Context: an optimization exercise on an open-source flow, tuned for small area, a short achievable clock period and few clock cycles. The choices shown serve that exercise and are no tape-out recipe.
Where RTL was checked, it was by simulation tests only, not by an equivalence proof against the original.
The series may have gaps, and a smaller design here may also do less where the tests do not look.
Function not checked in runs 3 and 4: the RTL went through the layout flow alone.

==> design/flow/constraint.sdc <==
create_clock -name core_clock -period 15.0 [get_ports {clk}]
set_input_delay 3.0000 -clock core_clock [delete_from_list [all_inputs] [get_ports {clk}]]
set_output_delay 3.0000 -clock core_clock [all_outputs]
set_load 0.01 [all_outputs]
==> design/flow/design.v <==
module SORT_IP #(
  parameter IP_WIDTH = 8   
) (
  IN_character,   
  IN_weight,   
  OUT_character
);
  input [IP_WIDTH*4-1:0] IN_character;   
  input [IP_WIDTH*5-1:0] IN_weight;   
  output reg [IP_WIDTH*4-1:0] OUT_character;
  integer i, j, toBeInsert;
  generate
    case (IP_WIDTH)   
      2: begin : _7_9
        reg [3:0] ary0[0:1];
        reg [4:0] w0[0:1];
        always @(*) begin
          for (i = 0; i < 2; i = i + 1) begin
            ary0[i] = IN_character[4*(1-i)+:4];
            w0[i]   = IN_weight[5*(1-i)+:5];
          end
          if (w0[0] < w0[1]) OUT_character = {ary0[1], ary0[0]};
          else OUT_character = {ary0[0], ary0[1]};
        end
      end
    endcase
  endgenerate
endmodule
module HT_TOP (
  input clk,
  input rst_n,
  input in_valid,
  input [2:0] in_weight,   
  input out_mode,
  output reg out_valid,
  output reg out_code
);
  parameter IDLE = 0, EAT = 1, CALC = 2, OUTPUT = 3;
  integer i;
  reg [1:0] state;
  reg [2:0] char;   
  reg [3:0] cnt;   
  reg [3:0] node_reg[0:7];   
  wire [3:0] node_wire[0:7];
  reg [4:0] _weight[0:7];   
  reg [4:0] weight[0:8];   
  reg mode;
  reg [6:0] encode[0:7];
  reg [2:0] set[0:7], ptr[0:7];
  reg flag;
  reg zero[0:7];
  TWO_MIN_IP FIND (
    .IN_character({
      node_reg[0],
      node_reg[1],
      node_reg[2],
      node_reg[3],
      node_reg[4],
      node_reg[5],
      node_reg[6],
      node_reg[7]
    }),
    .IN_weight({
      weight[node_reg[0]],
      weight[node_reg[1]],
      weight[node_reg[2]],
      weight[node_reg[3]],
      weight[node_reg[4]],
      weight[node_reg[5]],
      weight[node_reg[6]],
      weight[node_reg[7]]
    }),
    .OUT_character({
      node_wire[0],
      node_wire[1],
      node_wire[2],
      node_wire[3],
      node_wire[4],
      node_wire[5],
      node_wire[6],
      node_wire[7]
    })
  );
  localparam A = 0;
  localparam B = 1;
  localparam C = 2;
  localparam E = 3;
  localparam I = 4;
  localparam L = 5;
  localparam O = 6;
  localparam V = 7;
  always @(posedge clk) begin
    if (state == IDLE) if (in_valid) mode <= out_mode;
  end
  always @(posedge clk) begin
    if (cnt[3] == 0)   
      _weight[cnt] <= {2'b0, in_weight};
    else begin   
      case (cnt)
        8, 9, 10, 11, 12, 13:
        _weight[node_wire[7]] <= _weight[node_wire[6]] + _weight[node_wire[7]];
      endcase
    end
  end
  always @(posedge clk) begin
    if (state == IDLE && !in_valid) begin
      cnt <= 0;
    end else cnt <= cnt + 1;
  end
  always @(*) begin
    for (i = 0; i < 8; i = i + 1) zero[i] = ptr[i] == 0;
  end
  always @(posedge clk) begin
    if (state == IDLE) for (i = 0; i < 8; i = i + 1) node_reg[i] <= i;   
    else if (state == CALC) begin   
      {node_reg[0], node_reg[1], node_reg[2], node_reg[3], 
      node_reg[4], node_reg[5], node_reg[6], node_reg[7]} <= 
    {
        4'd8,   
        node_wire[0],
        node_wire[1],
        node_wire[2],
        node_wire[3],
        node_wire[4],
        node_wire[5],
        node_wire[7]   
      };
    end
  end
  always @(*) begin
    for (i = 0; i < 8; i = i + 1) weight[i] = _weight[i];
    weight[8] = 31;   
  end
  always @(posedge clk) begin
    if (state == IDLE) char <= I;
    else if (char == E && zero[E] || char == B && zero[B]) char <= I;
    else if (state == OUTPUT) begin
      case (1)
        char == I: if (zero[I]) char <= mode == 0 ? L : C;
        char == A: if (zero[A]) char <= B;
        char == C: if (zero[C]) char <= L;
        char == L: if (zero[L]) char <= mode == 0 ? O : A;
        char == O: if (zero[O]) char <= V;
        char == V: if (zero[V]) char <= E;
        default:   char <= char;
      endcase
    end
  end
  always @(posedge clk, negedge rst_n) begin
    if (!rst_n) state <= IDLE;
    else begin
      case (1)
        state == OUTPUT: begin
          if (char == E && zero[E] || char == B && zero[B]) state <= IDLE;
        end
        state == CALC: begin
          if (cnt == 14) state <= OUTPUT;
        end
        state == EAT: if (cnt == 7) state <= CALC;
        in_valid: state <= EAT;
      endcase
    end
  end
  always @(posedge clk) begin
    if (state == IDLE) begin
      for (i = 0; i < 8; i = i + 1) begin
        encode[i] <= 8'b0;
        ptr[i] <= 3'd0;
      end
    end else if (state == CALC) begin
      for (i = 0; i < 8; i = i + 1) begin
        if (set[i] == set[node_wire[6]]) begin   
          if (cnt != 14) ptr[i] <= ptr[i] + 1;
        end else if (set[i] == set[node_wire[7]]) begin   
          encode[i][ptr[i]] <= 1'b1;
          if (cnt != 14) ptr[i] <= ptr[i] + 1;
        end else begin   
          if (cnt == 14) begin
            ptr[i] <= ptr[i] - 1;   
          end
        end
      end
    end else if (state == OUTPUT) begin
      if (!zero[char]) ptr[char] <= ptr[char] - 1;
    end
  end
  always @(posedge clk) begin
    if (state == IDLE) begin
      for (i = 0; i < 8; i = i + 1) begin
        set[i] <= i;
      end
    end else begin
      case (cnt)
        8, 9, 10, 11, 12, 13: begin
          for (i = 0; i < 8; i = i + 1) begin   
            if (set[i] == set[node_wire[6]]) begin   
              set[i] <= set[node_wire[7]];   
            end
          end
        end
      endcase
    end
  end
  always @(posedge clk, negedge rst_n) begin
    if (!rst_n) out_valid <= 0;
    else if (state == CALC) begin
      if (cnt == 14) out_valid <= 1;
    end else if (char == E && zero[E] || char == B && zero[B]) out_valid <= 0;
  end
  always @(*) begin
    if (state != OUTPUT) out_code = 0;
    else out_code = encode[char][ptr[char]];
  end
endmodule
module TWO_MIN_IP (
  input [31:0] IN_character,   
  input [39:0] IN_weight,   
  output reg [31:0] OUT_character
);
  integer i, toBeInsert;
  wire [3:0] prearr0[0:1];
  reg [3:0] arr0[0:7], arr1[0:7];
  reg [4:0] w0[0:7], w1[0:7];
  integer
    r_gold_candidate13,
    r_gold_loser13,
    r_gold_candidate57,
    r_gold_loser57,
    r_gold,
    r_subgold,
    r_best_silver,
    r_silver,
    l_gold_candidate02,
    l_gold_candidate46,
    l_gold,
    silver,
    gold,
    idx[0:7];
  SORT_IP #(   
    .IP_WIDTH(2)
  ) SORT (
    .IN_character(IN_character[31:24]),
    .IN_weight(IN_weight[39:30]),
    .OUT_character({prearr0[0], prearr0[1]})
  );
  always @(*) begin
    {arr0[0], arr0[1]} = {prearr0[0], prearr0[1]};
    for (i = 2; i < 8; i = i + 1) arr0[i] = IN_character[4*(7-i)+:4];
    for (i = 0; i < 8; i = i + 1) w0[i] = IN_weight[5*(7-i)+:5];
    if (w0[0] < w0[1]) begin   
      {w0[0], w0[1]} = {w0[1], w0[0]};
    end
    if (w0[2] < w0[3]) begin   
      {arr0[2], arr0[3]} = {arr0[3], arr0[2]};
      {w0[2], w0[3]} = {w0[3], w0[2]};
    end
    if (w0[4] < w0[5]) begin   
      {arr0[4], arr0[5]} = {arr0[5], arr0[4]};
      {w0[4], w0[5]} = {w0[5], w0[4]};
    end
    if (w0[6] < w0[7]) begin   
      {arr0[6], arr0[7]} = {arr0[7], arr0[6]};
      {w0[6], w0[7]} = {w0[7], w0[6]};
    end
    {idx[0], idx[1], idx[2], idx[3], idx[4], idx[5], idx[6], idx[7]} = {
      0, 1, 2, 3, 4, 5, 6, 7
    };
    r_gold_candidate13 = idx[3];
    r_gold_loser13 = idx[1];
    r_gold_candidate57 = idx[7];
    r_gold_loser57 = idx[5];
    if (w0[idx[1]] < w0[idx[3]]) begin   
      r_gold_candidate13 = idx[1];
      r_gold_loser13 = idx[3];
      {idx[1], idx[3]} = {idx[3], idx[1]};
    end
    if (w0[idx[5]] < w0[idx[7]]) begin   
      r_gold_candidate57 = idx[5];
      r_gold_loser57 = idx[7];
      {idx[5], idx[7]} = {idx[7], idx[5]};
    end
    gold = r_gold_candidate57;
    r_subgold = r_gold_candidate13;
    r_best_silver = r_gold_loser57;
    if (w0[idx[3]] < w0[idx[7]]) begin
      gold = r_gold_candidate13;
      r_subgold = r_gold_candidate57;
      r_best_silver = r_gold_loser13;
    end
    case (1)
      w0[r_subgold] > w0[r_best_silver]: r_silver = r_best_silver;
      w0[r_subgold] == w0[r_best_silver]:
      r_silver = r_subgold < r_best_silver ? r_best_silver : r_subgold;
      w0[r_subgold] < w0[r_best_silver]: r_silver = r_subgold;
      default: r_silver = 0;
    endcase
    if (w0[idx[0]] < w0[idx[2]]) begin
      l_gold_candidate02 = idx[0];
    end else l_gold_candidate02 = idx[2];
    if (w0[idx[4]] < w0[idx[6]]) begin
      l_gold_candidate46 = idx[4];
    end else l_gold_candidate46 = idx[6];
    if (w0[l_gold_candidate02] < w0[l_gold_candidate46]) begin
      l_gold = l_gold_candidate02;
    end else l_gold = l_gold_candidate46;
    case (1)
      w0[r_silver] > w0[l_gold]: silver = l_gold;
      w0[r_silver] == w0[l_gold]:
      silver = r_silver < l_gold ? l_gold : r_silver;
      w0[r_silver] < w0[l_gold]: silver = r_silver;
      default: silver = 0;
    endcase
    case ({
      silver, gold
    })
      {
        32'd0, 32'd1
      }, {
        32'd1, 32'd0
      } : begin
        {arr1[0], arr1[1], arr1[2], arr1[3], arr1[4], arr1[5]} = {
          arr0[2], arr0[3], arr0[4], arr0[5], arr0[6], arr0[7]
        };
      end
      {
        32'd0, 32'd2
      }, {
        32'd2, 32'd0
      } : begin
        {arr1[0], arr1[1], arr1[2], arr1[3], arr1[4], arr1[5]} = {
          arr0[1], arr0[3], arr0[4], arr0[5], arr0[6], arr0[7]
        };
      end
      {
        32'd0, 32'd3
      }, {
        32'd3, 32'd0
      } : begin
        {arr1[0], arr1[1], arr1[2], arr1[3], arr1[4], arr1[5]} = {
          arr0[1], arr0[2], arr0[4], arr0[5], arr0[6], arr0[7]
        };
      end
      {
        32'd0, 32'd4
      }, {
        32'd4, 32'd0
      } : begin
        {arr1[0], arr1[1], arr1[2], arr1[3], arr1[4], arr1[5]} = {
          arr0[1], arr0[2], arr0[3], arr0[5], arr0[6], arr0[7]
        };
      end
      {
        32'd0, 32'd5
      }, {
        32'd5, 32'd0
      } : begin
        {arr1[0], arr1[1], arr1[2], arr1[3], arr1[4], arr1[5]} = {
          arr0[1], arr0[2], arr0[3], arr0[4], arr0[6], arr0[7]
        };
      end
      {
        32'd0, 32'd6
      }, {
        32'd6, 32'd0
      } : begin
        {arr1[0], arr1[1], arr1[2], arr1[3], arr1[4], arr1[5]} = {
          arr0[1], arr0[2], arr0[3], arr0[4], arr0[5], arr0[7]
        };
      end
      {
        32'd0, 32'd7
      }, {
        32'd7, 32'd0
      } : begin
        {arr1[0], arr1[1], arr1[2], arr1[3], arr1[4], arr1[5]} = {
          arr0[1], arr0[2], arr0[3], arr0[4], arr0[5], arr0[6]
        };
      end
      {
        32'd1, 32'd2
      }, {
        32'd2, 32'd1
      } : begin
        {arr1[0], arr1[1], arr1[2], arr1[3], arr1[4], arr1[5]} = {
          arr0[0], arr0[3], arr0[4], arr0[5], arr0[6], arr0[7]
        };
      end
      {
        32'd1, 32'd3
      }, {
        32'd3, 32'd1
      } : begin
        {arr1[0], arr1[1], arr1[2], arr1[3], arr1[4], arr1[5]} = {
          arr0[0], arr0[2], arr0[4], arr0[5], arr0[6], arr0[7]
        };
      end
      {
        32'd1, 32'd4
      }, {
        32'd4, 32'd1
      } : begin
        {arr1[0], arr1[1], arr1[2], arr1[3], arr1[4], arr1[5]} = {
          arr0[0], arr0[2], arr0[3], arr0[5], arr0[6], arr0[7]
        };
      end
      {
        32'd1, 32'd5
      }, {
        32'd5, 32'd1
      } : begin
        {arr1[0], arr1[1], arr1[2], arr1[3], arr1[4], arr1[5]} = {
          arr0[0], arr0[2], arr0[3], arr0[4], arr0[6], arr0[7]
        };
      end
      {
        32'd1, 32'd6
      }, {
        32'd6, 32'd1
      } : begin
        {arr1[0], arr1[1], arr1[2], arr1[3], arr1[4], arr1[5]} = {
          arr0[0], arr0[2], arr0[3], arr0[4], arr0[5], arr0[7]
        };
      end
      {
        32'd1, 32'd7
      }, {
        32'd7, 32'd1
      } : begin
        {arr1[0], arr1[1], arr1[2], arr1[3], arr1[4], arr1[5]} = {
          arr0[0], arr0[2], arr0[3], arr0[4], arr0[5], arr0[6]
        };
      end
      {
        32'd2, 32'd3
      }, {
        32'd3, 32'd2
      } : begin
        {arr1[0], arr1[1], arr1[2], arr1[3], arr1[4], arr1[5]} = {
          arr0[0], arr0[1], arr0[4], arr0[5], arr0[6], arr0[7]
        };
      end
      {
        32'd2, 32'd4
      }, {
        32'd4, 32'd2
      } : begin
        {arr1[0], arr1[1], arr1[2], arr1[3], arr1[4], arr1[5]} = {
          arr0[0], arr0[1], arr0[3], arr0[5], arr0[6], arr0[7]
        };
      end
      {
        32'd2, 32'd5
      }, {
        32'd5, 32'd2
      } : begin
        {arr1[0], arr1[1], arr1[2], arr1[3], arr1[4], arr1[5]} = {
          arr0[0], arr0[1], arr0[3], arr0[4], arr0[6], arr0[7]
        };
      end
      {
        32'd2, 32'd6
      }, {
        32'd6, 32'd2
      } : begin
        {arr1[0], arr1[1], arr1[2], arr1[3], arr1[4], arr1[5]} = {
          arr0[0], arr0[1], arr0[3], arr0[4], arr0[5], arr0[7]
        };
      end
      {
        32'd2, 32'd7
      }, {
        32'd7, 32'd2
      } : begin
        {arr1[0], arr1[1], arr1[2], arr1[3], arr1[4], arr1[5]} = {
          arr0[0], arr0[1], arr0[3], arr0[4], arr0[5], arr0[6]
        };
      end
      {
        32'd3, 32'd4
      }, {
        32'd4, 32'd3
      } : begin
        {arr1[0], arr1[1], arr1[2], arr1[3], arr1[4], arr1[5]} = {
          arr0[0], arr0[1], arr0[2], arr0[5], arr0[6], arr0[7]
        };
      end
      {
        32'd3, 32'd5
      }, {
        32'd5, 32'd3
      } : begin
        {arr1[0], arr1[1], arr1[2], arr1[3], arr1[4], arr1[5]} = {
          arr0[0], arr0[1], arr0[2], arr0[4], arr0[6], arr0[7]
        };
      end
      {
        32'd3, 32'd6
      }, {
        32'd6, 32'd3
      } : begin
        {arr1[0], arr1[1], arr1[2], arr1[3], arr1[4], arr1[5]} = {
          arr0[0], arr0[1], arr0[2], arr0[4], arr0[5], arr0[7]
        };
      end
      {
        32'd3, 32'd7
      }, {
        32'd7, 32'd3
      } : begin
        {arr1[0], arr1[1], arr1[2], arr1[3], arr1[4], arr1[5]} = {
          arr0[0], arr0[1], arr0[2], arr0[4], arr0[5], arr0[6]
        };
      end
      {
        32'd4, 32'd5
      }, {
        32'd5, 32'd4
      } : begin
        {arr1[0], arr1[1], arr1[2], arr1[3], arr1[4], arr1[5]} = {
          arr0[0], arr0[1], arr0[2], arr0[3], arr0[6], arr0[7]
        };
      end
      {
        32'd4, 32'd6
      }, {
        32'd6, 32'd4
      } : begin
        {arr1[0], arr1[1], arr1[2], arr1[3], arr1[4], arr1[5]} = {
          arr0[0], arr0[1], arr0[2], arr0[3], arr0[5], arr0[7]
        };
      end
      {
        32'd4, 32'd7
      }, {
        32'd7, 32'd4
      } : begin
        {arr1[0], arr1[1], arr1[2], arr1[3], arr1[4], arr1[5]} = {
          arr0[0], arr0[1], arr0[2], arr0[3], arr0[5], arr0[6]
        };
      end
      {
        32'd5, 32'd6
      }, {
        32'd6, 32'd5
      } : begin
        {arr1[0], arr1[1], arr1[2], arr1[3], arr1[4], arr1[5]} = {
          arr0[0], arr0[1], arr0[2], arr0[3], arr0[4], arr0[7]
        };
      end
      {
        32'd5, 32'd7
      }, {
        32'd7, 32'd5
      } : begin
        {arr1[0], arr1[1], arr1[2], arr1[3], arr1[4], arr1[5]} = {
          arr0[0], arr0[1], arr0[2], arr0[3], arr0[4], arr0[6]
        };
      end
      {
        32'd6, 32'd7
      }, {
        32'd7, 32'd6
      } : begin
        {arr1[0], arr1[1], arr1[2], arr1[3], arr1[4], arr1[5]} = {
          arr0[0], arr0[1], arr0[2], arr0[3], arr0[4], arr0[5]
        };
      end
      default: begin
        {arr1[0], arr1[1], arr1[2], arr1[3], arr1[4], arr1[5]} = 24'b0;
      end
    endcase
    arr1[6] = arr0[silver];
    arr1[7] = arr0[gold];
    OUT_character = {
      arr1[0], arr1[1], arr1[2], arr1[3], arr1[4], arr1[5], arr1[6], arr1[7]
    };
  end
endmodule
==> design/flow/run.sh <==
#!/bin/bash
# synth_recipe.tcl (not shown) runs the flow's synth.tcl, then flattens the netlist and writes it again
# the make line also repeats each setting of config.mk as NAME=value (left out here)
make -C /OpenROAD-flow-scripts/flow DESIGN_CONFIG=/design/flow/config.mk WORK_HOME=/design/flow/orfs CLKGATE_MAP_FILE= SYNTH_SCRIPT=/design/flow/synth_recipe.tcl finish
==> design/flow/config.mk <==
export PLATFORM = sky130hd
export DESIGN_NAME = HT_TOP
export DESIGN_NICKNAME = HT_TOP
export VERILOG_FILES = /design/flow/design.v
export SDC_FILE = /design/flow/constraint.sdc
export NUM_CORES = 4
export LEC_CHECK = 0
export CAP_MARGIN = 20
export CORE_MARGIN = 2
export CORE_UTILIZATION = 40
export SLEW_MARGIN = 20
Run 1, where the registers sit:
Bar = 50 um. Other sequential cells in the stronger gray, the rest of the logic in the fainter gray.
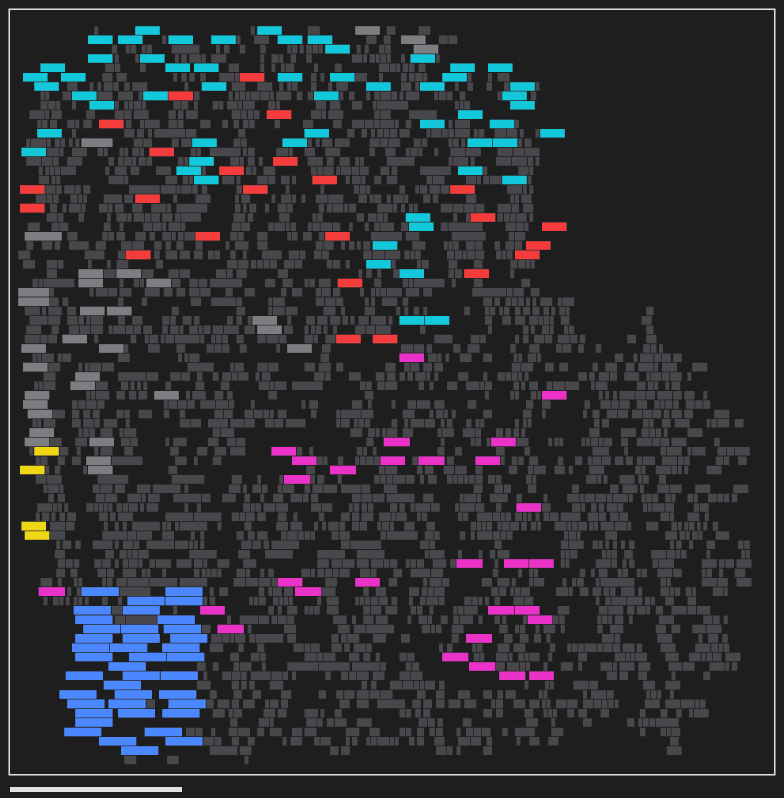
Yellow shows cnt, placed flops 4. Blue shows _weight, placed flops 40, where south-west. Red shows ptr, placed flops 24. Cyan shows encode, placed flops 56. Magenta shows node_reg, placed flops 29.

Run 1, the metal 1 layer:
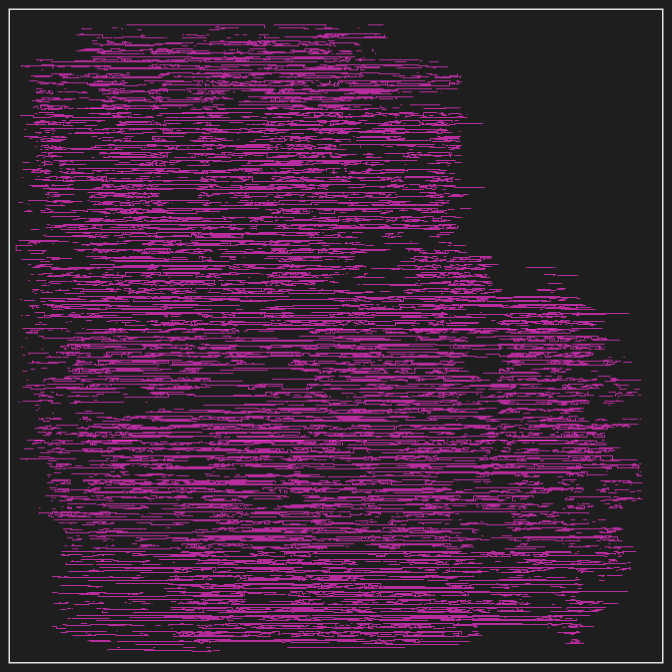
The layer carries 34.3 mm of wire. The longest straight run is 75.9 um. 2,418 nets have wire on it.

Run 1, the metal 4 layer:
Bar = 50 um.
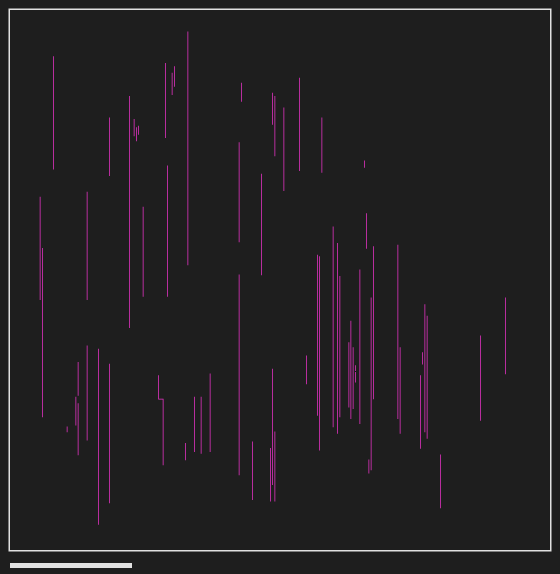
The wires run mostly vertical. 61 nets have wire on it.

==> impl_metrics.py, run 1 <==
metrics = {
    "outcome": {
        "outcome": "no timing/DRC/antenna violations",
    },
    "yosys": {
        "synth-async-reset-ratio": 0.0163,
        "synthFlopType": "dfxtp_1",
        "synth_xor_area_frac": 0.0258,
        "synth-edff-count": 41,
        "ys_seq_elements": 184,
        "synth_area_um2": 19000,
        "synth-adder-area-share": 0.0687,
        "synthTopCellsByArea": "dfxtp_1 (15%), ha_1 (6.8%), edfxtp_1 (6.5%)",
        "synth-compound-area-share": 0.304,
        "synthSimpleGateAreaFrac": 0.207,
        "synth_top_family_by_area": "compound AO/OA/AOI/OAI gates",
        "synth.mux.area_fraction": 0.116,
        "syn_nets": 2625,
        "syn_inst": 2514,
        "synth_top_area_frac": 0.147,
        "postSynthAreaPerCell_um2": 7.57,
        "seq_area_frac_synth": 0.216,
        "ys_warn_count": 15,
        "synth_top_area_cell": "dfxtp_1",
        "yosys.cell_types.count": 102,
    },
    "detailed_routing": {
        "via_per_inst": 6.69,
        "drt-initial-drc-count": 2772,
        "drc": 0,
        "route.vias.total": 20500,
        "drt-pass1-iter-count": 8,
        "ant_nets": 0,
        "wirelength_um": 77200,
        "avgRoutedWirePerCell_um": 25.2,
    },
    "worst_setup_path": {
        "required_ps": 15360,
        "start_kind": "flop",
        "cp-endpoint": "ptr[2][0]",
        "crit_start": "node_reg[6][0]",
        "timing.rr.start": "node_reg[6][0]",
        "path_class": "flop to flop",
        "regToRegEndpoint": "ptr[2][0]",
        "arrival_ps": 14760,
        "endpoint_kind": "flop",
        "cpPeakStageDelay_ps": 560,
        "crit_buf_inv": 7,
        "path_depth": 63,
        "r2r_slack_ps": 600,
        "slowest_stage": "a211oi_1",
        "crit_path_max_fanout": 16,
        "cp_top_family": "compound AO/OA/AOI/OAI gates",
        "worstRegToRegCells": 63,
    },
    "die": {
        "die_w_um": 222,
        "io_pins": 9,
        "dieHeight_um": 222,
        "start_util": 0.407,
        "core-area_um2": 46800,
        "dieArea_um2": 49400,
        "num_rows": 79,
    },
    "timing": {
        "finClkSkew_ps": 17.2,
        "period_share": 0.960,
        "fin_tns_setup_ps": 0,
        "slew_violations": 0,
        "layout_setup_ws_ps": 598,
        "maxSlewHeadroom": 0.249,
        "worst_pin_slew_ps": 1120,
        "hold_viol": 0,
        "max_freq_mhz": 69.4,
        "setup_viol": 0,
        "min_period_ps": 14400,
        "whs_ps": 463,
    },
    "clocking": {
        "clockRootBuffer": "clkbuf_16",
        "h-tree-depth": 4,
        "cts_setup_buffers": 0,
        "cts_sinks": 184,
        "clk_path_buf_depth": 2,
        "ctsResizeCount": 1,
        "cts_tree": "yes",
        "numCtsBuffers": 17,
        "clkTransAtPathRegs_ps": 80,
        "cts-hold-fix-buffers": 0,
        "clock_latency_ps": 480,
    },
    "cells_and_area": {
        "final_common_cell": "nor2_1",
        "post-route-util": 0.442,
        "layout_common_cells": "nor2_1 (260), nand2_1 (256), a21oi_1 (195), o21ai_0 (146), dfxtp_1 (127)",
        "nFillCells": 4733,
        "syn2layout_area_growth_pct": 8.49,
        "largest_register_ff_count": 56,
        "n_antenna_cell": 0,
        "nNetsFinal": 2550,
        "fin_cells": 3059,
        "drive_above_1_share": 0.119,
        "design_area_um2": 20700,
    },
    "grt": {
        "grt_usage": 0.300,
        "grt_max_degree": 51,
        "grt_pass1_vias": 18200,
        "antenna_found_initial": 0,
        "grt_pass1_wl_um": 114000,
        "gr-total-overflow": 0,
    },
    "placed_design": {
        "pre_cts_slack_ps": -36.3,
        "gp_congestion": 0.993,
        "dp_hpwl_um": 56800,
        "io_buffers": 8,
        "postPlaceCellArea_um2": 19700,
        "dp.cells": 3017,
    },
    "min_path": {
        "min_to": "encode[6][0]",
        "hold_start": "encode[6][0]",
        "worstHoldPathCells": 2,
        "hp-class": "flop to flop",
    },
    "flow_run": {
        "max-cap-violations": 0,
    },
}
Testbench counts for the RTL of run 1, summed over its fixed seeds: cycles 32,151.
run 1: metal layers:
layer / global-route usage / share of wire / up-vias
met5: 0 / 0 / -
met4: 0.0981 / 0.031 / 0
met3: 0.0631 / 0.11 / 148
met2: 0.434 / 0.41 / 1251
met1: 0.440 / 0.44 / 9813
li1: - / - / 9241
run 1: final cells by class:
type                            count  area (um2)  share of cell area
Clock buffer                       17         425              0.0206
Clock inverter                     15         169             0.00818
Inverter                          109         413              0.0200
Multi-Input combinational cell   2026       14000               0.677
Sequential cell                   184        4130               0.200
Tap cell                          607         759              0.0368
Timing Repair Buffer              101         778              0.0377
run 1: cell usage after synthesis, drive strengths merged (15+ instances only):
cell / count
or3: 18
o22ai: 36
mux4: 24
xnor2: 49
buf: 56
nand2: 258
mux2: 40
clkbuf: 140
or2: 21
a211oi: 59
a21oi: 203
a22oi: 22
and2: 23
edfxtp: 41
a31oi: 43
nand2b: 26
o211ai: 38
inv: 106
a221oi: 30
nor2b: 30
dfxtp: 140
mux2i: 122
ha: 103
nor3: 69
and3: 24
nand3: 49
nor2: 263
o221ai: 18
a211o: 15
a21o: 24
o21ai: 154
==> run 2: a larger rewrite; changed files in full <==
==> design/flow/design.v <==
module SORT_IP (
  input  [79:0] li,    
  input  [9:0]  xi,    
  input         xv,    
  output [79:0] lo,
  output [9:0]  xo,    
  output [4:0]  gm,    
  output [4:0]  sm     
);
  wire [9:0] e[0:9];
  genvar j;
  generate
    for (j = 0; j < 8; j = j + 1) begin : g_e
      assign e[j] = li[10*j+:10];
    end
  endgenerate
  assign e[8] = {5'd31, 5'd0};
  assign e[9] = {5'd31, 5'd0};
  wire [4:0] xw = xi[9:5], xm = xi[4:0];
  wire [4:0] e0w = e[0][9:5], e0m = e[0][4:0];
  wire [4:0] e1w = e[1][9:5], e1m = e[1][4:0];
  wire cC = !xv || (xw > e1w);
  wire cA = !cC && (xw <= e0w);
  assign gm = cA ? xm : e0m;
  assign sm = cA ? e0m : (cC ? e1m : xm);
  wire [4:0] ow = cC ? e1w : xw;
  wire [4:0] om = cC ? e1m : xm;
  assign xo = {e0w + ow, e0m | om};
  wire [7:0] c;
  generate
    for (j = 0; j < 8; j = j + 1) begin : g_c
      assign c[j] = xv && (xw <= e[j+2][9:5]);
    end
    for (j = 0; j < 8; j = j + 1) begin : g_lo
      if (j == 0)
        assign lo[10*j+:10] = !cC ? e[j+1] : (c[j] ? xi : e[j+2]);
      else
        assign lo[10*j+:10] = !cC ? e[j+1] : (c[j] ? (c[j-1] ? e[j+1] : xi) : e[j+2]);
    end
  endgenerate
endmodule
module HT_TOP (
  input clk,
  input rst_n,
  input in_valid,
  input [2:0] in_weight,
  input out_mode,
  output reg out_valid,
  output reg out_code
);
  localparam MPC = 2;           
  localparam NMC = 6 / MPC;     
  localparam IDLE = 2'd0, INPUT = 2'd1, MERGE = 2'd2, OUTPUT = 2'd3;
  reg [1:0] state;
  reg [2:0] cnt;
  reg mode;
  reg [9:0] L[0:7];    
  reg [9:0] x;         
  reg [7:0] cr[0:4];   
  integer i, k;
  wire md = (state == IDLE) ? out_mode : mode;
  reg [4:0] lm;   
  always @(*) begin
    case (cnt)
      3'd0: lm = md ? 5'b01000 : 5'b00000;   
      3'd1: lm = md ? 5'b10000 : 5'b00000;   
      3'd2: lm = md ? 5'b00010 : 5'b00000;   
      3'd3: lm = md ? 5'b00000 : 5'b10000;   
      3'd4: lm = 5'b00001;                   
      3'd5: lm = md ? 5'b00100 : 5'b00010;   
      3'd6: lm = md ? 5'b00000 : 5'b00100;   
      default: lm = md ? 5'b00000 : 5'b01000;   
    endcase
  end
  wire [9:0] xin = {2'b00, in_weight, lm};
  reg [8:0] B;   
  always @(*) begin
    for (i = 0; i < 8; i = i + 1) B[i] = (i < 8 - cnt) || (L[i][7:5] < in_weight);
    B[8] = 1'b0;
  end
  reg [9:0] Lin[0:7];
  always @(*) begin
    for (i = 0; i < 8; i = i + 1)
      if (i < 7 && B[i+1]) Lin[i] = L[i+1];
      else if (B[i]) Lin[i] = xin;
      else Lin[i] = L[i];
  end
  wire [79:0] lv[0:MPC];
  wire [9:0] xs[0:MPC];
  wire [4:0] gm[1:MPC], sm[1:MPC];
  genvar g;
  generate
    for (g = 0; g < 8; g = g + 1) begin : g_lv
      assign lv[0][10*g+:10] = L[g];
    end
    assign xs[0] = x;
    for (g = 0; g < MPC; g = g + 1) begin : g_st
      SORT_IP st (
        .li(lv[g]), .xi(xs[g]), .xv(g != 0 || cnt != 0),
        .lo(lv[g+1]), .xo(xs[g+1]), .gm(gm[g+1]), .sm(sm[g+1])
      );
    end
  endgenerate
  wire [9:0] xl = xs[MPC];
  wire [9:0] el = lv[MPC][9:0];
  wire xg = xl[9:5] <= el[9:5];             
  wire [4:0] b7 = xg ? xl[4:0] : ~xl[4:0];  
  wire last = (cnt == NMC - 1);
  reg [7:0] crm[0:4];
  always @(*) begin
    for (i = 0; i < 5; i = i + 1) begin
      crm[i] = cr[i];
      for (k = 1; k <= MPC; k = k + 1)
        if (gm[k][i]) crm[i] = {crm[i][6:0], 1'b1};
        else if (sm[k][i]) crm[i] = {crm[i][6:0], 1'b0};
      if (last && i != 0) crm[i] = {crm[i][6:0], b7[i]};
    end
  end
  always @(posedge clk) begin
    case (state)
      IDLE, INPUT: begin
        for (i = 0; i < 8; i = i + 1) L[i] <= Lin[i];
        for (i = 0; i < 5; i = i + 1) cr[i] <= 8'd1;
      end
      MERGE: begin
        for (i = 0; i < 8; i = i + 1) L[i] <= lv[MPC][10*i+:10];
        x <= xs[MPC];
        for (i = 0; i < 5; i = i + 1) cr[i] <= crm[i];
      end
      default: begin
        if (cr[0] == 8'd1) begin
          cr[0] <= {1'b0, cr[1][7:1]};
          cr[1] <= cr[2];
          cr[2] <= cr[3];
          cr[3] <= cr[4];
          cr[4] <= 8'd0;
        end else cr[0] <= {1'b0, cr[0][7:1]};
      end
    endcase
  end
  always @(posedge clk) begin
    if (state == IDLE) mode <= out_mode;
    if (state == IDLE && !in_valid) cnt <= 3'd0;
    else if (state == INPUT && cnt == 3'd7) cnt <= 3'd0;
    else cnt <= cnt + 3'd1;
  end
  always @(posedge clk, negedge rst_n) begin
    if (!rst_n) begin
      state <= IDLE;
      out_valid <= 1'b0;
      out_code <= 1'b0;
    end else begin
      case (state)
        IDLE: if (in_valid) state <= INPUT;
        INPUT: if (cnt == 3'd7) state <= MERGE;
        MERGE:
        if (last) begin
          state <= OUTPUT;
          out_valid <= 1'b1;
          out_code <= b7[0];
        end
        default:
        if (cr[0] != 8'd1) out_code <= cr[0][0];
        else if (cr[1] != 8'd0) out_code <= cr[1][0];
        else begin
          state <= IDLE;
          out_valid <= 1'b0;
          out_code <= 1'b0;
        end
      endcase
    end
  end
endmodule
Run 2, routed clock nets over the placement:
Bar = 50 um.
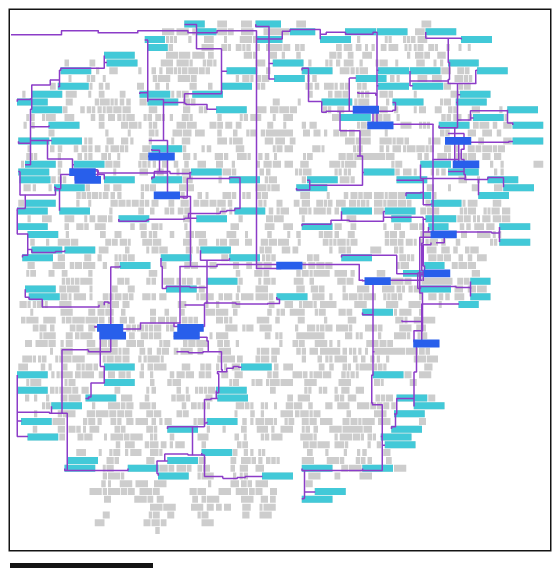
Cyan shows flip-flops, count 136. Purple shows clock wires, length 2,470 um. Blue shows cells driving clock nets, count 17.
There are 18 routed clock nets.

==> run 2 against run 1 <==
Net effect: register-to-register slack better by 5600 ps; worst setup slack improved by 5600 ps; synthesized cell count fell by 35%; first-iteration DRC count shrank 34%; die area down 28%; count of clock-buffer cells in the layout unchanged; via count decreased by 33%; clock skew shrank 5.2 ps; area after synthesis decreased by 28%; largest cell class unchanged.
==> impl_metrics.py, run 2 <==
metrics = {
    "yosys": {
        "synth-compound-area-share": 0.333,
        "synth_area_um2": 13600,
        "synthSimpleGateAreaFrac": 0.158,
        "synth_top_area_cell": "edfxtp_1",
        "syn_nets": 1768,
        "synth.most_common_cell": "nand2_1",
        "synth-async-reset-ratio": 0.0294,
        "synth_top_family_by_area": "compound AO/OA/AOI/OAI gates",
        "synthTopCellsByCount": "nand2_1 (158), nor2_1 (134), a21oi_1 (129)",
        "ys_warn_count": 10,
        "synth-edff-count": 121,
        "postSynthAreaPerCell_um2": 8.29,
        "synth_top_area_frac": 0.267,
        "synth_xor_area_frac": 0.00901,
        "ys_seq_elements": 136,
        "yosys.cell_types.count": 86,
        "syn_inst": 1643,
    },
    "cells_and_area": {
        "nFillCells": 3351,
        "largest_class": "multi-input combinational cells",
        "clk_share": 0.0410,
        "num-multi-input-gates": 1311,
        "syn2layout_area_growth_pct": 8.60,
        "design_area_um2": 14800,
        "signal_buffers": 47,
        "fin_cells": 2063,
        "num-nonclk-inverters": 91,
        "largest_register_ff_count": 78,
        "non_clock_buffer_area_share": 0.0252,
        "drive_above_1_share": 0.0824,
        "seq_area_um2": 3950,
        "multi_input_area_share": 0.605,
        "post-route-util": 0.441,
        "seq_share": 0.267,
        "final_common_cell": "nand2_1",
        "nClkBuffers": 17,
        "layout_common_cells": "nand2_1 (158), nor2_1 (133), a21oi_1 (126), edfxtp_1 (121), ha_1 (115)",
        "n_antenna_cell": 0,
    },
    "worst_setup_path": {
        "slowest_stage": "a31oi_1",
        "crit_path_max_fanout": 45,
        "start_kind": "flop",
        "required_ps": 15160,
        "cpPeakStageDelay_ps": 710,
        "endpoint_kind": "flop",
    },
    "die": {
        "dieHeight_um": 188,
        "start_util": 0.406,
        "io_pins": 9,
        "core-area_um2": 33500,
        "dieArea_um2": 35500,
        "num_tap_cells": 448,
        "num_rows": 67,
    },
    "detailed_routing": {
        "met3_length_um": 3810,
        "top_layer": "met4",
        "drt-met1-wl_um": 21300,
        "drt-initial-drc-count": 1832,
        "ant_nets": 0,
        "via_per_inst": 6.62,
        "wl_met2_um": 23400,
        "drt-pass1-iter-count": 6,
        "avgRoutedWirePerCell_um": 24.8,
    },
    "timing": {
        "maxSlewHeadroom": 0.256,
        "layout_setup_ws_ps": 6230,
        "fin_tns_setup_ps": 0,
        "whs_ps": 500,
        "worst_pin_slew_ps": 1110,
        "period_share": 0.585,
        "max_freq_mhz": 114,
        "hold_viol": 0,
        "min_period_ps": 8770,
    },
    "flow_run": {
        "max-cap-violations": 0,
    },
    "clocking": {
        "clkTransAtPathRegs_ps": 60,
        "numCtsBuffers": 17,
        "cts_tree": "yes",
        "ctsResizeCount": 0,
        "cts_setup_buffers": 0,
        "clk_path_buf_depth": 2,
        "clockRootBuffer": "clkbuf_16",
    },
    "placed_design": {
        "dp_hpwl_um": 38000,
        "io_buffers": 8,
        "dp.cells": 2033,
        "postPlaceCellArea_um2": 14200,
    },
    "grt": {
        "met3_usage": 0.0464,
        "grt_pass1_wl_um": 78400,
        "grt_pass1_vias": 13200,
        "gr-total-overflow": 0,
        "grt_use_met1": 0.370,
        "met2_usage": 0.460,
        "antenna_found_initial": 0,
    },
    "min_path": {
        "hp-class": "flop to flop",
    },
    "outcome": {
        "outcome": "no timing/DRC/antenna violations",
    },
}
Testbench counts for the RTL of run 2, summed over its fixed seeds: cycles 28,311.
Run 2, the metal 4 layer:
Bar = 50 um.
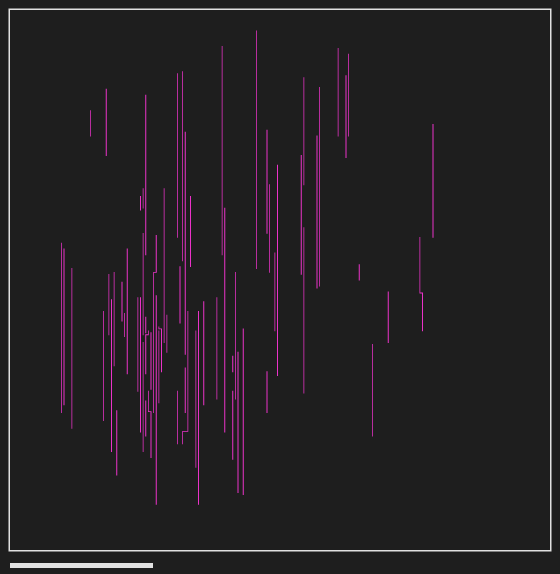
DR vias: 13,600
final wirelength: 51,100 um

run 2: cell types whose count changed after synthesis, moves of 30 or more:
cell	delta
nand2_1	-98
xnor2_1	-40
nor3_1	-32
mux2i_1	-82
a21oi_1	-73
clkbuf_1	-62
o21a_1	+30
o21ai_0	-38
nor2_1	-128
edfxtp_1	+80
dfxtp_1	-129
run 2: critical path: cells and delay by family (launching register included):
kind	cells	cell delay, ps
AO/OA/AOI/OAI	12	2620
adder cells (fa/ha/maj)	7	2180
buffers and inverters	8	2020
XOR/XNOR	4	1040
flip-flops	1	410
AND/OR/NAND/NOR	1	150
run 2: final timing paths:
kind	end	cells past startpoint	startpoint	slack [ps]
max in group asynchronous	out_valid	1	rst_n	11950
worst max register to register	cr[2][0]	32	cnt[0]	6230
min in group asynchronous	state[1]	1	rst_n	2820
worst min register to register	cnt[0]	1	cnt[0]	500
worst max-delay path	cr[2][0]	32	cnt[0]	6230
worst min-delay path	cnt[0]	1	cnt[0]	500
==> run 3: a larger rewrite; changed files in full <==
==> design/flow/design.v <==
module SORT_IP (
  input  [4:0] a,
  input  [4:0] b,
  output       le    
);
  reg r;
  integer n;
  always @(*) begin
    r = 1'b1;
    for (n = 0; n < 5; n = n + 1) r = (~a[n] & b[n]) | ((~a[n] | b[n]) & r);
  end
  assign le = r;
endmodule
module HT_TOP (
  input clk,
  input rst_n,
  input in_valid,
  input [2:0] in_weight,
  input out_mode,
  output reg out_valid,
  output reg out_code
);
  localparam IDLE = 2'd0, INPUT = 2'd1, MERGE = 2'd2, OUTPUT = 2'd3;
  reg [1:0] state;
  reg [2:0] cnt;
  reg mode;
  reg last;            
  reg [4:0] W[0:6];    
  reg [4:0] xw;        
  reg [2:0] p[0:4];    
  reg inx[0:4];        
  reg [7:0] cr[0:4];   
  integer i, k;
  wire inmode = (state == IDLE) || (state == INPUT);
  wire [8:0] ce;
  genvar g;
  generate
    for (g = 0; g < 7; g = g + 1) begin : g_ce
      SORT_IP cmp (.a(xw), .b(W[g]), .le(ce[g]));
    end
  endgenerate
  assign ce[8:7] = 2'b11;
  wire [4:0] Wx[0:8];
  generate
    for (g = 0; g < 7; g = g + 1) begin : g_wx
      assign Wx[g] = W[g];
    end
  endgenerate
  assign Wx[7] = 5'd31;
  assign Wx[8] = 5'd31;
  reg [7:0] B;   
  reg [2:0] P;   
  always @(*) begin
    for (i = 0; i < 7; i = i + 1) B[i] = (i + cnt < 8) || !ce[i];
    B[7] = 1'b0;
    P = 3'd0;
    for (i = 1; i < 7; i = i + 1) if (B[i]) P = i;
  end
  wire md = (state == IDLE) ? out_mode : mode;
  reg [2:0] ls;
  always @(*) begin
    case (cnt)
      3'd0: ls = md ? 3'd3 : 3'd5;   
      3'd1: ls = md ? 3'd4 : 3'd5;   
      3'd2: ls = md ? 3'd1 : 3'd5;   
      3'd3: ls = md ? 3'd5 : 3'd4;   
      3'd4: ls = 3'd0;               
      3'd5: ls = md ? 3'd2 : 3'd1;   
      3'd6: ls = md ? 3'd5 : 3'd2;   
      default: ls = md ? 3'd5 : 3'd3;   
    endcase
  end
  wire cA = ce[0];
  wire cC = !ce[1];
  wire cB = !cA && !cC;
  wire [4:0] s01 = W[0] + W[1];
  wire [4:0] s0x = W[0] + xw;
  wire [4:0] sum = cC ? s01 : s0x;
  wire t01, t0x;
  SORT_IP c01 (.a(s01), .b(xw), .le(t01));
  SORT_IP c0x (.a(s0x), .b(W[1]), .le(t0x));
  wire xg = cC ? t01 : t0x;
  reg [2:0] Q;   
  always @(*) begin
    Q = 3'd6;
    for (i = 7; i >= 2; i = i - 1) if (ce[i]) Q = i - 2;
  end
  reg inG[0:4], inS[0:4];
  always @(*) begin
    for (i = 0; i < 5; i = i + 1) begin
      inG[i] = cA ? inx[i] : (!inx[i] && p[i] == 3'd0);
      inS[i] = cA ? (!inx[i] && p[i] == 3'd0) : cC ? (!inx[i] && p[i] == 3'd1) : inx[i];
    end
  end
  always @(posedge clk) begin
    if (inmode) begin
      xw <= {2'b00, in_weight};
      for (i = 0; i < 7; i = i + 1)
        if (i < 6 && B[i+1]) W[i] <= W[i+1];
        else if (B[i]) W[i] <= xw;
      for (i = 0; i < 5; i = i + 1) begin
        inx[i] <= (ls == i);
        if (inx[i]) p[i] <= P;
        else if (B[p[i]]) p[i] <= p[i] - 3'd1;
        cr[i] <= 8'd1;
      end
    end else if (state == MERGE) begin
      xw <= sum;
      for (i = 0; i < 7; i = i + 1)
        if (!cC || (ce[i+2] && ce[i+1])) W[i] <= Wx[i+1];
        else if (ce[i+2]) W[i] <= xw;
        else W[i] <= Wx[i+2];
      for (i = 0; i < 5; i = i + 1) begin
        inx[i] <= inG[i] || inS[i];
        if (inx[i] && !(inG[i] || inS[i])) p[i] <= Q;
        else if (cC && !ce[p[i]]) p[i] <= p[i] - 3'd2;
        else p[i] <= p[i] - 3'd1;
        if (last && i != 0) begin
          if (inG[i] || inS[i]) cr[i] <= {cr[i][5:0], inG[i], xg};
          else cr[i] <= {cr[i][6:0], !xg};
        end else if (inG[i] || inS[i]) cr[i] <= {cr[i][6:0], inG[i]};
      end
    end else begin
      if (cr[0] == 8'd1) begin
        cr[0] <= {1'b0, cr[1][7:1]};
        cr[1] <= cr[2];
        cr[2] <= cr[3];
        cr[3] <= cr[4];
        cr[4] <= 8'd0;
      end else cr[0] <= {1'b0, cr[0][7:1]};
    end
  end
  always @(posedge clk) begin
    if (state == IDLE) mode <= out_mode;
    last <= (state == MERGE) && (cnt == 3'd4);
    if (state == IDLE && !in_valid) cnt <= 3'd0;
    else if (state == INPUT && cnt == 3'd7) cnt <= 3'd0;
    else cnt <= cnt + 3'd1;
  end
  always @(posedge clk, negedge rst_n) begin
    if (!rst_n) begin
      state <= IDLE;
      out_valid <= 1'b0;
      out_code <= 1'b0;
    end else begin
      case (state)
        IDLE: if (in_valid) state <= INPUT;
        INPUT: if (cnt == 3'd7) state <= MERGE;
        MERGE:
        if (last) begin
          state <= OUTPUT;
          out_valid <= 1'b1;
          out_code <= (inG[0] || inS[0]) ~^ xg;
        end
        default:
        if (cr[0] != 8'd1) out_code <= cr[0][0];
        else if (cr[1] != 8'd0) out_code <= cr[1][0];
        else begin
          state <= IDLE;
          out_valid <= 1'b0;
          out_code <= 1'b0;
        end
      endcase
    end
  end
endmodule
Run 3, the metal 4 layer:
Bar = 50 um.
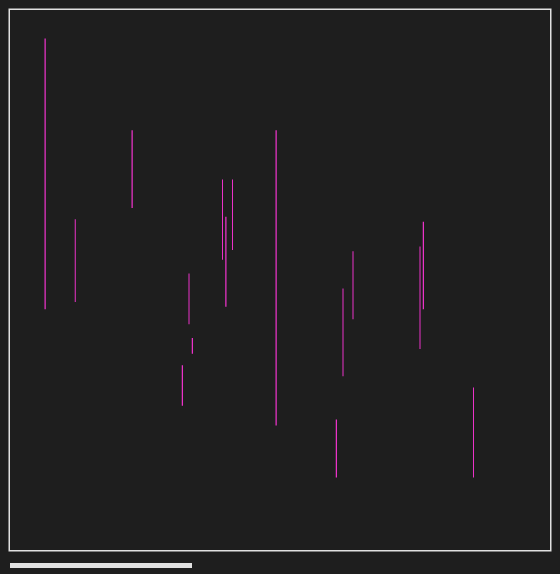
The longest straight run is 80.9 um. 13 nets have wire on it.

==> run 3 against run 2 <==
Net effect: still clean; cell area decreased by 40%; critical path depth fell by 25; register-to-register slack better by 4700 ps; worst setup slack improved by 4300 ps; maximum frequency is 96% higher; area after synthesis is 39% lower; non-clock buffer count fell by 34; core utilization shrank 0.79 points; flip-flop and latch count is 27 lower.
==> impl_metrics.py, run 3 <==
metrics = {
    "yosys": {
        "synth_top_family_by_area": "compound AO/OA/AOI/OAI gates",
        "synth_top_area_cell": "edfxtp_1",
        "ys_warn_count": 14,
        "synthSimpleGateAreaFrac": 0.154,
        "synth_xor_area_frac": 0.0168,
        "seq_area_frac_synth": 0.333,
        "synthTopCellsByArea": "edfxtp_1 (21%), dfxtp_1 (11%), ha_1 (6.3%)",
        "yosys.cell_types.count": 88,
        "synth_top_area_frac": 0.209,
        "synth-async-reset-ratio": 0.0367,
        "synth.most_common_cell": "nand2_1",
        "ys_seq_elements": 109,
        "synth_area_um2": 8340,
        "synth-adder-area-share": 0.0826,
        "postSynthAreaPerCell_um2": 8.39,
    },
    "timing": {
        "min_period_ps": 4480,
        "period_share": 0.298,
        "hold_viol": 0,
        "slew_violations": 0,
        "setup_viol": 0,
        "max_freq_mhz": 223,
        "fin_tns_setup_ps": 0,
        "worst_pin_slew_ps": 1090,
    },
    "outcome": {
        "outcome": "no timing/DRC/antenna violations",
    },
    "clocking": {
        "cts-hold-fix-buffers": 0,
        "cts_setup_buffers": 0,
        "h-tree-depth": 3,
        "cts_sinks": 109,
        "cts_tree": "yes",
        "clockRootBuffer": "clkbuf_16",
        "clk_path_buf_depth": 2,
        "ctsResizeCount": 0,
        "numCtsBuffers": 9,
    },
    "worst_setup_path": {
        "regToRegEndpoint": "W[1][2]",
        "path_class": "primary input to flop",
        "r2r_slack_ps": 10900,
        "crit_path_max_fanout": 5,
        "endpoint_kind": "flop",
        "timing.rr.start": "xw[4]",
    },
    "cells_and_area": {
        "seq_share": 0.316,
        "non_clock_buffer_area_share": 0.0133,
        "n_antenna_cell": 0,
        "clk_share": 0.0342,
        "nClkBuffers": 9,
        "largest_register_ff_count": 40,
        "nNetsFinal": 1008,
        "n_sequential_cell": 109,
        "drive_above_1_share": 0.0489,
        "num-multi-input-gates": 780,
        "syn2layout_area_growth_pct": 5.70,
        "multiInputGateArea_um2": 5110,
    },
    "die": {
        "num_rows": 52,
        "io_pins": 9,
        "dieArea_um2": 22000,
    },
    "detailed_routing": {
        "drc": 0,
        "ant_nets": 0,
        "route.vias.total": 7445,
        "wirelength_um": 23300,
        "drt-pass1-iter-count": 5,
    },
    "placed_design": {
        "dp_hpwl_um": 16600,
        "pre_cts_slack_ps": 10140,
    },
    "grt": {
        "grt_usage": 0.213,
        "gr-total-overflow": 0,
        "grt_pass1_wl_um": 37200,
    },
    "min_path": {
        "hp-class": "flop to flop",
    },
    "flow_run": {
        "max-cap-violations": 0,
    },
}
Run 3, routed clock nets over the placement:
Bar = 50 um.
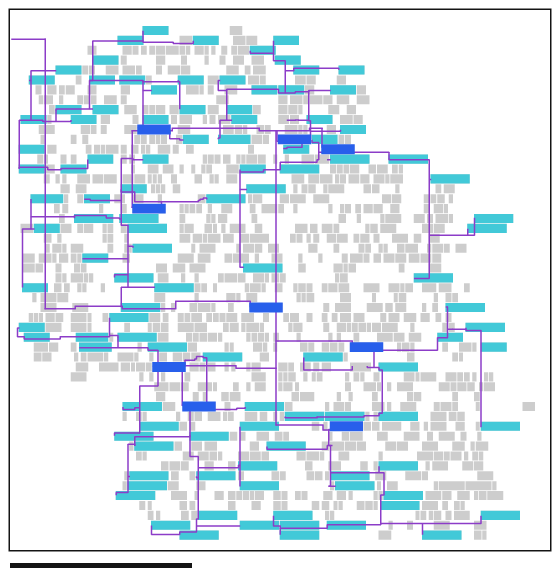
Blue shows cells driving clock nets, count 9. Purple shows clock wires, length 1,610 um. Cyan shows flip-flops, count 109.
Position of the flops: all over the die. There are 10 routed clock nets.

[run 3: worst max-delay path, stage by stage]
cell and delay [ps]:
clkdlybuf4s50_1 390, mux2i_1 310, inv_1 120, nor3_1 190
a21oi_1 120, or4_1 480, o21ai_0 80
[run 3: per-layer routing]
| layer | routed length, um | GRT usage | share of wire |
|---|---|---|---|
| met1 | 11300 | 0.312 | 0.49 |
| met2 | 9830 | 0.314 | 0.42 |
| met3 | 1720 | 0.0460 | 0.074 |
| met4 | 426 | 0.0600 | 0.018 |
| met5 | 0 | 0 | 0 |
[run 3: per-stage QoR]
step,hold slack (ps),cell area [um2],std cells
after global placement,433,8520,1216
final,452,8820,1232
after detailed placement,434,8520,1216
after CTS,455,8820,1232
after floorplan,421,8340,994
after global routing,496,8820,1232
[run 3: worst max-delay path by stage]
stage,startpoint,endpoint
finish,out_mode,inx[4]
global route,out_mode,inx[3]
CTS,out_mode,inx[1]
detailed placement,out_mode,inx[4]
global placement,out_mode,inx[4]
floorplan,out_mode,inx[4]
==> run 4, diff against run 3 <==
==> design/flow/flow/run.sh (new file) <==
#!/bin/bash
set -euo pipefail
bash standard.sh SETUP_SLACK_MARGIN=11 finish > standard_flow.log 2>&1
==> design/flow/standard.sh (new file) <==
#!/bin/bash
# synth_recipe.tcl (not shown) runs the flow's synth.tcl, then flattens the netlist and writes it again
# the make line also repeats each setting of config.mk as NAME=value (left out here)
make -C /OpenROAD-flow-scripts/flow DESIGN_CONFIG=/design/flow/config.mk WORK_HOME=/design/flow/orfs CLKGATE_MAP_FILE= SYNTH_SCRIPT=/design/flow/synth_recipe.tcl "${@:-finish}"
removed: design/flow/run.sh
Run 4, routed clock nets over the placement:
Bar = 50 um.
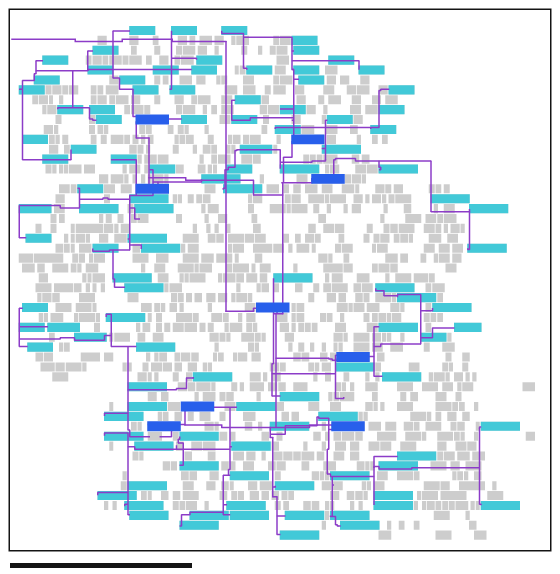
clk latency of the worst-skew pair: 360 ps
Clock Skew: 7.58 ps

==> run 4 against run 3 <==
Net effect: clock skew fell by 1.6 ps; routed wire length rose by 2.0%; register-to-register slack improved by 320 ps; worst hold slack got worse by 0.70 ps; via count rose by 2.1%; cell count rose by 0.73%; synthesized cell count did not move; global-route usage rose by 0.63 points; largest cell class unchanged; critical endpoint unchanged; cell area rose by 1.4%; flip-flop and latch count did not move.
==> impl_metrics.py, run 4 <==
metrics = {
    "yosys": {
        "yosys.cell_types.count": 88,
        "synthTopCellsByArea": "edfxtp_1 (21%), dfxtp_1 (11%), ha_1 (6.3%)",
        "seq_area_frac_synth": 0.333,
        "syn_nets": 1045,
        "syn_inst": 994,
        "synth_top_area_frac": 0.209,
        "postSynthAreaPerCell_um2": 8.39,
        "synth.most_common_cell": "nand2_1",
        "synthTopCellsByCount": "nand2_1 (94), a21oi_1 (92), nor2_1 (86)",
        "ys_warn_count": 14,
        "synth-async-reset-ratio": 0.0367,
        "synthFlopType": "edfxtp_1",
        "synth_area_um2": 8340,
        "ys_seq_elements": 109,
        "synth_top_area_cell": "edfxtp_1",
        "synth-edff-count": 58,
    },
    "worst_setup_path": {
        "worstRegToRegCells": 9,
        "slowest_stage": "or4_1",
        "path_cells": "buf_6 -> mux2i_4 -> o32a_1 -> o31ai_4 -> or4_1 -> o21ai_1",
        "start_kind": "primary input",
        "path_depth": 6,
        "required_ps": 15220,
        "cp_top_family": "simple AND/OR/NAND/NOR gates",
        "cpPeakStageDelay_ps": 510,
        "arrival_ps": 4190,
        "crit_buf_inv": 1,
        "endpoint_kind": "flop",
        "path_class": "primary input to flop",
        "crit_path_max_fanout": 5,
    },
    "clocking": {
        "h-tree-depth": 3,
        "clk_path_buf_depth": 2,
        "cts-hold-fix-buffers": 0,
        "ctsResizeCount": 15,
        "clockRootBuffer": "clkbuf_16",
        "clkTransAtPathRegs_ps": 80,
        "cts_sinks": 109,
        "cts_setup_buffers": 0,
        "numCtsBuffers": 9,
        "cts_tree": "yes",
    },
    "cells_and_area": {
        "multiInputGateArea_um2": 5190,
        "largest_register_ff_count": 40,
        "layout_common_cells": "nand2_1 (94), a21oi_1 (90), nor2_1 (84), o21ai_0 (62), edfxtp_1 (58)",
        "drive_above_1_share": 0.0772,
        "fin_cells": 1241,
        "largest-register": "cr",
        "design_area_um2": 8950,
        "final_common_cell": "nand2_1",
        "nFillCells": 2036,
        "n_antenna_cell": 0,
        "nNetsFinal": 1017,
        "syn2layout_area_growth_pct": 7.21,
        "post-route-util": 0.439,
    },
    "detailed_routing": {
        "wl_met2_um": 10300,
        "avgRoutedWirePerCell_um": 19.1,
        "top_layer": "met4",
        "drt-met1-wl_um": 11400,
        "met3_length_um": 1620,
        "drc": 0,
        "route.vias.total": 7605,
        "via_per_inst": 6.13,
        "ant_nets": 0,
        "wirelength_um": 23700,
        "drt-pass1-iter-count": 5,
        "drt-initial-drc-count": 816,
    },
    "timing": {
        "worst_pin_slew_ps": 1020,
        "maxSlewHeadroom": 0.319,
        "hold_viol": 0,
        "setup_viol": 0,
        "whs_ps": 451,
        "min_period_ps": 3980,
        "period_share": 0.265,
        "fin_tns_setup_ps": 0,
        "slew_violations": 0,
        "layout_setup_ws_ps": 11020,
        "max_freq_mhz": 252,
        "rsz0062_at_grt": "true",
    },
    "placed_design": {
        "pre_cts_slack_ps": 10270,
        "io_buffers": 8,
        "postPlaceCellArea_um2": 8550,
        "dp.cells": 1217,
        "gp_congestion": 0.885,
        "dp_hpwl_um": 16800,
    },
    "grt": {
        "grt_usage": 0.219,
        "grt_use_met1": 0.326,
        "met3_usage": 0.0353,
        "grt_max_degree": 69,
        "met2_usage": 0.327,
        "grt.busiest_layer": "met2",
        "grt_pass1_vias": 7132,
        "antenna_found_initial": 0,
        "gr-total-overflow": 0,
        "grt_pass1_wl_um": 38400,
    },
    "die": {
        "core-area_um2": 20400,
        "io_pins": 9,
        "dieHeight_um": 148,
        "die_w_um": 148,
        "num_rows": 52,
        "start_util": 0.410,
        "dieArea_um2": 22000,
    },
    "outcome": {
        "outcome": "no timing/DRC/antenna violations",
    },
    "min_path": {
        "hp-class": "flop to flop",
        "worstHoldPathCells": 1,
    },
    "flow_run": {
        "max-cap-violations": 0,
    },
}
Run 4, where the registers sit:
Bar = 50 um. Other sequential cells in the stronger gray, the rest of the logic in the fainter gray.
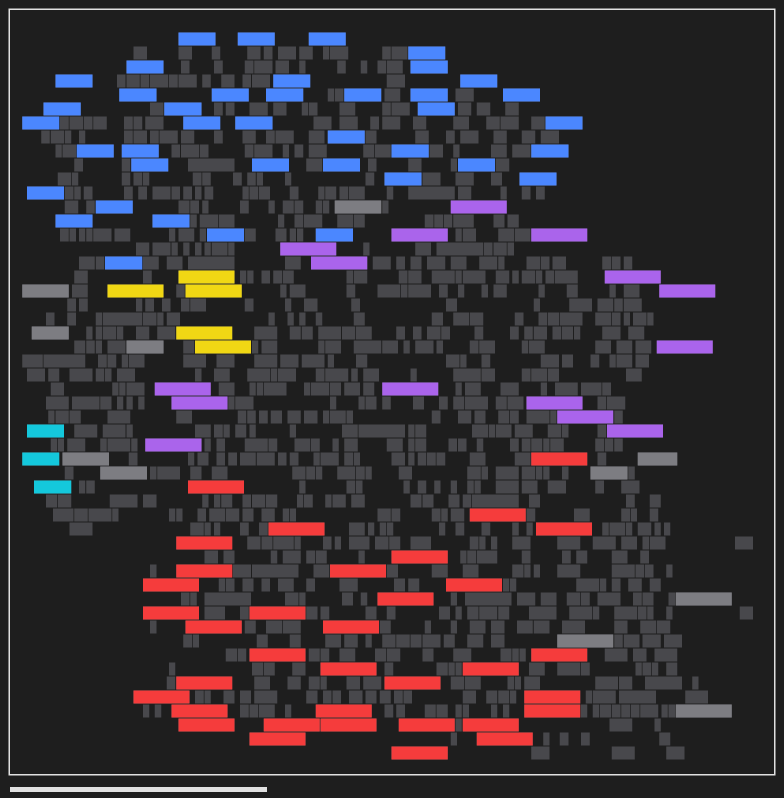
register area: 2780 um2
Seq/total area: 0.311

==> run 4: cell type report <==
type / instances / area share
inverter: 44 / 0.0190
timing repair buffer: 22 / 0.0197
multi-input combinational: 780 / 0.580
tap: 270 / 0.0378
sequential: 109 / 0.311
clock inverter: 7 / 0.00727
clock buffer: 9 / 0.0252
==> run 4: cell families (layout without fill, tap and decap cells) <==
group	after synthesis	in the layout	share of synthesized area
AO/OA/AOI/OAI	387	387	0.311
XOR/XNOR	16	16	0.0168
adder cells (fa/ha/maj)	56	56	0.0826
buffers and inverters	105	82	0.0553
flip-flops	109	109	0.333
multiplexers	39	39	0.0469
AND/OR/NAND/NOR	282	282	0.154
==> run 4: worst register-to-register path, cell delays in order (launching register included) <==
cell	delay, ps
edfxtp_1	620
inv_2	240
o22a_1	290
o221ai_2	460
and2_1	660
or3_1	290
nor4_1	60
a311o_1	280
a31oi_1	370
o31a_1	220
==> run 4: final timing paths <==
path / start / end / slack, ps
setup / recovery: out_mode / inx[4] / 11020
hold / removal: cr[3][7] / cr[3][7] / 450
setup reg to reg: xw[1] / p[3][0] / 11220
hold reg to reg: cr[3][7] / cr[3][7] / 450
max in group asynchronous: rst_n / out_code / 11800
min in group asynchronous: rst_n / out_valid / 2920
==> run 5, diff against run 4 <==
--- a/design/flow/design.v
+++ b/design/flow/design.v
@@ -27,2 +27,3 @@
   reg last;            
+  reg xgr;             
   reg [4:0] W[0:6];    
@@ -31,3 +32,3 @@
   reg inx[0:4];        
-  reg [7:0] cr[0:4];   
+  reg [6:0] cr[0:4];   
   integer i, k;
@@ -58,16 +59,16 @@
   end
-  wire md = (state == IDLE) ? out_mode : mode;
-  reg [2:0] ls;
-  always @(*) begin
-    case (cnt)
-      3'd0: ls = md ? 3'd3 : 3'd5;   
-      3'd1: ls = md ? 3'd4 : 3'd5;   
-      3'd2: ls = md ? 3'd1 : 3'd5;   
-      3'd3: ls = md ? 3'd5 : 3'd4;   
-      3'd4: ls = 3'd0;               
-      3'd5: ls = md ? 3'd2 : 3'd1;   
-      3'd6: ls = md ? 3'd5 : 3'd2;   
-      default: ls = md ? 3'd5 : 3'd3;   
+  function automatic [2:0] slot(input [2:0] n, input md);
+    case (n)
+      3'd0: slot = md ? 3'd3 : 3'd5;   
+      3'd1: slot = md ? 3'd4 : 3'd5;   
+      3'd2: slot = md ? 3'd1 : 3'd5;   
+      3'd3: slot = md ? 3'd5 : 3'd4;   
+      3'd4: slot = 3'd0;               
+      3'd5: slot = md ? 3'd2 : 3'd1;   
+      3'd6: slot = md ? 3'd5 : 3'd2;   
+      default: slot = md ? 3'd5 : 3'd3;   
     endcase
-  end
+  endfunction
+  wire [2:0] sx = slot(cnt - 3'd1, mode);   
+  wire [2:0] sv = slot(3'd7, mode);         
   wire cA = ce[0];
@@ -101,6 +102,6 @@
       for (i = 0; i < 5; i = i + 1) begin
-        inx[i] <= (ls == i);
-        if (inx[i]) p[i] <= P;
-        else if (B[p[i]]) p[i] <= p[i] - 3'd1;
-        cr[i] <= 8'd1;
+        inx[i] <= (sv == i);
+        if (sx == i) p[i] <= P;
+        else if (!ce[p[i]]) p[i] <= p[i] - 3'd1;
+        cr[i] <= 7'd1;
       end
@@ -117,10 +118,8 @@
         else p[i] <= p[i] - 3'd1;
-        if (last && i != 0) begin
-          if (inG[i] || inS[i]) cr[i] <= {cr[i][5:0], inG[i], xg};
-          else cr[i] <= {cr[i][6:0], !xg};
-        end else if (inG[i] || inS[i]) cr[i] <= {cr[i][6:0], inG[i]};
+        if (inG[i] || inS[i]) cr[i] <= {cr[i][5:0], inG[i]};
       end
     end else begin
-      if (cr[0] == 8'd1) begin
-        cr[0] <= {1'b0, cr[1][7:1]};
+      if (cr[0] == 7'd1) begin
+        cr[0] <= cr[1];
+        for (i = 0; i < 4; i = i + 1) inx[i] <= inx[i+1];
         cr[1] <= cr[2];
@@ -128,4 +127,4 @@
         cr[3] <= cr[4];
-        cr[4] <= 8'd0;
-      end else cr[0] <= {1'b0, cr[0][7:1]};
+        cr[4] <= 7'd0;
+      end else cr[0] <= {1'b0, cr[0][6:1]};
     end
@@ -135,2 +134,3 @@
     last <= (state == MERGE) && (cnt == 3'd4);
+    if (last) xgr <= xg;
     if (state == IDLE && !in_valid) cnt <= 3'd0;
@@ -155,4 +155,4 @@
         default:
-        if (cr[0] != 8'd1) out_code <= cr[0][0];
-        else if (cr[1] != 8'd0) out_code <= cr[1][0];
+        if (cr[0] != 7'd1) out_code <= cr[0][0];
+        else if (cr[1] != 7'd0) out_code <= inx[1] ~^ xgr;   
         else begin
==> design/flow/run.sh (new file) <==
#!/bin/bash
# synth_recipe.tcl (not shown) runs the flow's synth.tcl, then flattens the netlist and writes it again
# the make line also repeats each setting of config.mk as NAME=value (left out here)
make -C /OpenROAD-flow-scripts/flow DESIGN_CONFIG=/design/flow/config.mk WORK_HOME=/design/flow/orfs CLKGATE_MAP_FILE= SYNTH_SCRIPT=/design/flow/synth_recipe.tcl finish
removed: design/flow/flow/run.sh
removed: design/flow/standard.sh
Run 5, routed clock nets over the placement:
Bar = 50 um.
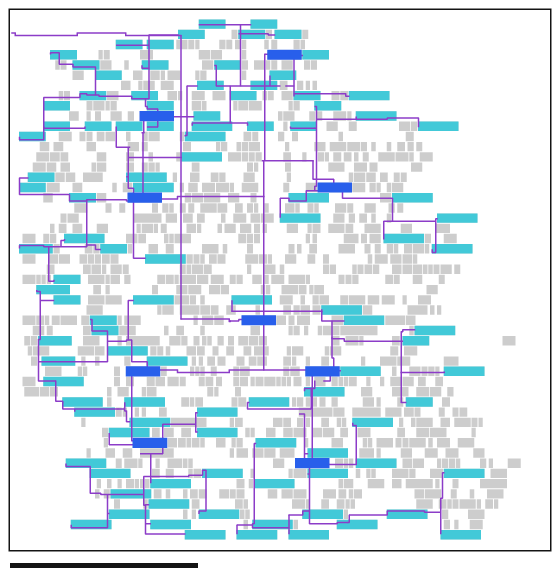
Purple shows clock wires, length 1,590 um. Blue shows cells driving clock nets, count 9. Cyan shows flip-flops, count 105.
There are 10 routed clock nets.

==> run 5 against run 4 <==
Net effect: sequential share of layout area grew 1.1 points; critical endpoint is now out_valid; maximum frequency fell by 6.8%; synthesized cell count is 7.6% lower; count of clock-buffer cells in the layout increased by 3; area after synthesis decreased by 6.3%; cell count decreased by 6.1%; first-iteration DRC count down 2.7%; routed wire length shrank 7.4%; die area fell by 6.1%.
==> impl_metrics.py, run 5 <==
metrics = {
    "yosys": {
        "synthTopCellsByCount": "nor2_1 (90), a21oi_1 (79), nand2_1 (75)",
        "ys_warn_count": 14,
        "synth_top_area_cell": "edfxtp_1",
        "syn_nets": 970,
        "synth-async-reset-ratio": 0.0381,
        "syn_inst": 918,
        "synth-edff-count": 60,
        "synthFlopType": "edfxtp_1",
        "postSynthAreaPerCell_um2": 8.52,
        "synthTopCellsByArea": "edfxtp_1 (23%), dfxtp_1 (10%), ha_1 (6.9%)",
        "synth_area_um2": 7820,
        "synth_top_area_frac": 0.230,
        "ys_seq_elements": 105,
        "synth.most_common_cell": "nor2_1",
        "yosys.cell_types.count": 87,
        "seq_area_frac_synth": 0.348,
    },
    "grt": {
        "grt_usage": 0.219,
        "gr-total-overflow": 0,
        "grt_max_degree": 51,
        "antenna_found_initial": 0,
        "grt_pass1_vias": 6572,
        "grt_pass1_wl_um": 35600,
    },
    "detailed_routing": {
        "drt-initial-drc-count": 794,
        "drt-pass1-iter-count": 6,
        "drc": 0,
        "ant_nets": 0,
        "via_per_inst": 6.02,
        "avgRoutedWirePerCell_um": 18.9,
    },
    "timing": {
        "min_period_ps": 4260,
        "worst_pin_slew_ps": 1100,
        "whs_ps": 455,
        "max_freq_mhz": 235,
        "fin_tns_setup_ps": 0,
        "finClkSkew_ps": 7.65,
        "setup_viol": 0,
        "layout_setup_ws_ps": 10740,
        "period_share": 0.284,
        "rsz0062_at_grt": "false",
        "slew_violations": 0,
        "maxSlewHeadroom": 0.264,
        "hold_viol": 0,
    },
    "flow_run": {
        "max-cap-violations": 0,
    },
    "die": {
        "die_w_um": 144,
        "core-area_um2": 19300,
        "start_util": 0.405,
        "io_pins": 9,
        "dieArea_um2": 20700,
        "num_rows": 51,
        "dieHeight_um": 144,
    },
    "cells_and_area": {
        "final_common_cell": "nor2_1",
        "multiInputGateArea_um2": 4670,
        "syn2layout_area_growth_pct": 7.92,
        "nFillCells": 1921,
        "post-route-util": 0.437,
        "seq_area_um2": 2720,
        "drive_above_1_share": 0.0611,
        "layout_common_cells": "nor2_1 (89), a21oi_1 (79), nand2_1 (75), edfxtp_1 (60), inv_1 (58)",
        "fin_cells": 1165,
        "n_antenna_cell": 0,
        "nNetsFinal": 947,
        "design_area_um2": 8440,
    },
    "clocking": {
        "cts_sinks": 105,
        "numCtsBuffers": 9,
        "clockRootBuffer": "clkbuf_16",
        "clkTransAtPathRegs_ps": 80,
        "cts_tree": "yes",
        "clock_latency_ps": 360,
        "h-tree-depth": 3,
        "cts_setup_buffers": 0,
        "cts-hold-fix-buffers": 0,
        "clk_path_buf_depth": 2,
        "ctsResizeCount": 0,
    },
    "placed_design": {
        "dp_hpwl_um": 15600,
        "postPlaceCellArea_um2": 8100,
        "io_buffers": 8,
        "gp_congestion": 0.921,
        "dp.cells": 1149,
        "pre_cts_slack_ps": 10460,
    },
    "worst_setup_path": {
        "crit_path_max_fanout": 3,
        "crit_buf_inv": 1,
        "timing.rr.start": "xw[3]",
        "start_kind": "flop",
        "crit_start": "out_valid",
        "required_ps": 12000,
        "cpPeakStageDelay_ps": 540,
        "endpoint_kind": "primary output",
        "path_class": "flop to primary output",
        "arrival_ps": 1260,
        "slowest_stage": "clkdlybuf4s50_1",
        "cp_top_family": "buffers and inverters",
        "path_cells": "clkdlybuf4s50_1",
    },
    "outcome": {
        "outcome": "no timing/DRC/antenna violations",
    },
    "min_path": {
        "hp-class": "flop to flop",
        "hold_start": "cr[3][6]",
    },
}
Testbench counts for the RTL of run 5, summed over its fixed seeds: cycles 31,191.
Run 5, the metal 1 layer:
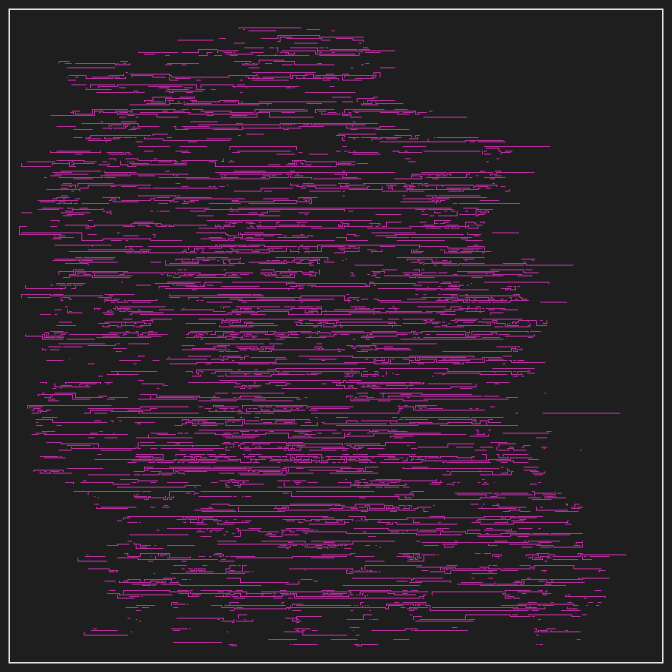
grt met1 use: 0.320
DR vias: 7,008
final wirelength: 22,000 um

run 5: path summary, 6_finish.rpt:
path                             endpoint  cells after the start  slack [ps]
worst max-delay path            out_valid                      1       10740
worst min-delay path             cr[3][6]                      2         450
worst max register to register    p[0][0]                     10       11080
worst min register to register   cr[3][6]                      2         450
max in group asynchronous        state[1]                      1       11990
min in group asynchronous       out_valid                      1        2830
run 5: layer usage:
layer  part of all wire  up-vias  track usage
met5                  0        -            0
li1                   -     3400            -
met1               0.47     3320        0.320
met2               0.44      260        0.328
met3              0.071       28       0.0377
met4              0.017        0       0.0707
run 5: cells by family after synthesis:
kind of cell               share of synthesized area
xor gates and xnor gates                      0.0157
AOI/OAI and AO/OA                              0.286
adders and majority gates                     0.0830
DFF                                            0.348
and+or+nand+nor                                0.169
muxes                                         0.0397
buffers and inverters                         0.0587
run 5: cell type report:
cell class	instances	share of cell area
Clock buffer	12	0.0356
Clock inverter	4	0.00385
Inverter	63	0.0283
Multi-Input combinational cell	699	0.553
Sequential cell	105	0.323
Tap cell	265	0.0393
Timing Repair Buffer	17	0.0175
==> run 6, diff against run 5 <==
==> design/flow/flow/run.sh (new file) <==
#!/bin/bash
set -euo pipefail
bash standard.sh SETUP_SLACK_MARGIN=11.3 finish > standard_flow.log 2>&1
==> design/flow/standard.sh (new file) <==
#!/bin/bash
# synth_recipe.tcl (not shown) runs the flow's synth.tcl, then flattens the netlist and writes it again
# the make line also repeats each setting of config.mk as NAME=value (left out here)
make -C /OpenROAD-flow-scripts/flow DESIGN_CONFIG=/design/flow/config.mk WORK_HOME=/design/flow/orfs CLKGATE_MAP_FILE= SYNTH_SCRIPT=/design/flow/synth_recipe.tcl "${@:-finish}"
removed: design/flow/run.sh
Run 6, where the registers sit:
Bar = 50 um. Other sequential cells in the stronger gray, the rest of the logic in the fainter gray.
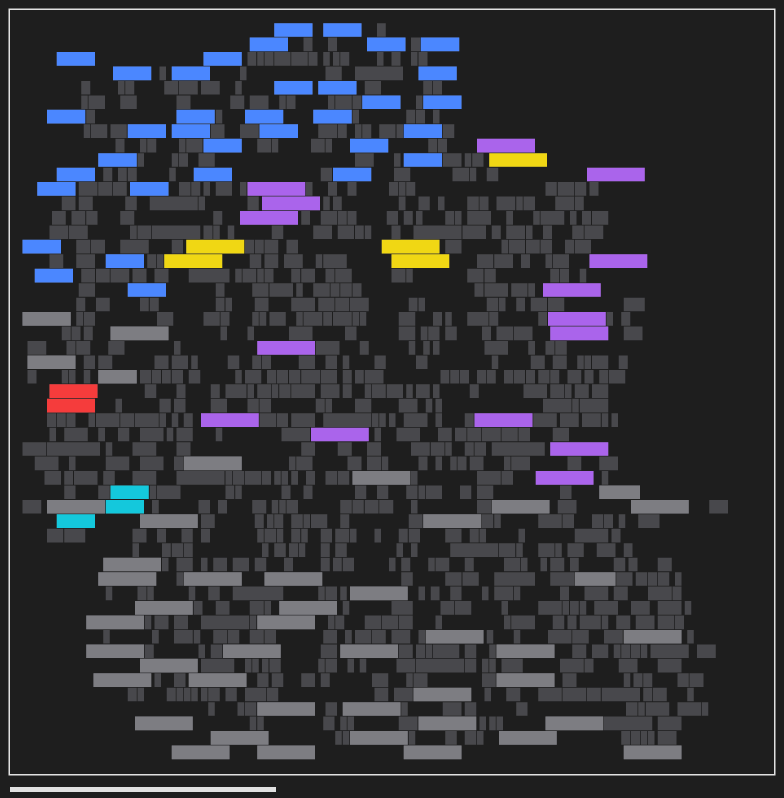
Purple shows p, placed flops 15. Yellow shows inx, placed flops 5. Red shows state, placed flops 2. Cyan shows cnt, placed flops 3. Blue shows cr, placed flops 35.

==> run 6 against run 5 <==
Net effect: maximum frequency up 10%; worst hold slack improved by 9.7 ps; first-iteration DRC count rose by 16%; non-clock buffer count rose by 8; via count grew 2.8%; sequential share of layout area down 0.22 points; critical path type unchanged; largest cell class unchanged; highest routed layer unchanged.
==> impl_metrics.py, run 6 <==
metrics = {
    "outcome": {
        "outcome": "no timing/DRC/antenna violations",
    },
    "timing": {
        "rsz0062_at_grt": "true",
        "hold_viol": 0,
        "setup_viol": 0,
        "period_share": 0.258,
        "fin_tns_setup_ps": 0,
        "slew_violations": 0,
        "layout_setup_ws_ps": 11120,
        "maxSlewHeadroom": 0.402,
        "whs_ps": 465,
        "max_freq_mhz": 258,
        "min_period_ps": 3880,
        "worst_pin_slew_ps": 891,
        "finClkSkew_ps": 6.96,
    },
    "die": {
        "start_util": 0.405,
        "dieArea_um2": 20700,
        "dieHeight_um": 144,
        "die_w_um": 144,
        "num_rows": 51,
        "core-area_um2": 19300,
        "io_pins": 9,
    },
    "yosys": {
        "ys_seq_elements": 105,
        "yosys.cell_types.count": 87,
        "synthFlopType": "edfxtp_1",
        "ys_warn_count": 14,
        "syn_inst": 918,
        "synthTopCellsByArea": "edfxtp_1 (23%), dfxtp_1 (10%), ha_1 (6.9%)",
        "synth-edff-count": 60,
        "synthTopCellsByCount": "nor2_1 (90), a21oi_1 (79), nand2_1 (75)",
        "synth-async-reset-ratio": 0.0381,
        "synth_top_area_frac": 0.230,
        "postSynthAreaPerCell_um2": 8.52,
        "synth.most_common_cell": "nor2_1",
        "synth_area_um2": 7820,
        "synth_top_area_cell": "edfxtp_1",
        "syn_nets": 970,
        "seq_area_frac_synth": 0.348,
    },
    "worst_setup_path": {
        "crit_path_max_fanout": 2,
        "cp_top_family": "flip-flops",
        "required_ps": 12000,
        "regToRegEndpoint": "p[1][2]",
        "timing.rr.start": "xw[0]",
        "cpPeakStageDelay_ps": 380,
        "path_class": "flop to primary output",
        "slowest_stage": "dfrtp_1",
        "crit_start": "out_code",
        "cp-endpoint": "out_code",
        "crit_buf_inv": 1,
        "start_kind": "flop",
        "path_cells": "buf_2",
        "arrival_ps": 880,
        "worstRegToRegCells": 8,
        "path_depth": 1,
        "endpoint_kind": "primary output",
        "r2r_slack_ps": 11320,
    },
    "grt": {
        "gr-total-overflow": 0,
        "met2_usage": 0.331,
        "antenna_found_initial": 0,
        "met3_usage": 0.0473,
        "grt_pass1_wl_um": 36200,
        "grt_pass1_vias": 6662,
        "grt_max_degree": 50,
        "grt_use_met1": 0.324,
        "grt_usage": 0.224,
        "grt.busiest_layer": "met2",
    },
    "min_path": {
        "min_to": "cr[3][6]",
        "hold_start": "cr[3][6]",
        "worstHoldPathCells": 2,
        "hp-class": "flop to flop",
    },
    "clocking": {
        "clkTransAtPathRegs_ps": 70,
        "cts_tree": "yes",
        "cts-hold-fix-buffers": 0,
        "clockRootBuffer": "clkbuf_16",
        "clk_path_buf_depth": 2,
        "numCtsBuffers": 9,
        "h-tree-depth": 3,
        "cts_sinks": 105,
        "clock_latency_ps": 360,
    },
    "detailed_routing": {
        "drt-pass1-iter-count": 6,
        "via_per_inst": 6.14,
        "ant_nets": 0,
        "top_layer": "met4",
        "wl_met2_um": 9900,
        "drt-met1-wl_um": 10600,
        "drc": 0,
        "drt-initial-drc-count": 918,
        "route.vias.total": 7205,
        "wirelength_um": 22500,
        "met3_length_um": 1560,
        "avgRoutedWirePerCell_um": 19.2,
    },
    "cells_and_area": {
        "final_common_cell": "nor2_1",
        "n_antenna_cell": 0,
        "design_area_um2": 8510,
        "fin_cells": 1173,
        "post-route-util": 0.440,
        "nNetsFinal": 955,
        "syn2layout_area_growth_pct": 8.75,
        "layout_common_cells": "nor2_1 (89), a21oi_1 (78), nand2_1 (75), edfxtp_1 (60), inv_1 (58)",
        "drive_above_1_share": 0.0826,
    },
    "placed_design": {
        "io_buffers": 8,
        "dp.cells": 1148,
        "pre_cts_slack_ps": 10780,
        "dp_hpwl_um": 15800,
        "postPlaceCellArea_um2": 8100,
        "gp_congestion": 0.923,
    },
    "flow_run": {
        "max-cap-violations": 0,
    },
}
Run 6, the metal 4 layer:
Bar = 50 um.
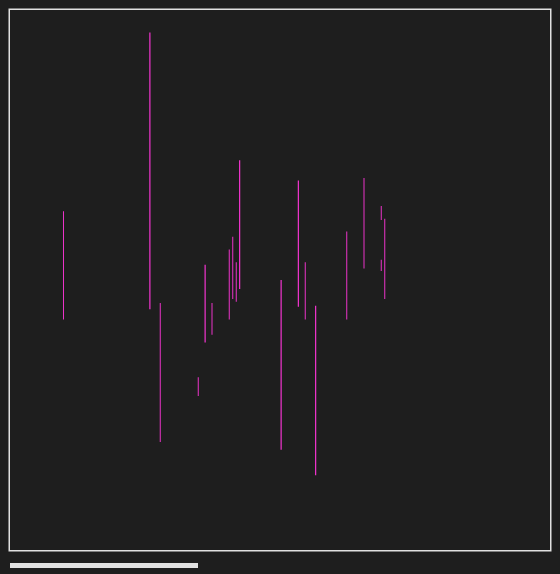
The layer carries 463 um of wire. The layer holds 2.1% of the routed length. The longest straight run is 73.4 um. The wires run mostly vertical. 14 nets have wire on it.

## run 6: timing repair
action / in CTS / in global routing
resized for setup: 12 / 16
endpoints found under the setup margin: 29 / 41
buffers inserted: 4 / 5
pin swaps: 1 / 4
## run 6: logic make-up after synthesis
kind of cell	share of synthesized area
AOI/OAI and AO/OA	0.286
and+or+nand+nor	0.169
buffers and inverters	0.0587
DFF	0.348
adders and majority gates	0.0830
muxes	0.0397
xor gates and xnor gates	0.0157
## run 6: area by class of cell
| cell class | count | area, um2 |
|---|---|---|
| Sequential cell | 105 | 2730 |
| Multi-Input combinational cell | 699 | 4720 |
| Fill cell | 1910 | 10800 |
| Clock buffer | 11 | 243 |
| Clock inverter | 5 | 43.8 |
| Timing Repair Buffer | 25 | 200 |
| Tap cell | 265 | 332 |
| Inverter | 63 | 239 |

==> port drivers added, routing unchanged <==
The flow's constraints put no driver on any port. The routed layouts listed below were extracted and timed again, unchanged, in two steps. Step 1: set_driving_cell puts a clkbuf_16 on clk and a buf_2 on each other input, an assumption about the parent block. Step 2 times the ports against the registers' clock, not the clock port: input delays grow and output delays shrink by t, the midpoint of the rising clock arrivals with the driver on. Slacks: ideal ports / drivers / drivers and shift; pairs: ideal ports / drivers.
run | shift t [ns] | slack for setup (ns) | clock arrival spread, ns | cell pins on the clock port's net
run 1 | 0.527 | 0.598 / 0.598 / 0.598 | 0.017 / 0.018 | 1
run 2 | 0.491 | 6.229 / 6.229 / 6.229 | 0.012 / 0.012 | 1
run 3 | 0.413 | 10.525 / 10.552 / 10.138 | 0.009 / 0.009 | 1
run 4 | 0.407 | 11.024 / 11.041 / 10.634 | 0.007 / 0.008 | 1
run 5 | 0.408 | 10.736 / 10.689 / 10.467 | 0.008 / 0.008 | 1
run 6 | 0.406 | 11.124 / 11.078 / 11.067 | 0.007 / 0.007 | 1
After both steps setup and hold are still met in every run listed. The setup slack of run 4, which loses most, moves by +0.017 ns with the drivers and by -0.390 ns with both steps.
